Source: an optimization exercise on an open RTL-to-GDS flow (aim: small area and a short achievable clock period). Production flows keep margins and buffers that such runs may drop. Only simulation tests tie the RTL to the original design; equivalence was not proved. Some runs may be left out. An edit can pass the tests and still lose a function that they never use.

## flow/design.v in outline (module list and top-level ports)
// module fpu_tree: 2801 lines
// module fpu_cpa: 673 lines
// module fpu_fa: 4 lines
// module fpu_hai: 4 lines
// module FPU_Main: 269 lines
// module fpu_mux31: 3 lines
// module fpu_mux8: 3 lines
module FPU_Main (
    input clk,
    input [31:0] A,
    input [31:0] B,
    input [1:0] S,
    output [31:0] O
);
  // ...
==> flow/flow/run.sh <==
#!/bin/bash
set -euo pipefail
bash standard.sh synth > synth.log 2>&1
bash standard.sh SETUP_SLACK_MARGIN=17 finish > layout.log 2>&1
==> flow/standard.sh <==
#!/bin/bash
# synth_recipe.tcl (not shown) runs the flow's synth.tcl, then flattens the netlist and writes it again
# the make line also repeats each setting of config.mk as NAME=value (left out here)
make -C /OpenROAD-flow-scripts/flow DESIGN_CONFIG=/design/flow/config.mk WORK_HOME=/design/flow/orfs CLKGATE_MAP_FILE= SYNTH_SCRIPT=/design/flow/synth_recipe.tcl "${@:-finish}"
==> flow/config.mk <==
export PLATFORM = sky130hd
export DESIGN_NAME = FPU_Main
export DESIGN_NICKNAME = FPU_Main
export VERILOG_FILES = /design/flow/design.v
export SDC_FILE = /design/flow/constraint.sdc
export NUM_CORES = 8
export LEC_CHECK = 0
export ABC_AREA = 1
export CAP_MARGIN = 20
export CORE_MARGIN = 2
export CORE_UTILIZATION = 40
export SLEW_MARGIN = 20
export SYNTH_HIERARCHICAL = 1
export SYNTH_MINIMUM_KEEP_SIZE = 0
==> flow/constraint.sdc <==
create_clock -name core_clock -period 25.0 [get_ports {clk}]
set_input_delay 5.0000 -clock core_clock [delete_from_list [all_inputs] [get_ports {clk}]]
set_output_delay 5.0000 -clock core_clock [all_outputs]
set_load 0.01 [all_outputs]
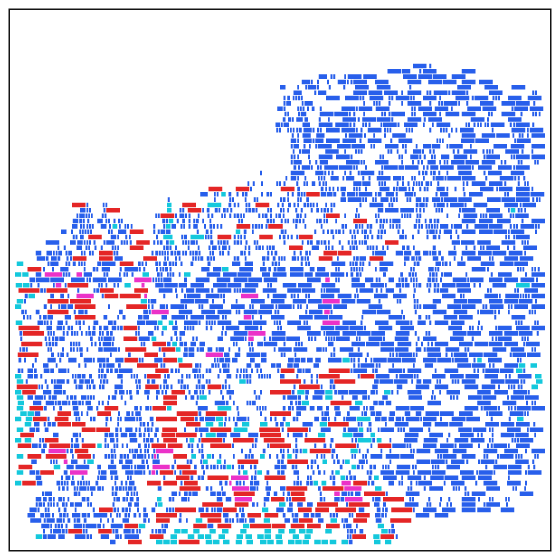
Fig. 1. Cells colored by class (run 1).
legend:
  magenta:
    class: clock drivers and dummy loads
    cells: 32
    share_of_their_area: 1.8%
  red:
    class: sequential cells
    cells: 185
    share_of_their_area: 14%
  cyan:
    class: remaining buffers and delay cells
    cells: 167
    share_of_their_area: 5.5%
  blue:
    class: combinational and other logic
    cells: 3191
    share_of_their_area: 78%

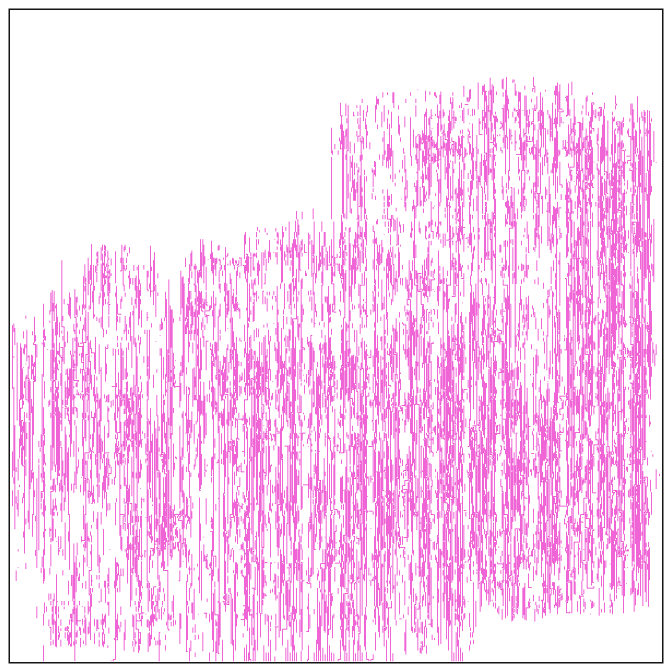
Fig. 2. Signal wires on met2 (run 1).
wire length on this layer: 45.5 mm
main direction: vertical

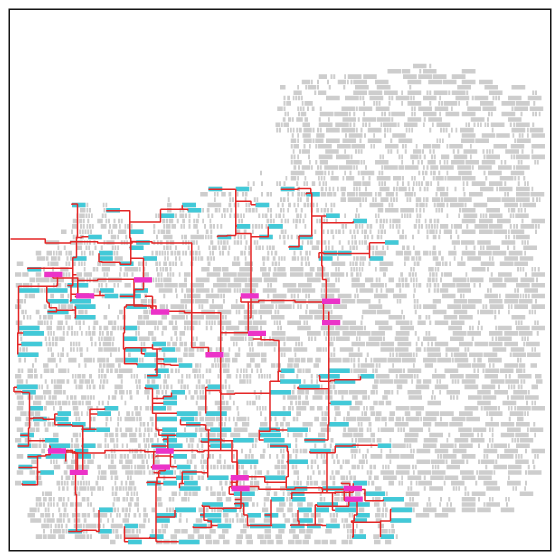
Fig. 3. Clock wires, drivers and flops (run 1).
legend:
  cyan:
    item: flip-flops
    count: 185
  red:
    item: clock wires
    length: 2790 um
  magenta:
    item: clock drivers
    count: 17
routed clock nets: 18

==> results.cfg, run 1 <==
[status]
outcome = finished clean

[floorplan]
num_rows = 99
die_x_um = 274.6
n_tap_cell = 959
die_area_um2 = 75410
initial_core_util_pct = 40.28

[clock_network]
cts.path.max_buffers = 2
h-tree-depth = 4
cts_tree = built

[flow_run]
drv_cap = 0

[layout]
diodes = 1
fin_nets = 4259
design_area_um2 = 31640
signal_buffers = 167
multi_input_area_share_pct = 70.56
nNonClkInverters = 402
clock_buffers = 21

[critical_path]
crit_fanout = 31
worstSetupPathType = reg -> reg
path_depth = 33
reg2reg_setup_slack_ns = 17.26
cp.arrival_ns = 8.12
cpMaxStageDelayCell = fa_1
crit_path_max_incr_delay_ns = 0.49
crit_top_cell = nand2_1

[place]
dpl.cell_count = 4488
hpwl_mm = 72.03
post_dp_cell_area_um2 = 30740

[sta]
setup_violations = 0
rsz0062_at_grt = false
finClkSkew_ns = 0.01478
hold_viol_final = 0
timing.final.crit_share_pct = 30.97

[yosys]
yosys_warnings = 7
yosysMostFrequentCell = nand2_1
synth_compound_area_share_pct = 6.446
ys_seq_area_share_pct = 14.87
syn-cell-area_um2 = 29290
synth_area_leader_cell = fa_1
synthFlopType = dfxtp_1
synth.distinct_cells = 64
synth-simple-area-share_pct = 24.66
synth_top_family_by_area = adder cells
yosysTopAreaCellShare_pct = 35.75
synthXorXnorAreaFrac_pct = 3.947
syn_area_per_cell_um2 = 8.304
synth_fa_ha_area_share_pct = 40.32
async_flop_share_pct = 0

[detailed_routing]
dr_wl_met3_mm = 8.710
wl_per_cell_um = 21.60
vias_per_cell = 5.425
num_vias = 24600
wl_met2_mm = 45.51
drc_errors = 0

[global_route]
grt_max_degree = 50
## run 1: routing by layer
layer / global-route usage, % / vias up
met5: 0 / -
met4: 9.797 / 0
met3: 5.412 / 236
met2: 43.44 / 1211
met1: 34.93 / 12100
li1: - / 11050
## run 1: cell families (layout without fill, tap and decap cells)
family / after synthesis / count (layout)
DFF: 185 / 185
adders and majority gates: 630 / 630
and+or+nand+nor: 1732 / 1732
other: 1 / 3
buffers and inverters: 555 / 601
xor gates and xnor gates: 132 / 132
AOI/OAI and AO/OA: 292 / 293
## run 1: worst reg2reg max path, delay by kind of cell (launching register included)
family	cells	cell delay [ns]
simple gates	12	1.38
fa+ha+maj	9	3.78
buf+inv	9	1.44
compound gates	3	0.65
flops	1	0.44
## run 1: what timing repair did
action / in CTS / in global routing
hold buffers: 0 / 0
buffers inserted: 3 / 7
setup endpoints to repair: 31 / 31
cloned: 3 / 1
resized for setup: 17 / 42
pin swaps: 1 / 1
Fig. 4: run 1, layout detail
Bar = 10 um. Region (122, 122) to (152, 152) um. Cells in gray, sequential cells in the stronger gray; small squares are vias.
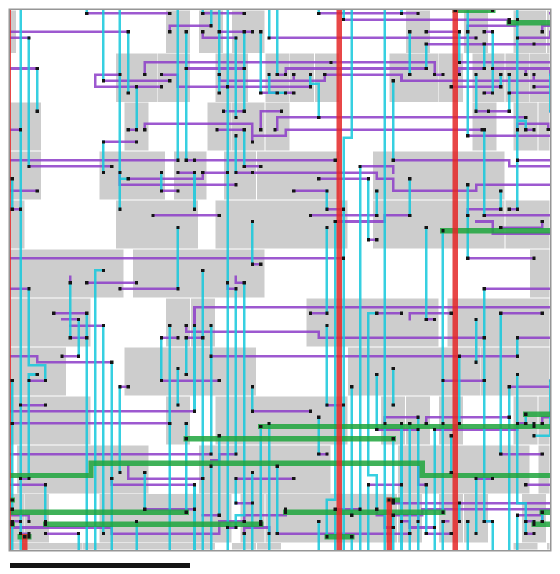

--- run 2 (diff from run 1) ---
--- a/flow/design.v
+++ b/flow/design.v
@@ -3716,7 +3716,19 @@
     wire [7:0]  ex1 = ({8{e1t}} & t[30:23]) | ({8{e1b}} & B_r[30:23]);
     wire [7:0]  ex2 = ({8{e2y}} & y[30:23]) | ({8{e2nb}} & ~B_r[30:23]) | ({8{e2a}} & A_r[30:23])
                     | ({8{e2x}} & Exp_2) | ({8{e2s}} & {3'b111, ~sa});
-    wire [7:0]  e0 = ex1 + ex2 + kr;
+    wire [7:0]  es, ec, e0, erc;
+    genvar ge;
+    generate
+        for (ge = 0; ge < 8; ge = ge + 1) begin : g_exp
+            fpu_fa u_c (.a(ex1[ge]), .b(ex2[ge]), .ci(kr[ge]), .s(es[ge]), .co(ec[ge]));
+            if (ge == 0) begin : g_lsb
+                assign e0[0] = es[0];
+                assign erc[0] = 1'b0;
+            end else begin : g_bit
+                fpu_fa u_r (.a(es[ge]), .b(ec[ge-1]), .ci(erc[ge-1]), .s(e0[ge]), .co(erc[ge]));
+            end
+        end
+    endgenerate
     wire        xs = (xst & t[31]) | (xsb & B_r[31]) | (xsa & A_r[31]);
     wire        ys = (yss & y[31]) | (yst & t[31]) | (ysa & A_r[31]);
     wire        h = ((w_mul | w_s0a) & p[47]) | (w_sqa & (p[48] | p[47])) | (w_dva & p[45]);
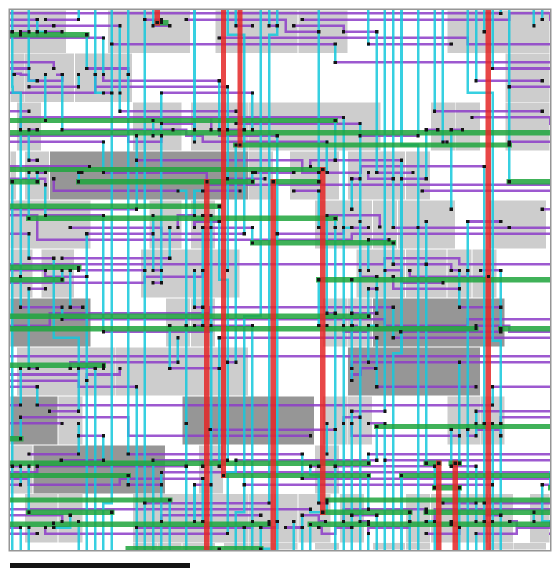
Fig. 5. Layout detail (run 2).
Bar = 10 um. Region (122, 122) to (152, 152) um. Cells in gray, sequential cells in the stronger gray; small squares are vias.
legend:
  green:
    layer: metal 3
  purple:
    layer: metal 1
  cyan:
    layer: metal 2
  red:
    layer: metal 4
most frequent: nand2_1 (22), inv_1 (6)
cells with their middle in the window: 64
sequential cells in the window: 5

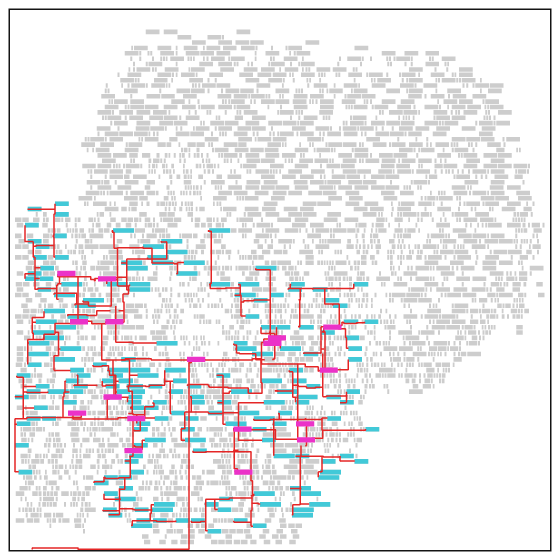
Fig. 6. Clock wires, drivers and flops (run 2).
legend:
  cyan:
    item: flip-flops
    count: 185
  red:
    item: clock wires
    length: 2660 um
  magenta:
    item: clock drivers
    count: 17
routed clock nets: 18

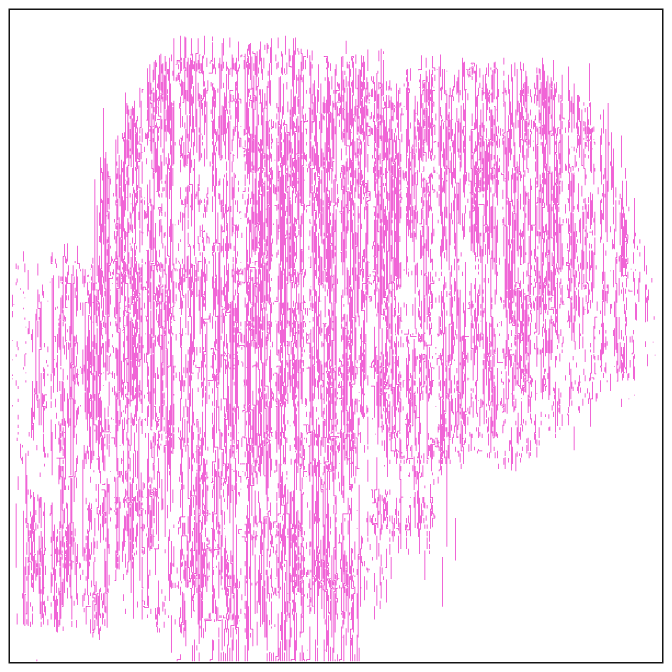
Fig. 7. Signal wires on met2 (run 2).
wire length on this layer: 45.7 mm
main direction: vertical
share of all routed wire: 46%
nets with wire on the layer: 3466
longest straight run: 83.8 um

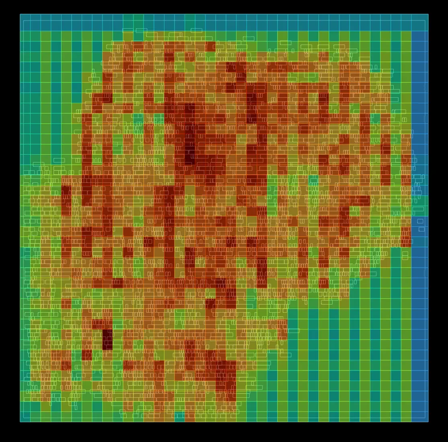
Fig. 8. Congestion heat map (run 2).
Util after Layout: 43.76%
M3 GR Usage: 5.868%
average wire per standard cell: 22.49 um

==> results.cfg, run 2 <==
[layout]
mostFrequentLayoutCell = nand2_1
design_area_um2 = 31390
seq_area_um2 = 4373
synthToLayoutAreaGrowth_pct = 8.021
nNonClkInverters = 364
clock_buffers = 17
fin_nets = 4195
layout_common_cells = nand2_1, fa_1, inv_1
multi_input_area_share_pct = 70.65
diodes = 0
multi_input_area_um2 = 22180
signal_buffers = 168
multi_input_gates = 2761

[floorplan]
core-area_um2 = 71730
die_h_um = 273.5
n_tap_cell = 950
num_rows = 98
initial_core_util_pct = 40.51
die_x_um = 273.5
die_area_um2 = 74830

[global_route]
grt_pass1_vias = 25070
grt_use_met1_pct = 37.10
grt_max_degree = 47
grt_first_pass_wirelength_mm = 152.7
met2_usage_pct = 43.16
grt_overflow_total = 0
antenna_found_initial = 1
grt.busiest_layer = met2

[critical_path]
crit_top_cell = fa_1
path_depth = 30
worst-path-buf-inv = 8
worstSetupPathType = reg -> reg
end_kind = flip-flop
reg2reg_setup_slack_ns = 17.26
cpMaxStageDelayCell = dfxtp_1
crit_path_max_incr_delay_ns = 0.68
crit_fanout = 24
cp.arrival_ns = 8.15

[detailed_routing]
drc_errors = 0
ant_nets = 0
num_vias = 24690
wl_met2_mm = 45.73
first_iter_violations = 2244
dr_wl_met3_mm = 10.29
vias_per_cell = 5.536
maxUsedRoutingLayer = met4

[clock_network]
cts.path.max_buffers = 2
h-tree-depth = 4
cts-resized-gates = 7
post_cts_buffers = 0
cts_hold_buf = 0
cts.sinks = 185
clk_latency_ns = 0.46
cts_tree = built

[sta]
rsz0062_at_grt = false
finClkSkew_ns = 0.01365
timing.final.crit_share_pct = 30.95
hold_viol_final = 0
setup_violations = 0
worst_pin_slew_ns = 1.043

[yosys]
syn-cell-area_um2 = 29060
async_flop_share_pct = 0
yosys_warnings = 7
ys_ff_latch = 185
ys_seq_area_share_pct = 14.98
yosysMostFrequentCell = nand2_1
synth_edf_count = 65
syn_area_per_cell_um2 = 8.387
synth.distinct_cells = 64
synthFlopType = dfxtp_1
yosys-top-cells-count = nand2_1, fa_1, inv_1, nand3_1, dfxtp_1
yosysTopAreaCellShare_pct = 36.51
synth_area_leader_cell = fa_1

[flow_run]
drv_cap = 0

[place]
post_dp_cell_area_um2 = 30480
hpwl_mm = 72.71

[status]
outcome = finished clean
-- run 2: cell count changes after synthesis, moves of 6 or more --
| cell | change |
|---|---|
| fa_1 | +7 |
| xor2_1 | -10 |
| or2_2 | -7 |
| inv_1 | -38 |
| ha_1 | -6 |
| nor2_1 | -13 |
| a21oi_1 | -6 |
-- run 2: per-stage QoR --
step                      util, %  worst slack (ns)  hold WS (ns)  instances
after global routing        43.76             17.01        0.5331       4460
after global placement      42.49             16.76        0.4783       4420
after CTS                   43.39             17.02        0.5061       4452
final                       43.76             17.26        0.5042       4460
after detailed placement    42.49             16.71        0.4843       4420
after floorplan                 -             17.20        0.4571       3466
-- run 2: cells by family (layout without fill, tap and decap cells) --
group                    after synthesis  after routing  share of synthesized area, %
adder cells (fa/ha/maj)              631            631                         40.86
other                                  2              3                       0.02584
XOR/XNOR                             124            124                         3.737
AO/OA/AOI/OAI                        285            285                         6.312
flip-flops                           185            185                         14.98
buffers and inverters                520            564                         9.450
multiplexers                           1              1                       0.03444
AND/OR/NAND/NOR                     1717           1717                         24.60
Fig. 9: run 2, cells colored by class
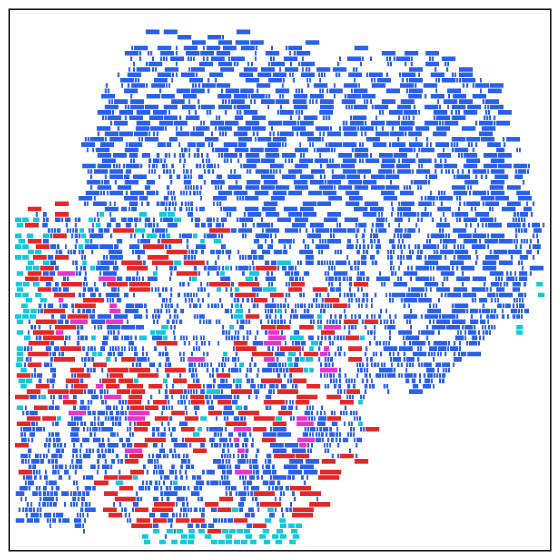

--- run 3 (diff from run 2) ---
--- a/flow/design.v
+++ b/flow/design.v
@@ -3504,10 +3504,8 @@
     assign O = t;
     wire sq = (S_r == OP_SQRT);
     wire restart = |chg;
-    wire [7:0] Exponent = A_r[30:23];
-    wire pos = (Exponent >= 8'd127) ? 1'b1 : 1'b0;
-    wire [7:0] Exp_2 = pos ? (Exponent - 8'd127) / 2 : (Exponent - 8'd127 - 1) / 2;
-    wire sq_rem = (Exponent - 8'd127) % 2;
+    wire       pos = (A_r[30:23] >= 8'd127);
+    wire       sq_rem = ~A_r[23];
     wire [8:0] dab = {1'b0, A_r[30:23]} - {1'b0, B_r[30:23]};
     wire [8:0] dba = {1'b0, B_r[30:23]} - {1'b0, A_r[30:23]};
     wire       abig = ~dab[8];                       
@@ -3638,6 +3636,7 @@
             O_DP_Y, O_X_T: kr <= 8'd255;
             O_T_Y_T, O_B_A: kr <= 8'd129;
             O_X0_T:         kr <= 8'd125;
+            O_X_C3E:        kr <= {7'b1100000, pos & A_r[23]};
             O_FIX:          kr <= 8'd130;
             O_NRM:          kr <= 8'd1;
             default:        kr <= 8'd0;
@@ -3715,7 +3714,7 @@
     fpu_tree u_tree (.xv({hx, xm}), .yv({hy, ym}), .ad(ad), .cin(asub), .p(p));
     wire [7:0]  ex1 = ({8{e1t}} & t[30:23]) | ({8{e1b}} & B_r[30:23]);
     wire [7:0]  ex2 = ({8{e2y}} & y[30:23]) | ({8{e2nb}} & ~B_r[30:23]) | ({8{e2a}} & A_r[30:23])
-                    | ({8{e2x}} & Exp_2) | ({8{e2s}} & {3'b111, ~sa});
+                    | ({8{e2x}} & {1'b0, A_r[30:24]}) | ({8{e2s}} & {3'b111, ~sa});
     wire [7:0]  es, ec, e0, erc;
     genvar ge;
     generate
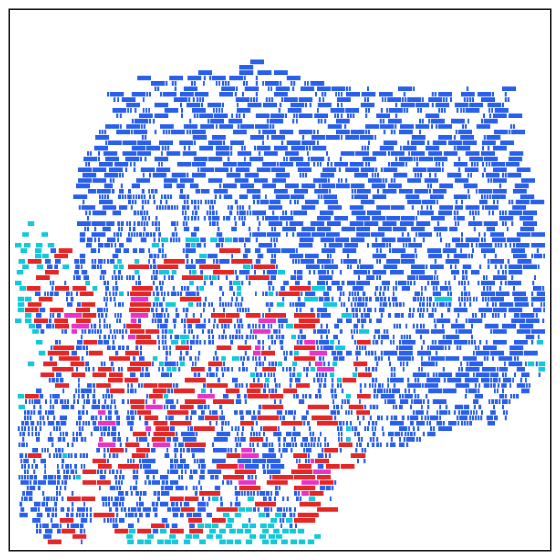
Fig. 10. Cells colored by class (run 3).
legend:
  red:
    class: sequential cells
    cells: 186
    share_of_their_area: 15%
  cyan:
    class: remaining buffers and delay cells
    cells: 169
    share_of_their_area: 5.6%
  blue:
    class: combinational and other logic
    cells: 3106
    share_of_their_area: 78%
  magenta:
    class: clock drivers and dummy loads
    cells: 32
    share_of_their_area: 1.9%

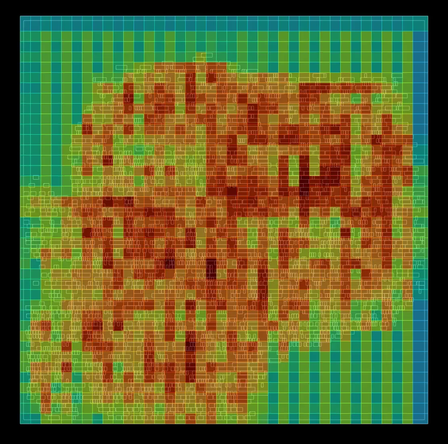
Fig. 11. Congestion heat map (run 3).
global route hottest layer: met2
met2 usage: 44.80%
average wire per standard cell: 22.73 um

==> results.cfg, run 3 <==
[layout]
fin_nets = 4172
final_util_pct = 43.52
fill_cells = 7176
seq_area_um2 = 4389
multi_input_area_um2 = 21840
mostFrequentLayoutCell = nand2_1
drive_gt1_share_pct = 6.728
synthToLayoutAreaGrowth_pct = 7.870
fin_cells = 4444
layout_common_cells = nand2_1, fa_1, inv_1
design_area_um2 = 31060

[yosys]
ys_ff_latch = 186
synth_area_leader_cell = fa_1
synthFlopType = dfxtp_1
yosys-top-cells-area = fa_1, nand2_1, dfxtp_1
synth_edf_count = 65
synth_cells = 3447
async_flop_share_pct = 0
yosys-top-cells-count = nand2_1, fa_1, inv_1, nand3_1, nor2_1
syn_area_per_cell_um2 = 8.353
synth.distinct_cells = 59
ys_seq_area_share_pct = 15.19
yosysMostFrequentCell = nand2_1
syn-cell-area_um2 = 28790
yosys_warnings = 7
yosysTopAreaCellShare_pct = 36.85

[floorplan]
core-area_um2 = 71360
num_rows = 98
die_area_um2 = 74140
die_h_um = 272.3
initial_core_util_pct = 40.35
die_x_um = 272.3
pin_count = 99

[critical_path]
cpMaxStageDelayCell = dfxtp_1
crit_fanout = 31
reg2regPathDepth = 32
required_ns = 25.35
worst-path-buf-inv = 10
crit_path_max_incr_delay_ns = 0.59
cp-start-kind = flip-flop
crit_family = adder cells
worstSetupPathType = reg -> reg
path_depth = 32
end_kind = flip-flop
cp.arrival_ns = 8.10
reg2reg_setup_slack_ns = 17.25

[detailed_routing]
maxUsedRoutingLayer = met5
first_iter_violations = 2701
dr_wl_met3_mm = 10.56
num_vias = 24650
wl_met2_mm = 47.13
routed_wl_mm = 101.0
drc_errors = 0
ant_nets = 0
drt-met1-wl_mm = 39.18
vias_per_cell = 5.546
first_pass_iters = 6

[sta]
max_freq_mhz = 129.0
setup_violations = 0
finClkSkew_ns = 0.01348
timing.hold.ws_ns = 0.4999
worst_pin_slew_ns = 1.011
timing.final.crit_share_pct = 31.00
rsz0062_at_grt = true
final.min_clock_period_ns = 7.751
fin_ws_ns = 17.25
finalSetupTns_ns = 0
relSlewSlack_pct = 32.54
slew_violations = 0
hold_viol_final = 0

[global_route]
grtUsageTotal_pct = 27.44
grt_max_degree = 52
grt_first_pass_wirelength_mm = 153.3
antenna_found_initial = 3
grt_pass1_vias = 25360
grt_overflow_total = 0

[place]
dpl.cell_count = 4401
place_congestion = 0.9971
pre_cts_ws_ns = 16.62
hpwl_mm = 73.35
port_buffers = 98
post_dp_cell_area_um2 = 30180

[clock_network]
clk_latency_ns = 0.45
cts.path.max_buffers = 2
cts.sinks = 186
clk_pin_slew_ns = 0.08
root_buffer = clkbuf_16
numCtsBuffers = 17
cts_tree = built
h-tree-depth = 4
cts_hold_buf = 0

[status]
outcome = finished clean

[flow_run]
drv_cap = 0

[worst_hold_path]
holdPathStages = 0
hold_path_class = reg -> reg
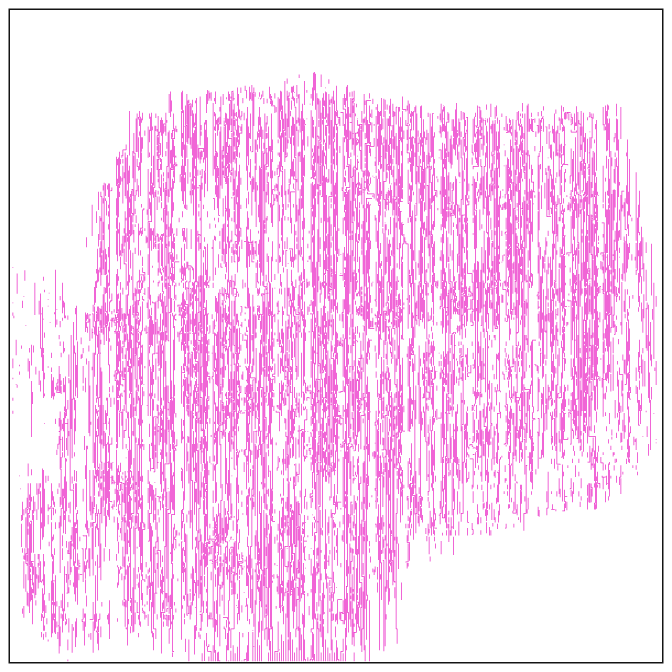
Fig. 12. Signal wires on met2 (run 3).
share of all routed wire: 47%
main direction: vertical
nets with wire on the layer: 3439
wire length on this layer: 47.1 mm
longest straight run: 78.5 um

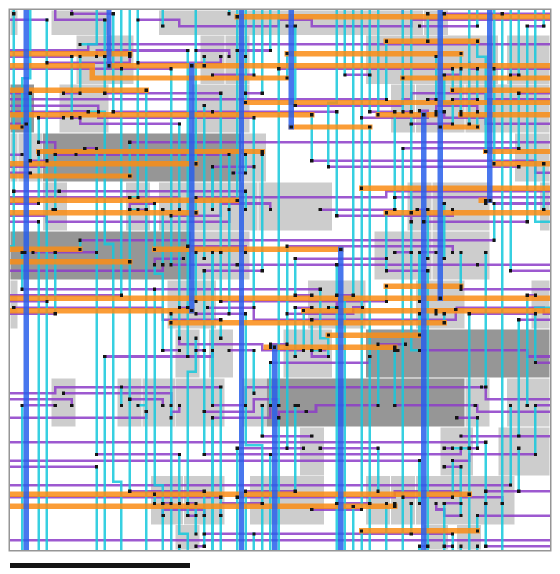
Fig. 13. Layout detail (run 3).
Bar = 10 um. Region (121, 121) to (151, 151) um. Cells in gray, sequential cells in the stronger gray; small squares are vias.
legend:
  blue:
    layer: metal 4
  cyan:
    layer: metal 2
  purple:
    layer: metal 1
  orange:
    layer: metal 3
sequential cells in the window: 4
cells with their middle in the window: 53
most frequent: nand2_1 (20)

## run 3: layout make-up
class,count,share of cell area (%)
Antenna cell,1,0.008057
Clock buffer,17,1.370
Clock inverter,15,0.4834
Inverter,367,4.472
Multi-Input combinational cell,2739,70.33
Sequential cell,186,14.13
Tap cell,950,3.827
Timing Repair Buffer,169,5.378
## run 3: cells by family after synthesis
| family | count (synthesis) | synth area share, % |
|---|---|---|
| DFF | 186 | 15.19 |
| buffers and inverters | 523 | 9.534 |
| and+or+nand+nor | 1711 | 24.43 |
| AOI/OAI and AO/OA | 282 | 6.249 |
| adders and majority gates | 625 | 40.98 |
| other | 2 | 0.02608 |
| xor gates and xnor gates | 118 | 3.589 |
## run 3: metal layers
metal	track usage, %	vias up
li1	-	10800
met5	0	-
met2	44.80	1381
met3	6.471	283
met4	9.919	2
met1	35.55	12180
## run 3: timing repair
action,in CTS,in global routing
hold endpoints to repair,0,0
pin swaps,0,1
resized for setup,11,53
gates cloned,0,2
buffers inserted,0,8
setup endpoints to repair,31,31
Fig. 14: run 3, clock wires, drivers and flops
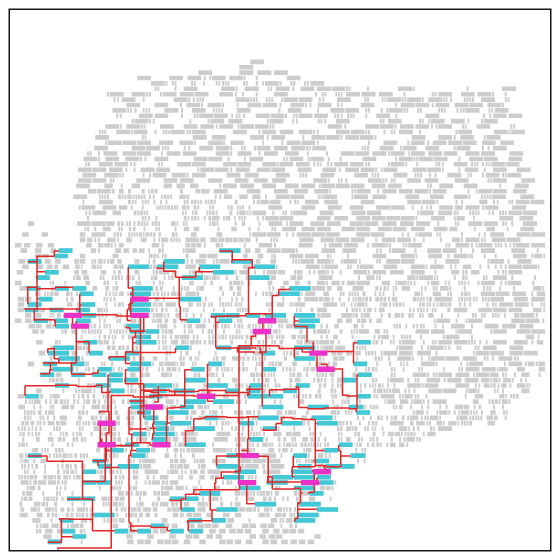

--- run 4 (diff from run 3) ---
--- a/flow/design.v
+++ b/flow/design.v
@@ -3494,7 +3494,9 @@
     localparam [31:0] C_X0      = 32'h3f5a827a;   
     localparam [31:0] C_R0      = 32'h3f95f61a;   
     localparam [31:0] C_SQ2     = 32'h3fb504f3;
-    reg [31:0] A_r, B_r, t, y;      
+    reg [31:0] A_r, B_r, t;         
+    reg [22:0] y;
+    reg        ye0;
     reg [1:0]  S_r;
     reg [4:0]  step;
     reg [1:0]  chg;                 
@@ -3609,9 +3611,9 @@
     wire n_y_qtr = (op == O_C2_T) || (op == O_TWO_T);
     wire n_y_half = (op == O_X0_T) || (op == O_X_T);
     wire n_y_sh = (op == O_ALN) || (op == O_NRM);
-    reg e1t, e1b, e2y, e2nb, e2a, e2x, e2s;
+    reg e1t, e1b, e2y, e2nb, e2a, e2x, e2s;   
     reg [7:0] kr;
-    reg xst, xsb, xsa, yss, yst, ysa;
+    reg xst, xsb, xsa, yst, ysa;
     reg sxb, sxt, sxa, syy, sya, shen, hy_r, hx_r;
     reg kx_a, kx_b, kx_c, kx_d, kx_e, kx_f, kx_g;    
     reg ky_p, ky_q, ky_r;                            
@@ -3626,7 +3628,6 @@
         e1t <= (op == O_DP_Y) || (op == O_T_Y_T) || (op == O_RC_N) || (op == O_X_C3E) || (op == O_T_C3) ||
                (op == O_SHN) || (op == O_NRM) || (op == O_IDT) || (op == O_FIX);
         e1b <= (op == O_X_T) || (op == O_B_A) || ((op == O_ADD) && !abig);
-        e2y <= (op == O_T_Y_T);
         e2nb <= (op == O_RC_N);
         e2a <= (op == O_B_A) || (op == O_FIX) || ((op == O_ADD) && abig);
         e2x <= (op == O_X_C3E);
@@ -3634,7 +3635,8 @@
         case (op)
             O_DP_C1, O_DPT_C1, O_C2_T, O_TWO_T, O_R0_AP, O_RC_N: kr <= 8'd126;
             O_DP_Y, O_X_T: kr <= 8'd255;
-            O_T_Y_T, O_B_A: kr <= 8'd129;
+            O_T_Y_T:        kr <= 8'd255;    
+            O_B_A:          kr <= 8'd129;
             O_X0_T:         kr <= 8'd125;
             O_X_C3E:        kr <= {7'b1100000, pos & A_r[23]};
             O_FIX:          kr <= 8'd130;
@@ -3645,7 +3647,7 @@
                (op == O_IDT) || (op == O_FIX);
         xsb <= (op == O_RC_N) || (op == O_X_T) || (op == O_B_A) || ((op == O_ADD) && !abig);
         xsa <= (op == O_ADD) && abig;
-        yss <= (op == O_T_Y_T);
+        e2y <= (op == O_T_Y_T);
         yst <= (op == O_DP_Y);
         ysa <= (op == O_B_A) || (op == O_FIX);
         sxb <= n_x_br | n_x_dp;
@@ -3713,7 +3715,7 @@
     wire [48:0] p;
     fpu_tree u_tree (.xv({hx, xm}), .yv({hy, ym}), .ad(ad), .cin(asub), .p(p));
     wire [7:0]  ex1 = ({8{e1t}} & t[30:23]) | ({8{e1b}} & B_r[30:23]);
-    wire [7:0]  ex2 = ({8{e2y}} & y[30:23]) | ({8{e2nb}} & ~B_r[30:23]) | ({8{e2a}} & A_r[30:23])
+    wire [7:0]  ex2 = ({8{e2y}} & {7'd0, ye0}) | ({8{e2nb}} & ~B_r[30:23]) | ({8{e2a}} & A_r[30:23])
                     | ({8{e2x}} & {1'b0, A_r[30:24]}) | ({8{e2s}} & {3'b111, ~sa});
     wire [7:0]  es, ec, e0, erc;
     genvar ge;
@@ -3729,7 +3731,7 @@
         end
     endgenerate
     wire        xs = (xst & t[31]) | (xsb & B_r[31]) | (xsa & A_r[31]);
-    wire        ys = (yss & y[31]) | (yst & t[31]) | (ysa & A_r[31]);
+    wire        ys = (yst & t[31]) | (ysa & A_r[31]);
     wire        h = ((w_mul | w_s0a) & p[47]) | (w_sqa & (p[48] | p[47])) | (w_dva & p[45]);
     wire        hs48 = w_sqa & p[48];
     wire        hs47 = (w_mul | w_s0a) | (w_sqa & ~p[48]);
@@ -3756,7 +3758,10 @@
         else if (we_x)
             B_r <= t;
         t <= res;
-        if (we_y) y <= t;
+        if (we_y) begin
+            y <= t[22:0];
+            ye0 <= t[23];
+        end
         if (w_s0a) nn <= ~(p[47] | p[46]);
     end
 endmodule
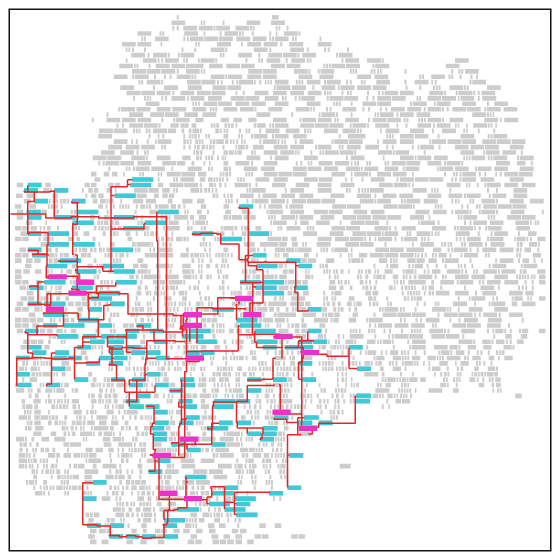
Fig. 15. Clock wires, drivers and flops (run 4).
legend:
  magenta:
    item: clock drivers
    count: 17
  cyan:
    item: flip-flops
    count: 178
  red:
    item: clock wires
    length: 2560 um
routed clock nets: 18

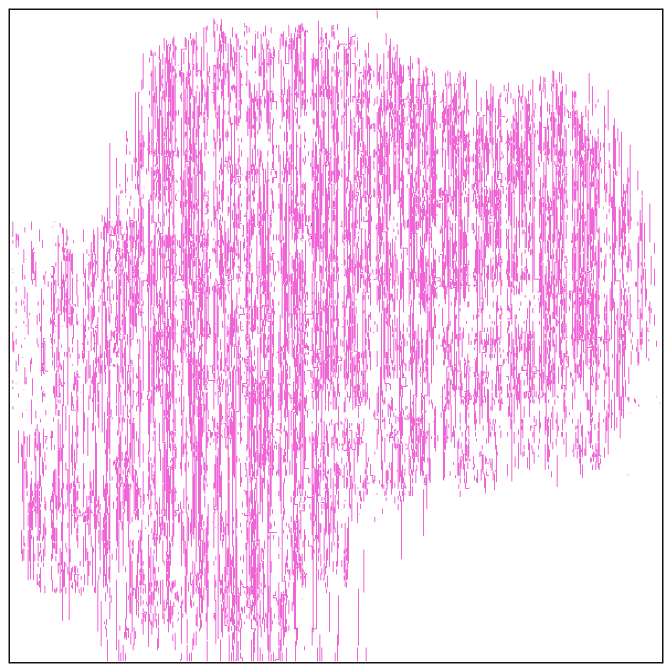
Fig. 16. Signal wires on met2 (run 4).
wire length on this layer: 45.4 mm
longest straight run: 105 um
nets with wire on the layer: 3444
share of all routed wire: 46%
main direction: vertical

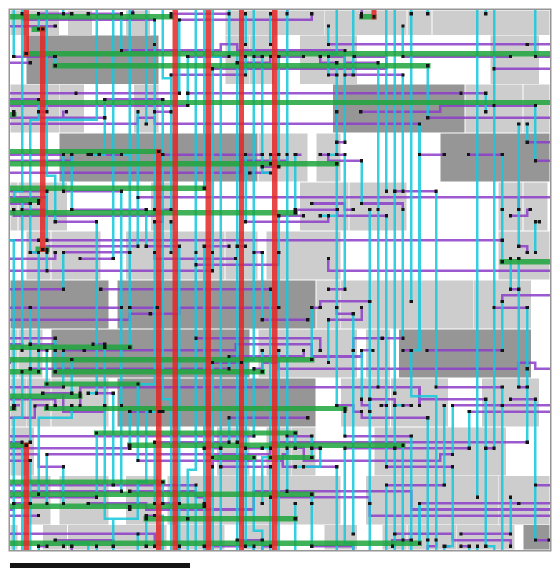
Fig. 17. Layout detail (run 4).
Bar = 10 um. Region (121, 121) to (151, 151) um. Cells in gray, sequential cells in the stronger gray; small squares are vias.
legend:
  purple:
    layer: metal 1
  red:
    layer: metal 4
  cyan:
    layer: metal 2
  green:
    layer: metal 3
cells with their middle in the window: 66
most frequent: nand2_1 (15), inv_1 (6)
sequential cells in the window: 8

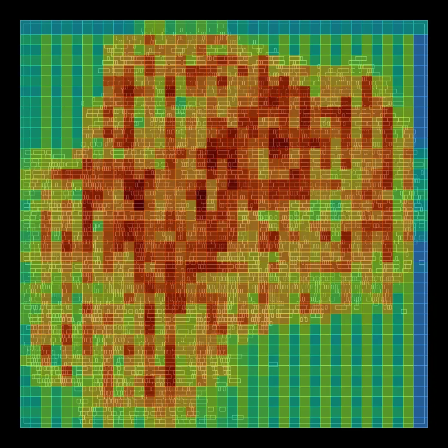
Fig. 18. Congestion heat map (run 4).
GRT Util Overall: 26.66%
Util after Layout: 43.85%

==> results.cfg, run 4 <==
[yosys]
yosys-top-cells-area = fa_1, nand2_1, dfxtp_1
synth_area_leader_cell = fa_1
synth_edf_count = 57
yosysTopAreaCellShare_pct = 37.05
synthFlopType = dfxtp_1
syn_area_per_cell_um2 = 8.399
yosys_warnings = 7

[sta]
hold_viol_final = 0
finClkSkew_ns = 0.02060
fin_ws_ns = 17.26
finalSetupTns_ns = 0
max_freq_mhz = 129.1
rsz0062_at_grt = false

[layout]
synthToLayoutAreaGrowth_pct = 9.083
mostFrequentLayoutCell = nand2_1
fin_cells = 4426
layout_common_cells = nand2_1, fa_1, inv_1
diodes = 0
drive_gt1_share_pct = 8.602

[critical_path]
cpMaxStageDelayCell = dfxtp_1
cp.arrival_ns = 8.08
required_ns = 25.34
end_kind = flip-flop
crit_fanout = 31

[status]
outcome = finished clean

[detailed_routing]
ant_nets = 0
maxUsedRoutingLayer = met4
wl_met2_mm = 45.37

[clock_network]
cts.path.max_buffers = 2
root_buffer = clkbuf_16
cts_hold_buf = 0
clk_latency_ns = 0.47

[place]
pre_cts_ws_ns = 16.32
post_dp_cell_area_um2 = 30090
place_congestion = 0.9494

[global_route]
grt_pass1_vias = 24550
grt_first_pass_wirelength_mm = 148.6
antenna_found_initial = 0

[floorplan]
die_h_um = 271.6

[flow_run]
drv_cap = 0
-- run 4: cell types whose count changed after synthesis, sizes merged, moves of 3 or more --
| cell | previous run | this run |
|---|---|---|
| inv | 364 | 356 |
| nor4 | 12 | 8 |
| nor2 | 148 | 156 |
| o21ai | 66 | 58 |
| edfxtp | 65 | 57 |
| nor3 | 11 | 16 |
| xor2 | 75 | 56 |
| a21oi | 96 | 99 |
| xnor2 | 43 | 61 |
| nand2 | 1334 | 1311 |
| o21bai | 1 | 5 |
| nand3 | 156 | 161 |
| o2111ai | 26 | 19 |
| buf | 111 | 108 |
-- run 4: final cells by class --
class	instances	area [um2]	area share (%)
repair buffers	185	1877	6.007
well taps	950	1189	3.805
clock buffers	17	425.4	1.362
flip-flops and latches	178	4153	13.29
multi-input cells	2723	22040	70.56
repair inverters	1	7.507	0.02403
clock inverters	15	185.2	0.5927
inverters	357	1363	4.361
-- run 4: logic make-up after synthesis --
logic type      after synthesis  share of synthesized area, %
compound gates              271                         6.199
buf+inv                     510                         9.349
fa+ha+maj                   625                         41.20
simple gates               1705                         25.15
other cells                   2                       0.02622
mux                           2                       0.06990
flops                       178                         14.43
xor+xnor                    117                         3.578
Fig. 19: run 4, cells colored by class
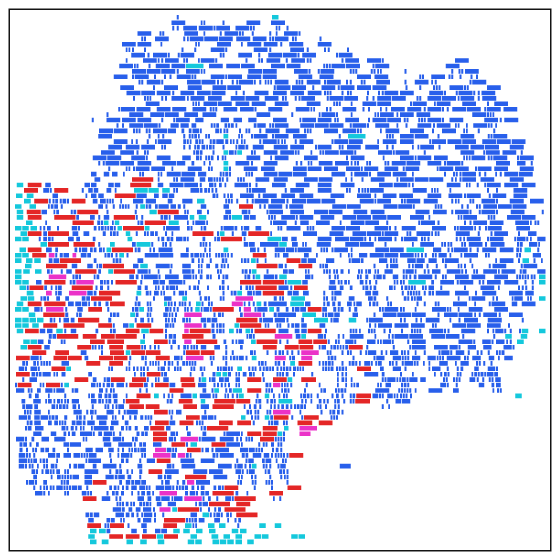

--- run 5 (diff from run 4) ---
--- a/flow/design.v
+++ b/flow/design.v
@@ -1,4 +1,4 @@
-module fpu_tree (input [23:0] xv, input [23:0] yv, input [25:0] ad, input cin, output [48:0] p);
+module fpu_tree (input [23:0] xv, input [23:0] yv, input [25:0] ad, input cin, output [48:21] p, output [22:0] pl);
     wire pp1;
     wire pp2;
     wire pp3;
@@ -2797,9 +2797,9 @@
     fpu_fa f507 (.a(pp576), .b(c1659), .ci(an600), .s(s1662), .co(c1663));
     wire [48:0] r0 = {an602, an601, s1662, s1660, s1656, c1643, c1633, c1621, s1620, s1606, c1573, c1553, c1531, c1507, c1481, c1453, c1423, c1391, c1357, c1321, c1283, c1243, s1242, c1157, c1111, c1065, c1023, c983, c945, c909, c875, c843, c813, c785, c759, c735, c713, c693, c675, s672, s656, s642, s632, s620, s614, s608, pp49, pp2, pp1};
     wire [48:0] r1 = {1'b1, c1663, c1661, c1657, c1651, s1650, s1642, s1632, c1607, c1591, s1590, s1572, s1552, s1530, s1506, s1480, s1452, s1422, s1390, s1356, s1320, s1282, c1201, s1200, s1156, s1110, s1064, s1022, s982, s944, s908, s874, s842, s812, s784, s758, s734, s712, s692, s674, s658, s644, s630, s622, s612, s606, s604, pp25, 1'b1};
-    fpu_cpa u_cpa (.a(r0), .b(r1), .p(p));
+    fpu_cpa u_cpa (.a(r0), .b(r1), .p(p), .pl(pl));
 endmodule
-module fpu_cpa (input [48:0] a, input [48:0] b, output [48:0] p);
+module fpu_cpa (input [48:0] a, input [48:0] b, output [48:21] p, output [22:0] pl);
     wire g1664;
     wire p1665;
     wire g1666;
@@ -3422,27 +3422,7 @@
     assign G1972 = G1936 | (P1937 & G1955);
     assign G1973 = G1938 | (P1939 & G1955);
     assign G1974 = G1956 | (P1957 & G1955);
-    assign p[0] = p1665;
-    assign p[1] = ~(p1667 ^ g1762);
-    assign p[2] = ~(p1669 ^ G1763);
-    assign p[3] = ~(p1671 ^ G1810);
-    assign p[4] = ~(p1673 ^ G1811);
-    assign p[5] = ~(p1675 ^ G1856);
-    assign p[6] = ~(p1677 ^ G1857);
-    assign p[7] = ~(p1679 ^ G1858);
-    assign p[8] = ~(p1681 ^ G1859);
-    assign p[9] = ~(p1683 ^ G1900);
-    assign p[10] = ~(p1685 ^ G1901);
-    assign p[11] = ~(p1687 ^ G1902);
-    assign p[12] = ~(p1689 ^ G1903);
-    assign p[13] = ~(p1691 ^ G1904);
-    assign p[14] = ~(p1693 ^ G1905);
-    assign p[15] = ~(p1695 ^ G1906);
-    assign p[16] = ~(p1697 ^ G1907);
-    assign p[17] = ~(p1699 ^ G1940);
-    assign p[18] = ~(p1701 ^ G1941);
-    assign p[19] = ~(p1703 ^ G1942);
-    assign p[20] = ~(p1705 ^ G1943);
+    assign pl = {p1709, p1707, p1705, p1703, p1701, p1699, p1697, p1695, p1693, p1691, p1689, p1687, p1685, p1683, p1681, p1679, p1677, p1675, p1673, p1671, p1669, p1667, p1665};
     assign p[21] = ~(p1707 ^ G1944);
     assign p[22] = ~(p1709 ^ G1945);
     assign p[23] = ~(p1711 ^ G1946);
@@ -3712,8 +3692,9 @@
                     | ({26{sh_m1}} & {3'b000, av[23:1]}) | ({26{sh_m2}} & {4'b0000, av[23:2]});
     wire        asub = a_dv | (a_s0 & sub0);
     wire [25:0] ad = aal ^ {26{asub}};
-    wire [48:0] p;
-    fpu_tree u_tree (.xv({hx, xm}), .yv({hy, ym}), .ad(ad), .cin(asub), .p(p));
+    wire [48:21] p;
+    wire [22:0] pl;                  
+    fpu_tree u_tree (.xv({hx, xm}), .yv({hy, ym}), .ad(ad), .cin(asub), .p(p), .pl(pl));
     wire [7:0]  ex1 = ({8{e1t}} & t[30:23]) | ({8{e1b}} & B_r[30:23]);
     wire [7:0]  ex2 = ({8{e2y}} & {7'd0, ye0}) | ({8{e2nb}} & ~B_r[30:23]) | ({8{e2a}} & A_r[30:23])
                     | ({8{e2x}} & {1'b0, A_r[30:24]}) | ({8{e2s}} & {3'b111, ~sa});
@@ -3737,7 +3718,7 @@
     wire        hs47 = (w_mul | w_s0a) | (w_sqa & ~p[48]);
     wire        ls46 = w_mul | w_sqa | w_raw | w_s0a;
     wire [22:0] hi_m = ({23{hs48}} & p[47:25]) | ({23{hs47}} & p[46:24]) | ({23{w_dva}} & p[44:22]);
-    wire [22:0] lo_m = ({23{ls46}} & p[45:23]) | ({23{w_dva}} & p[43:21]) | ({23{w_nrm}} & p[22:0]);
+    wire [22:0] lo_m = ({23{ls46}} & p[45:23]) | ({23{w_dva}} & p[43:21]) | ({23{w_nrm}} & pl);
     wire [7:0]  e1 = e0 + 8'd1;
     wire [7:0]  e2 = e0 + 8'd2;
     wire [7:0]  hi_e;
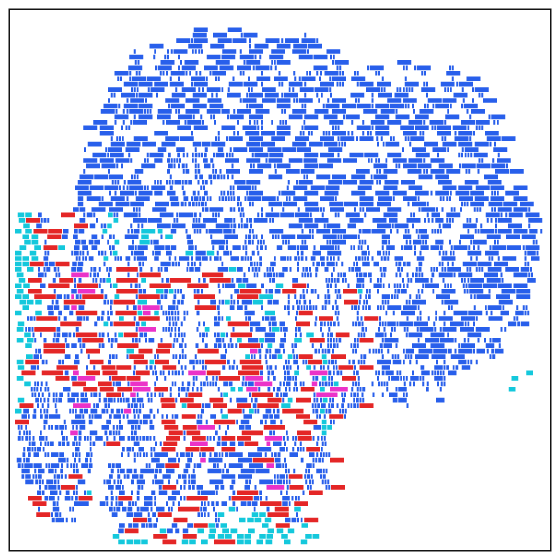
Fig. 20. Cells colored by class (run 5).
legend:
  red:
    class: sequential cells
    cells: 178
    share_of_their_area: 14%
  magenta:
    class: clock drivers and dummy loads
    cells: 32
    share_of_their_area: 2.0%
  blue:
    class: combinational and other logic
    cells: 3018
    share_of_their_area: 78%
  cyan:
    class: remaining buffers and delay cells
    cells: 168
    share_of_their_area: 5.5%

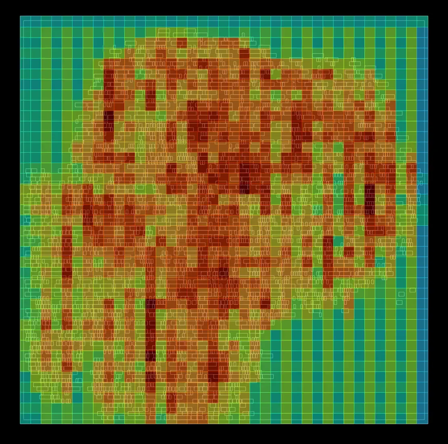
Fig. 21. Congestion heat map (run 5).
Util after Layout: 43.33%
average wire per standard cell: 22.22 um
M3 GR Usage: 4.569%
met2 usage: 42.20%
met1 usage: 36.50%

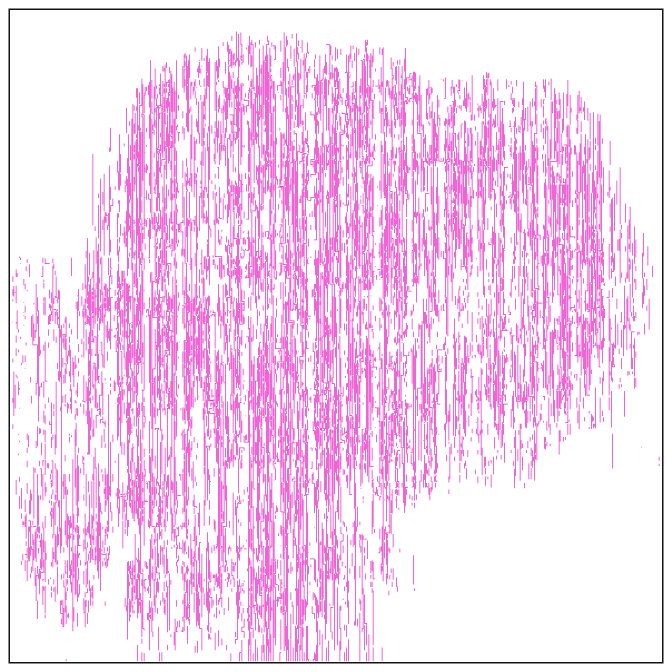
Fig. 22. Signal wires on met2 (run 5).
longest straight run: 91.3 um
share of all routed wire: 45%
wire length on this layer: 43.6 mm
nets with wire on the layer: 3357

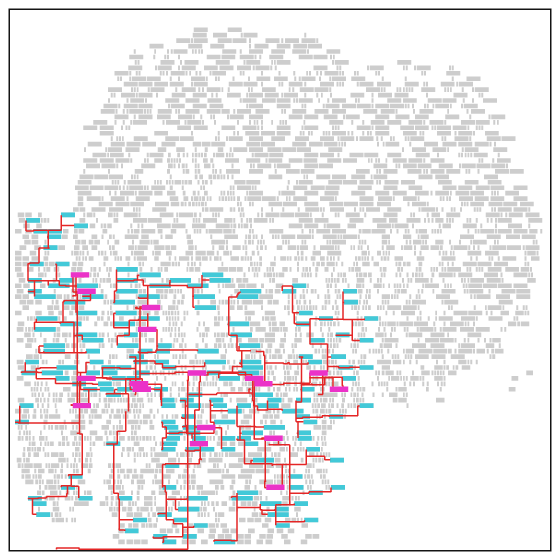
Fig. 23. Clock wires, drivers and flops (run 5).
legend:
  cyan:
    item: flip-flops
    count: 178
  magenta:
    item: clock drivers
    count: 17
  red:
    item: clock wires
    length: 2560 um
routed clock nets: 18

==> results.cfg, run 5 <==
[clock_network]
cts.sinks = 178
numCtsBuffers = 17
clk_latency_ns = 0.45
clk_pin_slew_ns = 0.08
root_buffer = clkbuf_16
cts.path.max_buffers = 2
cts_tree = built
h-tree-depth = 4

[critical_path]
cp-start-kind = flip-flop
reg2reg_setup_slack_ns = 17.27
required_ns = 25.39
cpMaxStageDelayCell = dfxtp_1
worstSetupPathType = reg -> reg
crit_top_cell = fa_1
cp.arrival_ns = 8.12
reg2regPathDepth = 29
end_kind = flip-flop
crit_fanout = 24
crit_path_max_incr_delay_ns = 0.74

[layout]
fill_cells = 6958
mostFrequentLayoutCell = nand2_1
multi_input_area_um2 = 21430
multi_input_area_share_pct = 70.76
synthToLayoutAreaGrowth_pct = 7.339
seq_cells = 178
dominant_cells = multi-input combinational cells
fin_nets = 4071
fin_cells = 4336
seq_area_um2 = 4145
design_area_um2 = 30290
sh_seq_area_pct = 13.69
clock_buffers = 17
nNonClkInverters = 349
diodes = 0
multi_input_gates = 2669
signal_buffers = 168
bufAreaShareNonClock_pct = 5.321
layout_common_cells = nand2_1, fa_1, inv_1
drive_gt1_share_pct = 7.391
clock_cell_area_share_pct = 1.946

[yosys]
yosys_warnings = 7
yosys-top-cells-area = fa_1, nand2_1, dfxtp_1
ys_seq_area_share_pct = 14.65
syn_area_per_cell_um2 = 8.383
synthFlopType = dfxtp_1
yosys-top-cells-count = nand2_1, fa_1, inv_1, nand3_1, dfxtp_1
syn-cell-area_um2 = 28220
ys_ff_latch = 178
synth_cells = 3366
yosysMostFrequentCell = nand2_1
yosysTopAreaCellShare_pct = 37.25
async_flop_share_pct = 0
synth_area_leader_cell = fa_1
synth_edf_count = 57

[sta]
relSlewSlack_pct = 36.55
finClkSkew_ns = 0.01381
hold_viol_final = 0
final.min_clock_period_ns = 7.730
rsz0062_at_grt = false
fin_ws_ns = 17.27
max_freq_mhz = 129.4
finalSetupTns_ns = 0
worst_pin_slew_ns = 0.9508
timing.final.crit_share_pct = 30.92
setup_violations = 0
timing.hold.ws_ns = 0.5316
slew_violations = 0

[global_route]
antenna_found_initial = 0
grt_first_pass_wirelength_mm = 147.5
grt_overflow_total = 0
grt_pass1_vias = 24650
grtUsageTotal_pct = 26.54

[worst_hold_path]
hold_path_class = reg -> reg
holdPathStages = 3

[detailed_routing]
num_vias = 23980
first_iter_violations = 2484
first_pass_iters = 7
ant_nets = 0

[floorplan]
num_rows = 97
die_x_um = 269.6
core-area_um2 = 69910
die_h_um = 269.6
n_tap_cell = 940
initial_core_util_pct = 40.36
pin_count = 99

[place]
port_buffers = 98
pre_cts_ws_ns = 16.04
post_dp_cell_area_um2 = 29460
hpwl_mm = 70.24
place_congestion = 0.9653

[flow_run]
drv_cap = 0

[status]
outcome = finished clean
## run 5: kinds of logic after synthesis
family | count (synthesis) | share of synthesized area (%)
DFF | 178 | 14.65
buffers and inverters | 520 | 9.902
muxes | 2 | 0.07095
other | 2 | 0.02662
xor gates and xnor gates | 103 | 3.197
adders and majority gates | 621 | 41.50
and+or+nand+nor | 1672 | 24.57
AOI/OAI and AO/OA | 268 | 6.075
## run 5: layer usage
metal | up-vias | track usage [%] | share of wire [%]
li1 | 10490 | - | -
met1 | 11970 | 36.50 | 41
met2 | 1309 | 42.20 | 45
met3 | 212 | 4.569 | 9.7
met4 | 0 | 9.430 | 3.7
met5 | - | 0 | 0
## run 5: timing repair
action | 4_1_cts | 5_1_grt
pin swaps | 0 | 0
resized for setup | 10 | 40
setup buffers | 0 | 10
hold buffers | 0 | 0
gates cloned | 1 | 1
endpoints found under the hold margin | 0 | 0
setup endpoints to repair | 31 | 31
## run 5: worst max-delay path, delay by kind of cell, from the launching register on
kind,cells,cell delay [ns]
fa+ha+maj,9,3.91
simple gates,13,1.35
buf+inv,5,1.06
flops,1,0.74
compound gates,2,0.59
Fig. 24: run 5, layout detail
Bar = 10 um. Region (120, 120) to (150, 150) um. Cells in gray, sequential cells in the stronger gray; small squares are vias.
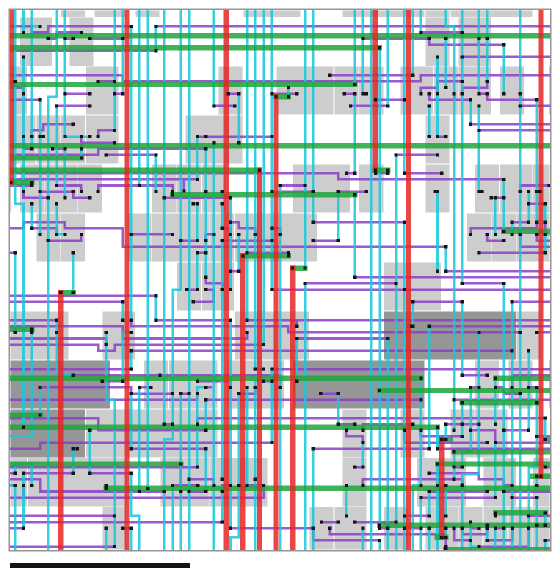

--- run 6 (diff from run 5) ---
==> flow/flow/run.sh (replaced) <==
#!/bin/bash
set -euo pipefail
bash standard.sh synth > synth.log 2>&1
bash standard.sh SETUP_SLACK_MARGIN=17.4 finish > layout.log 2>&1
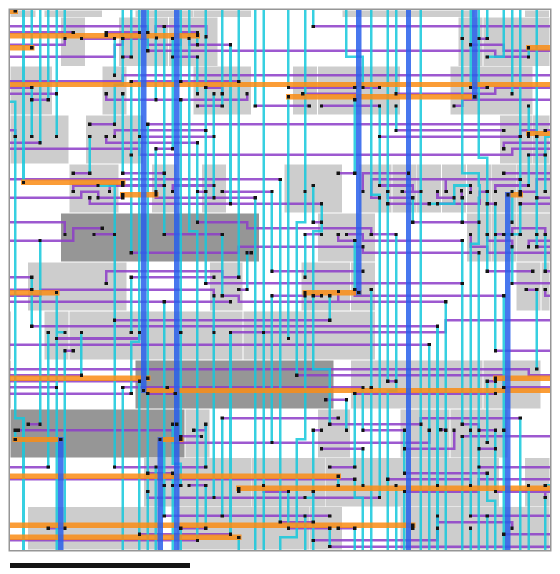
Fig. 25. Layout detail (run 6).
Bar = 10 um. Region (120, 120) to (150, 150) um. Cells in gray, sequential cells in the stronger gray; small squares are vias.
legend:
  orange:
    layer: metal 3
  blue:
    layer: metal 4
  cyan:
    layer: metal 2
  purple:
    layer: metal 1
sequential cells in the window: 3
most frequent: nand2_1 (14), a21oi_1 (6), a22oi_1 (5)
cells with their middle in the window: 54

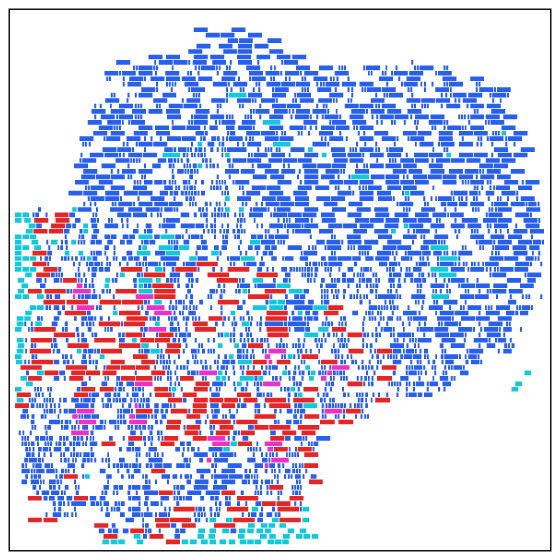
Fig. 26. Cells colored by class (run 6).
legend:
  red:
    class: sequential cells
    cells: 178
    share_of_their_area: 14%
  cyan:
    class: remaining buffers and delay cells
    cells: 190
    share_of_their_area: 7.1%
  blue:
    class: combinational and other logic
    cells: 3018
    share_of_their_area: 77%
  magenta:
    class: clock drivers and dummy loads
    cells: 32
    share_of_their_area: 2.0%

==> results.cfg, run 6 <==
[status]
outcome = finished clean

[critical_path]
crit_path_max_incr_delay_ns = 0.59
crit_top_cell = nand2_1
reg2regPathDepth = 34
cp-start-kind = flip-flop
crit_fanout = 31
worstSetupPathType = reg -> reg
cpMaxStageDelayCell = fa_1

[yosys]
synth_cells = 3366
yosys-top-cells-count = nand2_1, fa_1, inv_1, nand3_1, dfxtp_1
synth_top_family_by_area = adder cells
synth-simple-area-share_pct = 24.57
ys_ff_latch = 178
synth_fa_ha_area_share_pct = 41.50
synth_edf_count = 57
synthXorXnorAreaFrac_pct = 3.197
synth_compound_area_share_pct = 6.075

[detailed_routing]
dr_wl_met3_mm = 10.29
wl_met2_mm = 45.43
drt-met1-wl_mm = 40.40
first_iter_violations = 2403
num_vias = 24060

[layout]
layout_common_cells = nand2_1, fa_1, inv_1
design_area_um2 = 31040
drive_gt1_share_pct = 9.099
fin_cells = 4360

[flow_run]
drv_cap = 0

[floorplan]
pin_count = 99
num_rows = 97

[global_route]
grt_overflow_total = 0
met2_usage_pct = 42.55
grt_first_pass_wirelength_mm = 147.6

[sta]
final.min_clock_period_ns = 7.449
max_freq_mhz = 134.3
fin_ws_ns = 17.55
worst_pin_slew_ns = 0.9981
finalSetupTns_ns = 0
setup_violations = 0
slew_violations = 0
hold_viol_final = 0
finClkSkew_ns = 0.01389

[place]
pre_cts_ws_ns = 15.82

[worst_hold_path]
hold_path_class = reg -> reg

[clock_network]
clk_latency_ns = 0.45
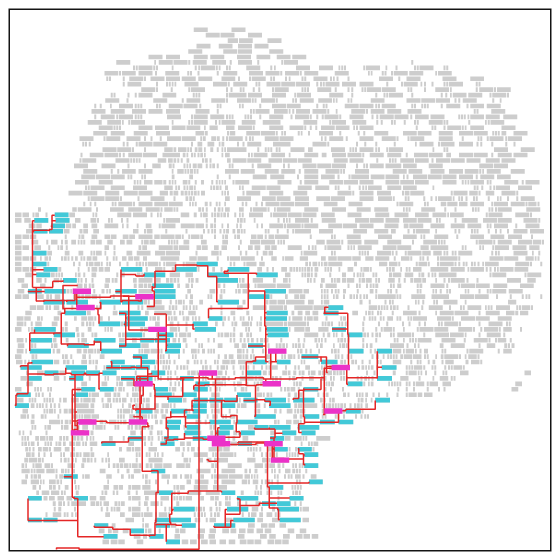
Fig. 27. Clock wires, drivers and flops (run 6).
legend:
  magenta:
    item: clock drivers
    count: 17
  red:
    item: clock wires
    length: 2510 um
  cyan:
    item: flip-flops
    count: 178
routed clock nets: 18

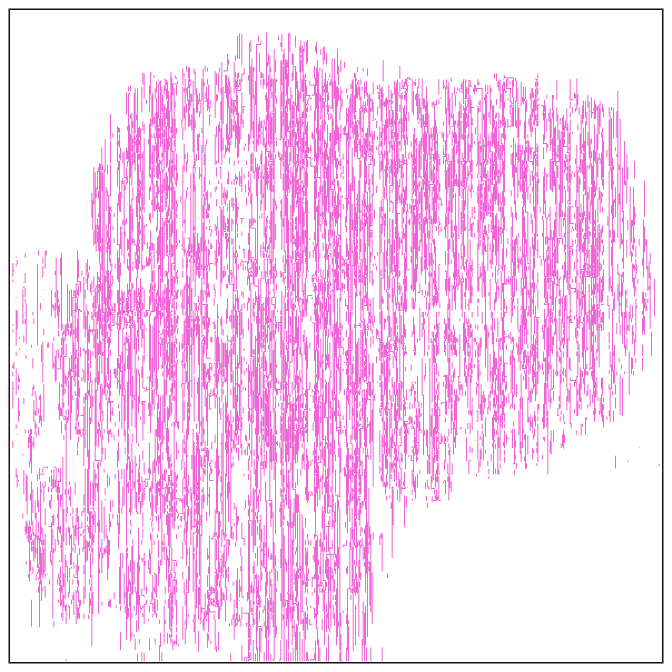
Fig. 28. Signal wires on met2 (run 6).
wire length on this layer: 45.4 mm
share of all routed wire: 46%

==> run 6: cell count changes in the layout (fill, tap and decap cells not counted), sizes merged <==
cell      previous run  this run
diode                0         2
buf                 67        80
bufinv               1         0
clkinvlp             2         4
clkbuf              20        33
inv                357       353
clkinv               4         3
==> run 6: what timing repair did <==
action                                  in CTS  in global routing
pin swaps                                    1                  5
setup buffers                                3                 20
endpoints found under the setup margin      32                 31
cloned                                       2                 10
resized for setup                           56                 91
==> run 6: cell type report <==
type,instances,share of cell area (%)
antenna,2,0.01612
timing repair buffer,190,6.849
clock inverter,11,0.2741
inverter,348,4.313
sequential,178,13.49
tap,940,3.789
clock buffer,21,1.625
timing repair inverter,1,0.02419
multi-input combinational,2669,69.62
==> run 6: worst max-delay path, delay by kind of cell, from the launching register on <==
kind | cells | cell delay, ns
compound gates | 2 | 0.24
fa+ha+maj | 8 | 3.65
buf+inv | 9 | 1.18
flops | 1 | 0.37
simple gates | 15 | 1.87
Fig. 29: run 6, congestion heat map
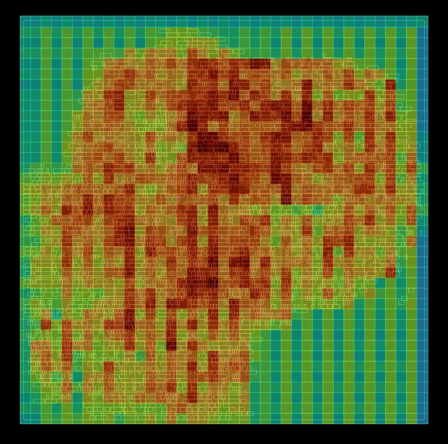

--- run 7 (diff from run 6) ---
==> flow/flow/run.sh (replaced) <==
#!/bin/bash
set -euo pipefail
bash standard.sh synth > synth.log 2>&1
bash standard.sh SETUP_SLACK_MARGIN=17.4 "BUFFER_PORTS_ARGS=-buffer_cell sky130_fd_sc_hd__buf_1" finish > layout.log 2>&1
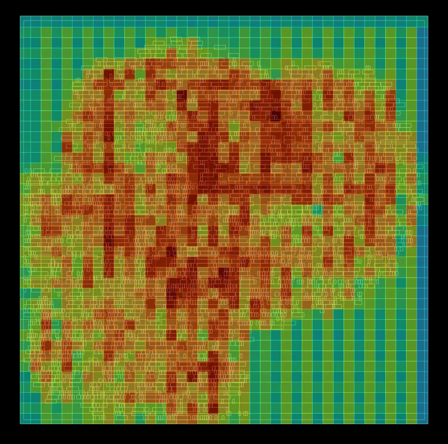
Fig. 30. Congestion heat map (run 7).
Util after Layout: 43.51%
met1 usage: 36.64%

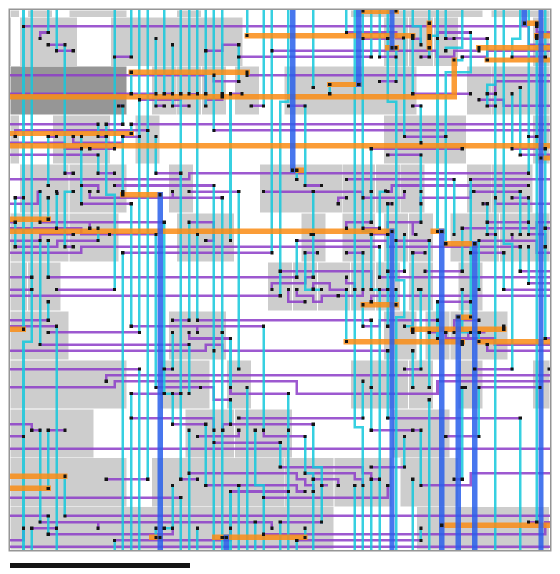
Fig. 31. Layout detail (run 7).
Bar = 10 um. Region (120, 120) to (150, 150) um. Cells in gray, sequential cells in the stronger gray; small squares are vias.
legend:
  purple:
    layer: metal 1
  blue:
    layer: metal 4
  orange:
    layer: metal 3
  cyan:
    layer: metal 2
sequential cells in the window: 1
most frequent: nand2_1 (21), inv_1 (8)
cells with their middle in the window: 65

==> results.cfg, run 7 <==
[floorplan]
die_x_um = 269.6
die_area_um2 = 72680
pin_count = 99
die_h_um = 269.6
num_rows = 97
n_tap_cell = 940

[layout]
multi_input_gates = 2669
seq_cells = 178
drive_gt1_share_pct = 9.064
dominant_cells = multi-input combinational cells
signal_buffers = 192
sh_seq_area_pct = 13.73
design_area_um2 = 30420
synthToLayoutAreaGrowth_pct = 7.800
bufAreaShareNonClock_pct = 5.203
nNonClkInverters = 349
multi_input_area_share_pct = 71.00
diodes = 1
clock_cell_area_share_pct = 1.752
clock_buffers = 18
layout_common_cells = nand2_1, fa_1, inv_1

[detailed_routing]
num_vias = 24160
first_iter_violations = 2765
ant_nets = 0

[clock_network]
cts-resized-gates = 53
clk_latency_ns = 0.46
h-tree-depth = 4
cts.path.max_buffers = 2
post_cts_buffers = 4
cts.sinks = 178
clk_pin_slew_ns = 0.08

[critical_path]
cpMaxStageDelayCell = fa_1
path_depth = 32
cp-start-kind = flip-flop
worst-path-buf-inv = 7
reg2regPathDepth = 32
crit_path_max_incr_delay_ns = 0.54
crit_fanout = 31
crit_family = adder cells
worstSetupPathType = reg -> reg
reg2reg_setup_slack_ns = 17.60
required_ns = 25.35

[yosys]
syn_area_per_cell_um2 = 8.383
synth_cells = 3366
yosys-top-cells-count = nand2_1, fa_1, inv_1, nand3_1, dfxtp_1
syn-cell-area_um2 = 28220
synth_edf_count = 57
yosysTopAreaCellShare_pct = 37.25
ys_ff_latch = 178

[global_route]
grt_overflow_total = 0
grt_max_degree = 53
grt_first_pass_wirelength_mm = 147.5

[place]
pre_cts_ws_ns = 15.83
post_dp_cell_area_um2 = 28840

[sta]
relSlewSlack_pct = 31.22
final.min_clock_period_ns = 7.398
max_freq_mhz = 135.2
setup_violations = 0
hold_viol_final = 0
fin_ws_ns = 17.60
finalSetupTns_ns = 0
worst_pin_slew_ns = 1.032
finClkSkew_ns = 0.01352
slew_violations = 0

[flow_run]
drv_cap = 0

[worst_hold_path]
hold_path_class = reg -> reg

[status]
outcome = finished clean
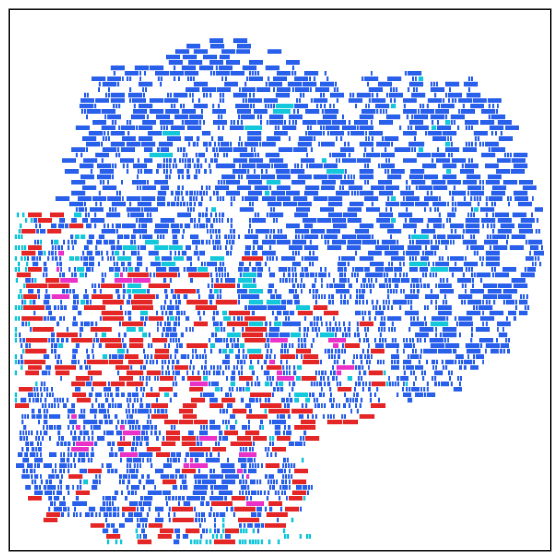
Fig. 32. Cells colored by class (run 7).
legend:
  magenta:
    class: clock drivers and dummy loads
    cells: 32
    share_of_their_area: 1.8%
  cyan:
    class: remaining buffers and delay cells
    cells: 192
    share_of_their_area: 5.4%
  blue:
    class: combinational and other logic
    cells: 3018
    share_of_their_area: 78%
  red:
    class: sequential cells
    cells: 178
    share_of_their_area: 14%

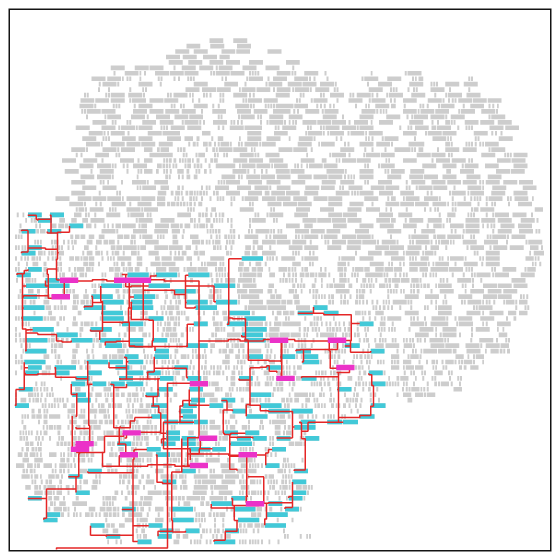
Fig. 33. Clock wires, drivers and flops (run 7).
legend:
  cyan:
    item: flip-flops
    count: 178
  magenta:
    item: clock drivers
    count: 17
  red:
    item: clock wires
    length: 2660 um
routed clock nets: 18

[run 7: cell count changes in the layout (fill, tap and decap cells not counted), sizes merged]
cell           before  now
buf                80  181
clkdlybuf4s50      98    0
clkbuf             33   28
inv               353  352
clkinvlp            4    5
clkinv              3    6
bufbuf              0    1
diode               2    1
[run 7: kinds of logic (layout without fill, tap and decap cells)]
group	after synthesis	count (layout)	share of synthesized area [%]
flops	178	178	14.65
xor+xnor	103	103	3.197
other cells	2	4	0.02662
buf+inv	520	573	9.902
mux	2	2	0.07095
fa+ha+maj	621	621	41.50
simple gates	1672	1672	24.57
compound gates	268	268	6.075
[run 7: metal layers]
layer	vias to the layer above	track usage, %	share of wire (%)
met4	2	7.149	3.3
li1	10520	-	-
met5	-	0	0.012
met1	12000	36.64	40
met2	1423	43.11	46
met3	225	5.005	11
[run 7: metrics by stage]
| stage | std cells |
|---|---|
| detailed placement | 4291 |
| CTS | 4330 |
| finish | 4361 |
| global route | 4360 |
| global placement | 4291 |
| floorplan | 3367 |
Fig. 34: run 7, signal wires on met2
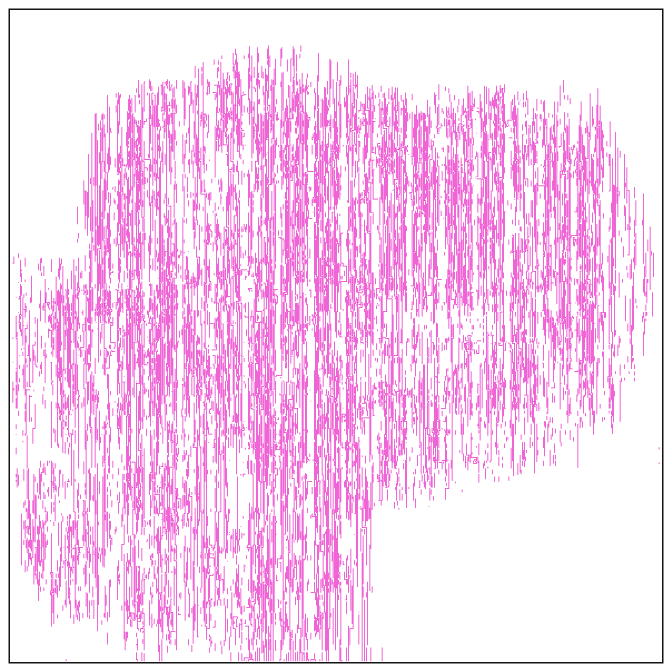

--- run 8 (diff from run 7) ---
--- a/flow/design.v
+++ b/flow/design.v
@@ -3521,7 +3521,8 @@
         O_ADD   = 5'd16,   
         O_SHN   = 5'd17,   
         O_NRM   = 5'd18,   
-        O_IDT   = 5'd19;   
+        O_IDT   = 5'd19,   
+        O_CPA   = 5'd20;   
     reg [3:0] j;
     reg       inner;
     reg [4:0] op;
@@ -3558,10 +3559,11 @@
             if (nstep == 5'd12) op = O_FIX;
         end else if (S_r == OP_ADD) begin
             case (nstep)
-                5'd0: op = O_ALN;
-                5'd1: op = O_ADD;
-                5'd2: op = O_SHN;
-                5'd3: op = nn ? O_NRM : O_IDT;
+                5'd0: op = O_CPA;
+                5'd1: op = O_ALN;
+                5'd2: op = O_ADD;
+                5'd3: op = O_SHN;
+                5'd4: op = nn ? O_NRM : O_IDT;
                 default: ;
             endcase
         end else begin
@@ -3570,9 +3572,8 @@
     end
     wire n_x_br = (op == O_X_T) || (op == O_B_A) ||
                   ((op == O_ALN) && abig) || ((op == O_ADD) && !abig);
-    wire n_x_ar = ((op == O_ALN) && !abig) || ((op == O_ADD) && abig);
     wire n_x_dp = (op == O_DP_C1) || (op == O_DP_Y);
-    wire n_x_t  = (op == O_T_Y_T) || (op == O_T_C3) || (op == O_IDT) || (op == O_X_C3E) || (op == O_FIX);
+    wire n_x_t  = ((op == O_ALN) && !abig) || (op == O_T_Y_T) || (op == O_T_C3) || (op == O_IDT) || (op == O_X_C3E) || (op == O_FIX);
     wire n_x_dpt = (op == O_DPT_C1);
     wire n_x_rc = (op == O_RC_N);
     wire n_x_tr = (op == O_NRM) || (op == O_SHN);
@@ -3583,7 +3584,7 @@
     wire n_y_c1 = (op == O_DP_C1) || (op == O_DPT_C1);
     wire n_y_y  = (op == O_T_Y_T);
     wire n_y_t  = (op == O_DP_Y);
-    wire n_y_a  = (op == O_B_A);
+    wire n_y_a  = (op == O_B_A) || (op == O_CPA) || ((op == O_ADD) && abig);
     wire n_y_ap = (op == O_RC_N) || (op == O_R0_AP);
     wire n_y_c3e = (op == O_X_C3E);
     wire n_y_c3 = (op == O_T_C3);
@@ -3593,8 +3594,8 @@
     wire n_y_sh = (op == O_ALN) || (op == O_NRM);
     reg e1t, e1b, e2y, e2nb, e2a, e2x, e2s;   
     reg [7:0] kr;
-    reg xst, xsb, xsa, yst, ysa;
-    reg sxb, sxt, sxa, syy, sya, shen, hy_r, hx_r;
+    reg xst, xsb, yst, ysa;
+    reg sxb, sxt, syy, sya, shen, hy_r;
     reg kx_a, kx_b, kx_c, kx_d, kx_e, kx_f, kx_g;    
     reg ky_p, ky_q, ky_r;                            
     reg a_dv, a_sq, a_s0, a_ref_x;
@@ -3609,7 +3610,7 @@
                (op == O_SHN) || (op == O_NRM) || (op == O_IDT) || (op == O_FIX);
         e1b <= (op == O_X_T) || (op == O_B_A) || ((op == O_ADD) && !abig);
         e2nb <= (op == O_RC_N);
-        e2a <= (op == O_B_A) || (op == O_FIX) || ((op == O_ADD) && abig);
+        e2a <= (op == O_B_A) || (op == O_FIX) || (op == O_CPA) || ((op == O_ADD) && abig);
         e2x <= (op == O_X_C3E);
         e2s <= (op == O_NRM);
         case (op)
@@ -3626,17 +3627,14 @@
         xst <= (op == O_T_Y_T) || (op == O_X_C3E) || (op == O_T_C3) || (op == O_SHN) || (op == O_NRM) ||
                (op == O_IDT) || (op == O_FIX);
         xsb <= (op == O_RC_N) || (op == O_X_T) || (op == O_B_A) || ((op == O_ADD) && !abig);
-        xsa <= (op == O_ADD) && abig;
         e2y <= (op == O_T_Y_T);
         yst <= (op == O_DP_Y);
-        ysa <= (op == O_B_A) || (op == O_FIX);
+        ysa <= (op == O_B_A) || (op == O_FIX) || (op == O_CPA) || ((op == O_ADD) && abig);
         sxb <= n_x_br | n_x_dp;
         sxt <= n_x_t | n_x_rc | n_x_tr | n_x_dpt;
         syt <= n_y_t;
-        sxa <= n_x_ar;
         syy <= n_y_y;
         sya <= n_y_a | n_y_ap;
-        hx_r <= ~n_x_tr;
         sa <= n_sa;
         sv <= n_sv;
         c_shn <= (op == O_SHN);
@@ -3663,7 +3661,7 @@
         w_nrm <= (op == O_NRM);
         w_mul <= (op == O_DP_C1) || (op == O_DP_Y) || (op == O_DPT_C1) || (op == O_T_Y_T) ||
                  (op == O_RC_N) || (op == O_R0_AP) || (op == O_X_C3E) || (op == O_T_C3) || (op == O_B_A) ||
-                 (op == O_IDT) || (op == O_FIX);
+                 (op == O_IDT) || (op == O_FIX) || (op == O_CPA);
         we_y  <= (op == O_DP_Y);
         we_x  <= (op == O_DPT_C1);
     end
@@ -3677,8 +3675,8 @@
         for (k = 0; k < 23; k = k + 1)
             oh[k] = shen & (sa == k[4:0]);
     end
-    wire [22:0] xm = ({23{sxb}} & B_r[22:0]) | ({23{sxt}} & t[22:0]) | ({23{sxa}} & A_r[22:0]) | kxv;
-    wire        hx = hx_r;
+    wire [22:0] xm = ({23{sxb}} & B_r[22:0]) | ({23{sxt}} & t[22:0]) | kxv;
+    wire        hx = 1'b1;
     wire [22:0] ym = ({23{syy}} & y[22:0]) | ({23{syt}} & t[22:0]) | ({23{sya}} & A_r[22:0]) | kyv | oh;
     wire        hy = hy_r;
     wire [1:0]  ref2 = a_ref_x ? B_r[24:23] : C_X0[24:23];
@@ -3711,7 +3709,7 @@
             end
         end
     endgenerate
-    wire        xs = (xst & t[31]) | (xsb & B_r[31]) | (xsa & A_r[31]);
+    wire        xs = (xst & t[31]) | (xsb & B_r[31]);
     wire        ys = (yst & t[31]) | (ysa & A_r[31]);
     wire        h = ((w_mul | w_s0a) & p[47]) | (w_sqa & (p[48] | p[47])) | (w_dva & p[45]);
     wire        hs48 = w_sqa & p[48];
==> flow/flow/run.sh (replaced) <==
#!/bin/bash
set -euo pipefail
bash standard.sh synth > synth.log 2>&1
bash standard.sh SETUP_SLACK_MARGIN=17.4 finish > layout.log 2>&1
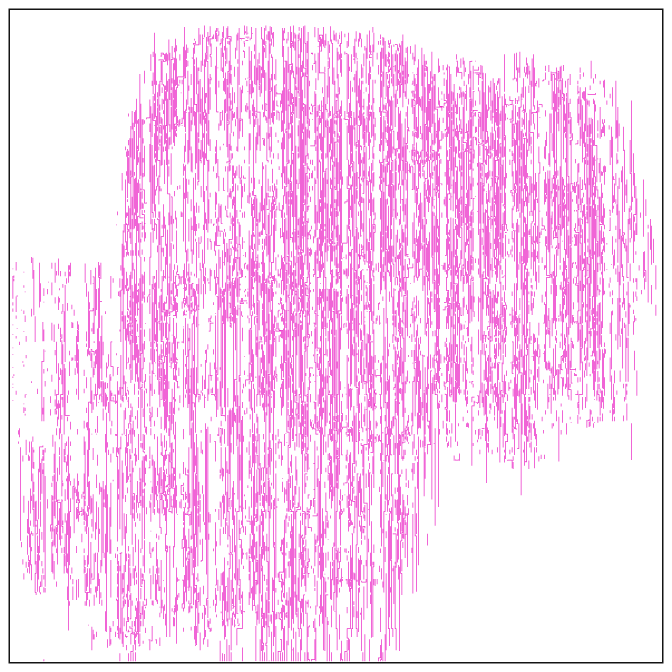
Fig. 35. Signal wires on met2 (run 8).
main direction: vertical
nets with wire on the layer: 3413
share of all routed wire: 46%
longest straight run: 90.4 um

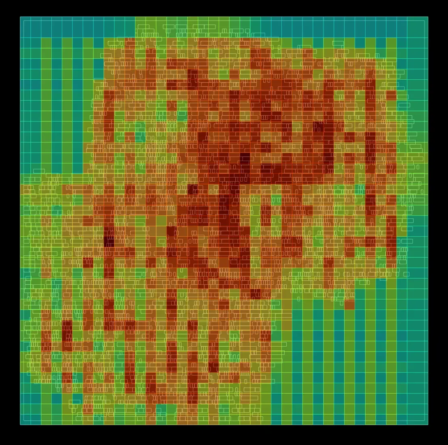
Fig. 36. Congestion heat map (run 8).
Util after Layout: 45.06%
met1 usage: 36.14%
average wire per standard cell: 22.60 um

==> results.cfg, run 8 <==
[place]
dpl.cell_count = 4273
port_buffers = 98
pre_cts_ws_ns = 15.93
post_dp_cell_area_um2 = 29470

[global_route]
grt_first_pass_wirelength_mm = 145.1
grt_overflow_total = 0
grt.busiest_layer = met2
met2_usage_pct = 43.77
use_met3_pct = 4.659
grt_max_degree = 50

[critical_path]
cp-start-kind = flip-flop
crit_family = adder cells
crit_fanout = 24
worst-path-buf-inv = 5
required_ns = 25.34
reg2reg_setup_slack_ns = 17.52
end_kind = flip-flop
worstSetupPathType = reg -> reg
cpMaxStageDelayCell = dfxtp_1
path_depth = 29
reg2regPathDepth = 29
crit_path_max_incr_delay_ns = 0.63

[sta]
relSlewSlack_pct = 34.13
fin_ws_ns = 17.52
finalSetupTns_ns = 0
max_freq_mhz = 133.6
slew_violations = 0
worst_pin_slew_ns = 0.9867
hold_viol_final = 0
setup_violations = 0

[floorplan]
die_x_um = 269.1
pin_count = 99
num_rows = 97
die_h_um = 269.1

[yosys]
synth_edf_count = 57
yosys-top-cells-area = fa_1, nand2_1, dfxtp_1
synthXorXnorAreaFrac_pct = 3.178
syn-cell-area_um2 = 28110
ys_ff_latch = 174
synth_fa_ha_area_share_pct = 41.66
syn_area_per_cell_um2 = 8.421
synth_mux_area_share_pct = 0
synth_compound_area_share_pct = 6.850
synth_top_family_by_area = adder cells
yosysTopAreaCellShare_pct = 37.39
synth-simple-area-share_pct = 23.71
yosys-top-cells-count = nand2_1, fa_1, inv_1, nand3_1, nor2_1
synth_cells = 3338

[clock_network]
clk_pin_slew_ns = 0.08
cts.path.max_buffers = 2
h-tree-depth = 4
clk_latency_ns = 0.44
cts.sinks = 174

[layout]
mostFrequentLayoutCell = nand2_1
layout_common_cells = nand2_1, fa_1, inv_1
diodes = 0
synthToLayoutAreaGrowth_pct = 11.85
fin_cells = 4368
drive_gt1_share_pct = 10.79

[status]
outcome = finished clean

[worst_hold_path]
hold_path_class = reg -> reg
holdPathStages = 0

[flow_run]
drv_cap = 0

[detailed_routing]
num_vias = 23900
ant_nets = 0
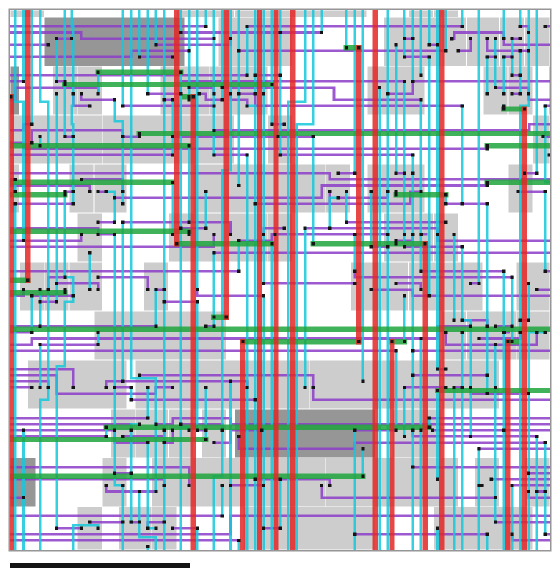
Fig. 37. Layout detail (run 8).
Bar = 10 um. Region (120, 120) to (150, 150) um. Cells in gray, sequential cells in the stronger gray; small squares are vias.
legend:
  red:
    layer: metal 4
  purple:
    layer: metal 1
  cyan:
    layer: metal 2
  green:
    layer: metal 3
most frequent: nand2_1 (19), inv_1 (6), buf_12 (6)
sequential cells in the window: 2
cells with their middle in the window: 60

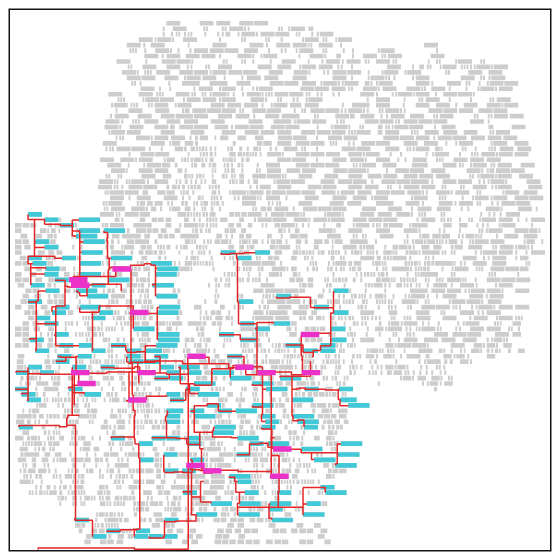
Fig. 38. Clock wires, drivers and flops (run 8).
legend:
  red:
    item: clock wires
    length: 2490 um
  cyan:
    item: flip-flops
    count: 174
  magenta:
    item: clock drivers
    count: 17
routed clock nets: 18

==> run 8: metal layers <==
metal / up-vias / wire length, um
met4: 0 / 4328
met3: 239 / 8599
met2: 1277 / 45340
met5: - / 0
met1: 11850 / 40430
li1: 10530 / -
==> run 8: worst register-to-register path, delay by kind of cell (launching register included) <==
kind	cells	cell delay [ns]
fa+ha+maj	8	3.75
buf+inv	5	1.10
simple gates	11	0.97
compound gates	5	0.89
flops	1	0.63
==> run 8: repair_timing <==
| action | 4_1_cts | 5_1_grt |
|---|---|---|
| cloned | 2 | 14 |
| pin swaps | 2 | 4 |
| resized for setup | 62 | 116 |
| endpoints found under the setup margin | 32 | 31 |
| buffers inserted | 5 | 42 |
==> run 8: kinds of logic after synthesis <==
kind of cell / Yosys count
adder cells (fa/ha/maj): 621
flip-flops: 174
AND/OR/NAND/NOR: 1601
buffers and inverters: 532
other: 3
XOR/XNOR: 102
AO/OA/AOI/OAI: 305
==> run 8: cell type report <==
cell class	count	area, um2
clock buffers	17	425.4
clock inverters	15	146.4
fillers	6830	38340
inverters	362	1393
multi-input cells	2639	21700
flip-flops and latches	174	4108
well taps	940	1176
repair buffers	221	2495
Fig. 39: run 8, cells colored by class
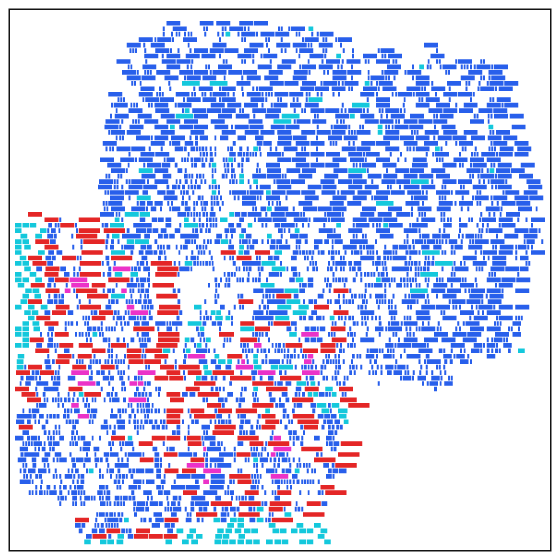

## Run 9: large edit since run 8, in outline
flow/design.v: 3752 -> 3700 lines; modules unchanged: 4
  fpu_tree: edited, 2801 -> 2747 lines
  fpu_cpa: edited, 653 -> 653 lines
  FPU_Main: edited, 284 -> 286 lines
==> flow/flow/run.sh (replaced) <==
#!/bin/bash
set -euo pipefail
bash standard.sh synth > synth.log 2>&1
bash standard.sh SETUP_SLACK_MARGIN=17.4 "BUFFER_PORTS_ARGS=-buffer_cell sky130_fd_sc_hd__buf_1" finish > layout.log 2>&1
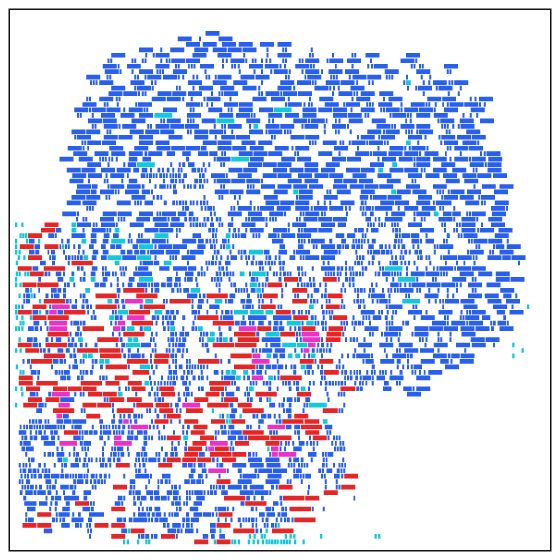
Fig. 40. Cells colored by class (run 9).
legend:
  red:
    class: sequential cells
    cells: 178
    share_of_their_area: 14%
  magenta:
    class: clock drivers and dummy loads
    cells: 32
    share_of_their_area: 2.1%
  cyan:
    class: remaining buffers and delay cells
    cells: 187
    share_of_their_area: 5.0%
  blue:
    class: combinational and other logic
    cells: 2922
    share_of_their_area: 79%

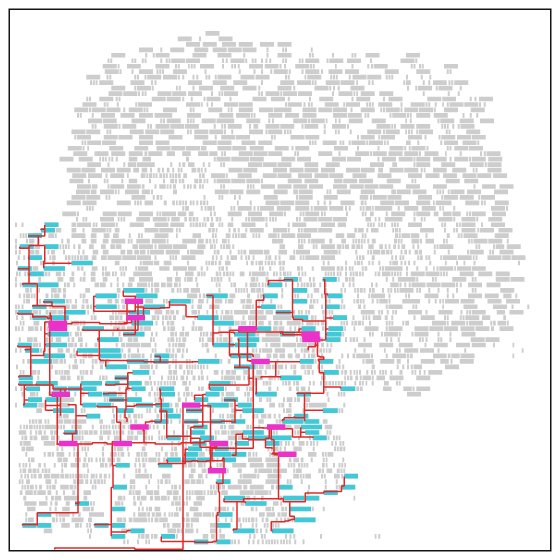
Fig. 41. Clock wires, drivers and flops (run 9).
legend:
  cyan:
    item: flip-flops
    count: 178
  magenta:
    item: clock drivers
    count: 17
  red:
    item: clock wires
    length: 2410 um
routed clock nets: 18

==> results.cfg, run 9 <==
[sta]
hold_viol_final = 0
setup_violations = 0
finalSetupTns_ns = 0
fin_ws_ns = 17.66
relSlewSlack_pct = 27.18
max_freq_mhz = 136.2
worst_pin_slew_ns = 1.091
final.min_clock_period_ns = 7.345
slew_violations = 0

[critical_path]
required_ns = 25.39
crit_fanout = 12
reg2reg_setup_slack_ns = 17.66
cpMaxStageDelayCell = dfxtp_1
reg2regPathDepth = 25
crit_path_max_incr_delay_ns = 0.58
end_kind = flip-flop
crit_family = adder cells
path_depth = 25
worstSetupPathType = reg -> reg
worst-path-buf-inv = 2
cp-start-kind = flip-flop

[yosys]
yosysMostFrequentCell = nand2_1
synth_compound_area_share_pct = 6.009
ys_ff_latch = 178
synth-simple-area-share_pct = 25.01
synth_top_family_by_area = adder cells
syn_area_per_cell_um2 = 8.618
yosysTopAreaCellShare_pct = 39.14
syn-cell-area_um2 = 28030
synth_mux_area_share_pct = 0.03572
synth_fa_ha_area_share_pct = 42.40
yosys-top-cells-area = fa_1, nand2_1, dfxtp_1
synthXorXnorAreaFrac_pct = 3.281
yosys-top-cells-count = nand2_1, fa_1, inv_1, nand3_1, dfxtp_1
synthFlopType = dfxtp_1
synth_cells = 3252
synth_edf_count = 57

[flow_run]
drv_cap = 0

[layout]
diodes = 0
fin_cells = 4259
final_util_pct = 43.25
drive_gt1_share_pct = 8.768
mostFrequentLayoutCell = nand2_1
synthToLayoutAreaGrowth_pct = 7.514
layout_common_cells = nand2_1, fa_1, inv_1

[clock_network]
cts.sinks = 178
cts.path.max_buffers = 2
h-tree-depth = 4
clk_pin_slew_ns = 0.08
clk_latency_ns = 0.45
root_buffer = clkbuf_16

[floorplan]
die_h_um = 268.7
die_x_um = 268.7
core-area_um2 = 69660
die_area_um2 = 72200
pin_count = 99
num_rows = 97

[detailed_routing]
wl_per_cell_um = 23.06
num_vias = 23700
ant_nets = 0
routed_wl_mm = 98.20

[global_route]
grt_first_pass_wirelength_mm = 147.1
grtUsageTotal_pct = 27.31
met2_usage_pct = 43.72
grt_max_degree = 51
grt.busiest_layer = met2
grt_use_met1_pct = 37.24
grt_overflow_total = 0
use_met3_pct = 4.731

[place]
port_buffers = 98
hpwl_mm = 69.76
post_dp_cell_area_um2 = 28700
pre_cts_ws_ns = 16.34
dpl.cell_count = 4195

[worst_hold_path]
hold_path_class = reg -> reg
holdPathStages = 4

[status]
outcome = finished clean
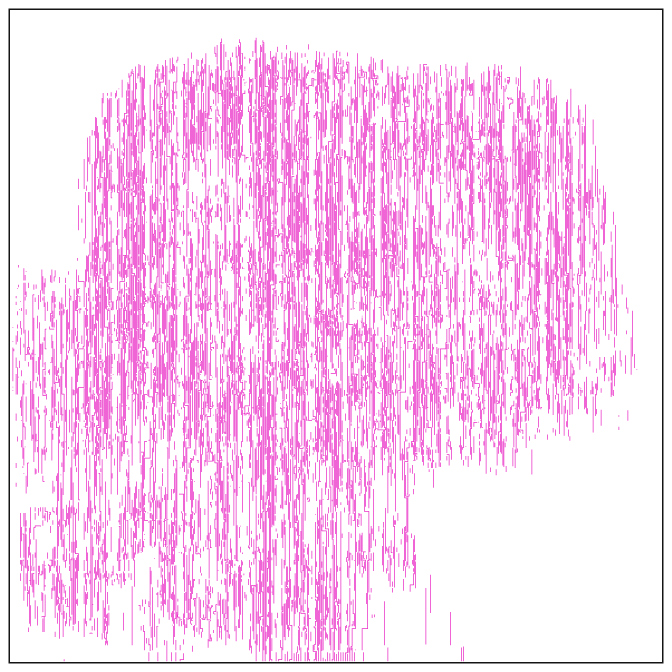
Fig. 42. Signal wires on met2 (run 9).
nets with wire on the layer: 3315
wire length on this layer: 45.0 mm
longest straight run: 70.0 um

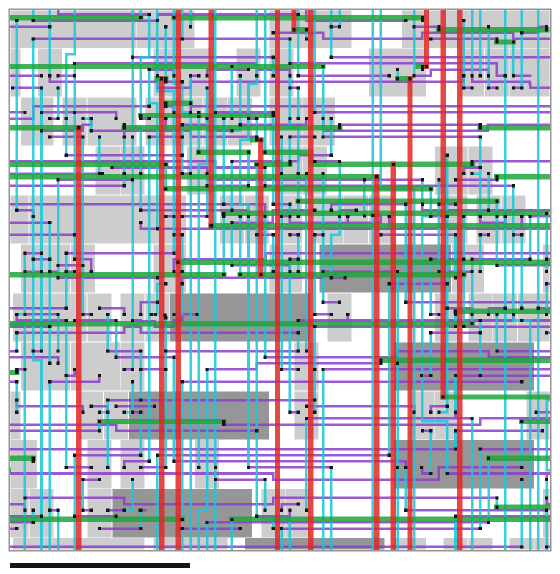
Fig. 43. Layout detail (run 9).
Bar = 10 um. Region (119, 119) to (149, 149) um. Cells in gray, sequential cells in the stronger gray; small squares are vias.
legend:
  purple:
    layer: metal 1
  red:
    layer: metal 4
  cyan:
    layer: metal 2
  green:
    layer: metal 3
sequential cells in the window: 6
most frequent: nand2_1 (47), nand3_1 (11), dfxtp_2 (5)
cells with their middle in the window: 78

run 9: changes by cell type in the layout (fill, tap and decap cells not counted), sizes merged, moves of 6 or more:
cell,change
a21oi,-12
buf,+71
clkbuf,-6
clkdlybuf4s50,-98
conb,+17
fa,+23
ha,-23
inv,-132
nand2,+50
nand3,+32
nor2,-7
o211ai,-7
o21ai,-23
run 9: what timing repair did:
item                                    in CTS  in global routing
setup buffers                                2                 19
gates resized for setup                     36                 80
pin swaps                                    1                  3
endpoints found under the setup margin      32                 31
cloned                                       1                 10
hold buffers                                 0                  0
run 9: cell type report:
class,instances,area [um2]
Inverter,227,873.3
Tap cell,940,1176
Fill cell,6900,39530
Multi-Input combinational cell,2694,21860
Timing Repair inverter,1,7.507
Timing Repair Buffer,187,1435
Sequential cell,178,4175
Clock buffer,18,450.4
Clock inverter,14,155.1
run 9: routing by layer:
metal | vias to the layer above | part of all wire (%)
met5 | - | 0
met4 | 0 | 4.1
met3 | 238 | 9.3
met2 | 1312 | 46
met1 | 11840 | 41
li1 | 10310 | -
Fig. 44: run 9, congestion heat map
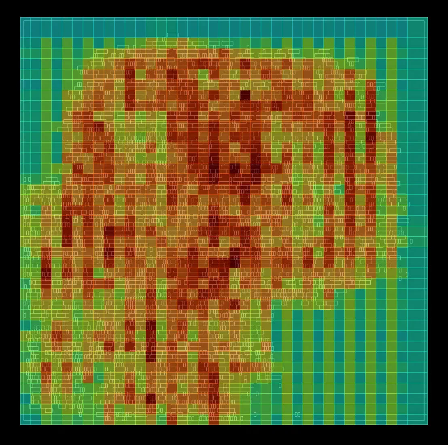

--- run 10 (diff from run 9) ---
--- a/flow/design.v
+++ b/flow/design.v
@@ -3468,51 +3468,60 @@
         O_SHN   = 5'd17,   
         O_NRM   = 5'd18,   
         O_IDT   = 5'd19;   
-    reg [3:0] j;
-    reg       inner;
     reg [4:0] op;
     always @* begin
-        inner = 1'b0; j = 4'd0;
-        if (S_r == OP_DIV) begin
-            inner = (nstep < 5'd12); j = nstep[3:0];
-        end else if (nstep >= 5'd2 && nstep < 5'd14) begin
-            inner = 1'b1; j = nstep[3:0] - 4'd2;
-        end else if (nstep >= 5'd15 && nstep < 5'd27) begin
-            inner = 1'b1; j = nstep[3:0] - 4'd15;
-        end
         op = O_IDT;
-        if ((S_r == OP_DIV || S_r == OP_SQRT) && inner) begin
-            case (j)
-                4'd0: op = sq ? O_DPT_C1 : O_DP_C1;
-                4'd1: op = O_C2_T;
-                4'd2, 4'd5, 4'd8: op = O_DP_Y;
-                4'd3, 4'd6, 4'd9: op = O_TWO_T;
-                4'd4, 4'd7, 4'd10: op = O_T_Y_T;
-                4'd11: op = O_RC_N;
-                default: ;
-            endcase
-        end else if (S_r == OP_SQRT) begin
-            case (nstep)
-                5'd0: op = O_R0_AP;
-                5'd1: op = O_X0_T;
-                5'd14, 5'd27: op = O_X_T;
-                5'd28: op = O_X_C3E;
-                5'd29: op = sq_rem ? O_T_C3 : O_IDT;
-                default: ;
-            endcase
-        end else if (S_r == OP_DIV) begin
-            if (nstep == 5'd12) op = O_FIX;
-        end else if (S_r == OP_ADD) begin
-            case (nstep)
-                5'd0: op = O_ALN;
-                5'd1: op = O_ADD;
-                5'd2: op = O_SHN;
-                5'd3: op = nn ? O_NRM : O_IDT;
-                default: ;
-            endcase
-        end else begin
-            if (nstep == 5'd0) op = O_B_A;
-        end
+        case ({S_r, nstep})
+            {2'd3, 5'd0}: op = O_DP_C1;
+            {2'd3, 5'd1}: op = O_C2_T;
+            {2'd3, 5'd2}: op = O_DP_Y;
+            {2'd3, 5'd3}: op = O_TWO_T;
+            {2'd3, 5'd4}: op = O_T_Y_T;
+            {2'd3, 5'd5}: op = O_DP_Y;
+            {2'd3, 5'd6}: op = O_TWO_T;
+            {2'd3, 5'd7}: op = O_T_Y_T;
+            {2'd3, 5'd8}: op = O_DP_Y;
+            {2'd3, 5'd9}: op = O_TWO_T;
+            {2'd3, 5'd10}: op = O_T_Y_T;
+            {2'd3, 5'd11}: op = O_RC_N;
+            {2'd3, 5'd12}: op = O_FIX;
+            {2'd1, 5'd0}: op = O_R0_AP;
+            {2'd1, 5'd1}: op = O_X0_T;
+            {2'd1, 5'd2}: op = O_DPT_C1;
+            {2'd1, 5'd3}: op = O_C2_T;
+            {2'd1, 5'd4}: op = O_DP_Y;
+            {2'd1, 5'd5}: op = O_TWO_T;
+            {2'd1, 5'd6}: op = O_T_Y_T;
+            {2'd1, 5'd7}: op = O_DP_Y;
+            {2'd1, 5'd8}: op = O_TWO_T;
+            {2'd1, 5'd9}: op = O_T_Y_T;
+            {2'd1, 5'd10}: op = O_DP_Y;
+            {2'd1, 5'd11}: op = O_TWO_T;
+            {2'd1, 5'd12}: op = O_T_Y_T;
+            {2'd1, 5'd13}: op = O_RC_N;
+            {2'd1, 5'd15}: op = O_DPT_C1;
+            {2'd1, 5'd16}: op = O_C2_T;
+            {2'd1, 5'd17}: op = O_DP_Y;
+            {2'd1, 5'd18}: op = O_TWO_T;
+            {2'd1, 5'd19}: op = O_T_Y_T;
+            {2'd1, 5'd20}: op = O_DP_Y;
+            {2'd1, 5'd21}: op = O_TWO_T;
+            {2'd1, 5'd22}: op = O_T_Y_T;
+            {2'd1, 5'd23}: op = O_DP_Y;
+            {2'd1, 5'd24}: op = O_TWO_T;
+            {2'd1, 5'd25}: op = O_T_Y_T;
+            {2'd1, 5'd26}: op = O_RC_N;
+            {2'd1, 5'd14}: op = O_X_T;
+            {2'd1, 5'd27}: op = O_X_T;
+            {2'd1, 5'd28}: op = O_X_C3E;
+            {2'd1, 5'd29}: op = sq_rem ? O_T_C3 : O_IDT;
+            {2'd0, 5'd0}: op = O_ALN;
+            {2'd0, 5'd1}: op = O_ADD;
+            {2'd0, 5'd2}: op = O_SHN;
+            {2'd0, 5'd3}: op = nn ? O_NRM : O_IDT;
+            {2'd2, 5'd0}: op = O_B_A;
+            default: ;
+        endcase
     end
     wire n_x_br = (op == O_X_T) || (op == O_B_A) ||
                   ((op == O_ALN) && abig) || ((op == O_ADD) && !abig);
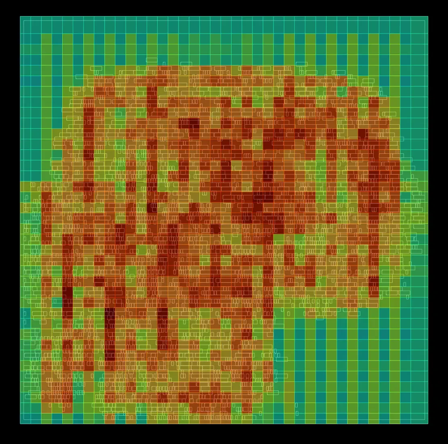
Fig. 45. Congestion heat map (run 10).
M3 GR Usage: 5.665%
Util after Layout: 43.43%
GRT Util Overall: 26.91%
met2 usage: 42.97%

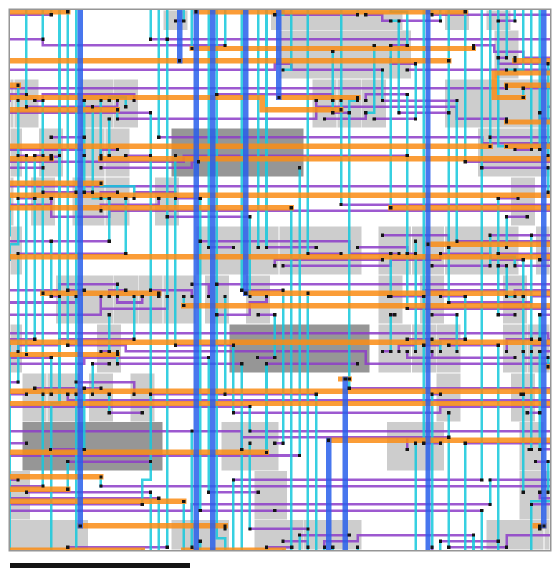
Fig. 46. Layout detail (run 10).
Bar = 10 um. Region (118, 118) to (148, 148) um. Cells in gray, sequential cells in the stronger gray; small squares are vias.
legend:
  purple:
    layer: metal 1
  blue:
    layer: metal 4
  orange:
    layer: metal 3
  cyan:
    layer: metal 2
cells with their middle in the window: 59
sequential cells in the window: 3
most frequent: nand2_1 (28), nand3_1 (6)

==> results.cfg, run 10 <==
[layout]
multi_input_area_share_pct = 72.27
multi_input_gates = 2646
clock_cell_area_share_pct = 1.952
diodes = 0
bufAreaShareNonClock_pct = 5.176
signal_buffers = 192
synthToLayoutAreaGrowth_pct = 7.793
mostFrequentLayoutCell = nand2_1
layout_common_cells = nand2_1, fa_1, inv_1
clock_buffers = 22
multi_input_area_um2 = 21490
seq_cells = 178
dominant_cells = multi-input combinational cells
nNonClkInverters = 219
sh_seq_area_pct = 14.06
seq_area_um2 = 4182
fill_cells = 6777
drive_gt1_share_pct = 8.815

[clock_network]
post_cts_buffers = 2
cts-resized-gates = 45
cts_tree = built
h-tree-depth = 4
clk_latency_ns = 0.45
cts.path.max_buffers = 2
root_buffer = clkbuf_16
cts.sinks = 178
clk_pin_slew_ns = 0.07
cts_hold_buf = 0

[critical_path]
end_kind = flip-flop
cpMaxStageDelayCell = fa_1
crit_family = adder cells
cp-start-kind = flip-flop
worst-path-buf-inv = 3
crit_path_max_incr_delay_ns = 0.59
required_ns = 25.34
reg2regPathDepth = 27
worstSetupPathType = reg -> reg
crit_fanout = 23
path_depth = 27
reg2reg_setup_slack_ns = 17.52

[detailed_routing]
wl_per_cell_um = 23.50
ant_nets = 0
drc_errors = 0
first_pass_iters = 6
routed_wl_mm = 97.49
num_vias = 23380

[yosys]
synth_edf_count = 57
synthFlopType = dfxtp_1
ys_seq_area_share_pct = 14.99
syn_area_per_cell_um2 = 8.637
yosysMostFrequentCell = nand2_1
yosysTopAreaCellShare_pct = 39.77
ys_ff_latch = 178
synth_cells = 3194
yosys-top-cells-area = fa_1, nand2_1, dfxtp_1
syn-cell-area_um2 = 27590
yosys-top-cells-count = nand2_1, fa_1, inv_1, nand3_1, dfxtp_1
async_flop_share_pct = 0

[sta]
slew_violations = 0
finalSetupTns_ns = 0
hold_viol_final = 0
max_freq_mhz = 133.7
final.min_clock_period_ns = 7.482
worst_pin_slew_ns = 0.9367
relSlewSlack_pct = 37.48
setup_violations = 0

[global_route]
grt_first_pass_wirelength_mm = 143.0
grt_max_degree = 56
grt_overflow_total = 0

[flow_run]
drv_cap = 0

[floorplan]
pin_count = 99
core-area_um2 = 68470
num_rows = 96
die_h_um = 266.6
die_area_um2 = 71080
n_tap_cell = 882
die_x_um = 266.6

[place]
post_dp_cell_area_um2 = 28190
hpwl_mm = 68.82
port_buffers = 98

[worst_hold_path]
hold_path_class = reg -> reg
holdPathStages = 3

[status]
outcome = finished clean
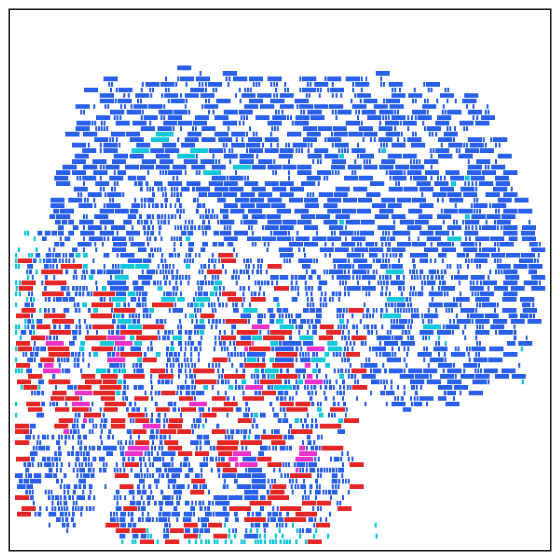
Fig. 47. Cells colored by class (run 10).
legend:
  magenta:
    class: clock drivers and dummy loads
    cells: 32
    share_of_their_area: 2.0%
  red:
    class: sequential cells
    cells: 178
    share_of_their_area: 15%
  cyan:
    class: remaining buffers and delay cells
    cells: 192
    share_of_their_area: 5.4%
  blue:
    class: combinational and other logic
    cells: 2865
    share_of_their_area: 78%

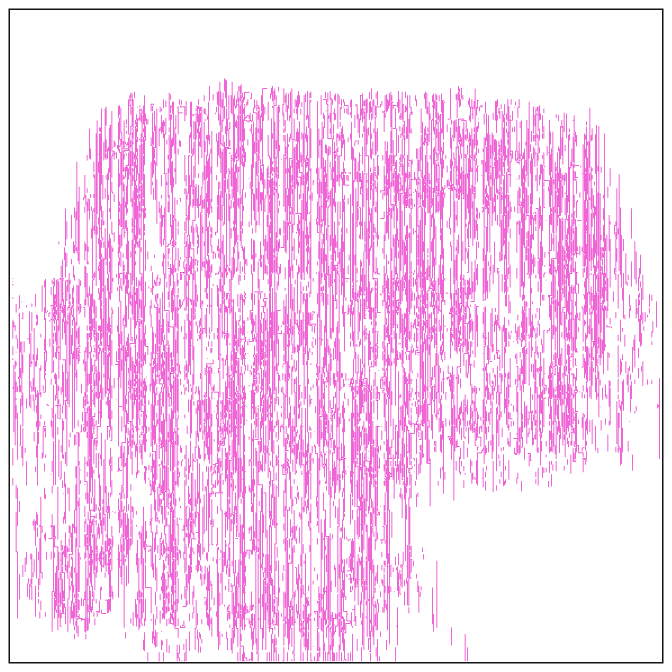
Fig. 48. Signal wires on met2 (run 10).
longest straight run: 89.1 um
main direction: vertical
share of all routed wire: 46%
nets with wire on the layer: 3243
wire length on this layer: 44.8 mm

run 10: cell count changes in the layout (fill, tap and decap cells not counted), sizes merged, moves of 6 or more:
cell	change
clkbuf	+8
ha	-6
nand3	-17
inv	-14
or2	+6
nand2	-20
nor2	-7
run 10: stage by stage:
step	setup WS, ns	std cells	util (%)	hold WS, ns
floorplan	17.51	3218	-	0.5042
finish	17.52	4149	43.43	0.5588
detailed placement	16.23	4080	41.17	0.5544
CTS	17.40	4115	42.26	0.5588
global placement	16.32	4080	41.17	0.5360
global route	17.34	4149	43.43	0.5756
run 10: logic make-up after synthesis:
family	count (synthesis)	synth area share, %
buffers and inverters	394	8.441
xor gates and xnor gates	103	3.270
DFF	178	14.99
AOI/OAI and AO/OA	258	5.946
adders and majority gates	615	42.81
other	2	0.02722
and+or+nand+nor	1644	24.52
run 10: per-layer routing:
metal	global-route usage, %	vias up	share of wire [%]	wire (um)
li1	-	10130	-	-
met1	36.30	11670	40	39030
met2	42.97	1368	46	44790
met3	5.665	207	10	9916
met4	9.323	2	3.8	3748
met5	0	-	0.013	13

separate check: timing with driven ports:
How much do the figures lean on ideal ports? The routed layouts below were timed once more, with nothing changed but the port constraints.
Step 1 sets driving cells, clkbuf_16 on the clock port and buf_2 on the other inputs (assumed; they add their load-dependent delay and slew).
Step 2 adds t to the input delays and takes it off the output delays; t is the mean of the earliest and latest rising clock arrival at the registers after step 1. Input paths then give back, and output paths get back, about the clock's delay inside the block.
a / b / c = no drivers / after step 1 / after step 2; a / b = the first two.
run	shift t [ns]	setup slack, ns	hold slack, ns	clock arrival spread, ns	worst register clock-pin slew, ns
run 1	0.508	17.257 / 17.257 / 17.257	0.534 / 0.534 / 0.534	0.016 / 0.016	0.08 / 0.08
run 2	0.504	17.263 / 17.263 / 17.263	0.504 / 0.504 / 0.504	0.014 / 0.014	0.08 / 0.08
run 3	0.497	17.249 / 17.249 / 17.249	0.500 / 0.500 / 0.500	0.014 / 0.014	0.08 / 0.08
run 4	0.508	17.257 / 17.257 / 17.257	0.547 / 0.547 / 0.547	0.026 / 0.025	0.09 / 0.09
run 5	0.487	17.270 / 17.270 / 17.270	0.532 / 0.532 / 0.532	0.013 / 0.014	0.08 / 0.08
run 6	0.488	17.551 / 17.551 / 17.551	0.530 / 0.530 / 0.530	0.014 / 0.014	0.08 / 0.08
run 7	0.500	17.602 / 17.602 / 17.602	0.564 / 0.564 / 0.564	0.014 / 0.014	0.08 / 0.08
run 8	0.489	17.518 / 17.518 / 17.518	0.524 / 0.524 / 0.524	0.009 / 0.009	0.08 / 0.08
run 9	0.491	17.655 / 17.655 / 17.655	0.560 / 0.560 / 0.560	0.014 / 0.014	0.08 / 0.08
run 10	0.499	17.518 / 17.518 / 17.518	0.559 / 0.559 / 0.559	0.013 / 0.014	0.08 / 0.08
After both steps setup and hold are still met in every run listed.
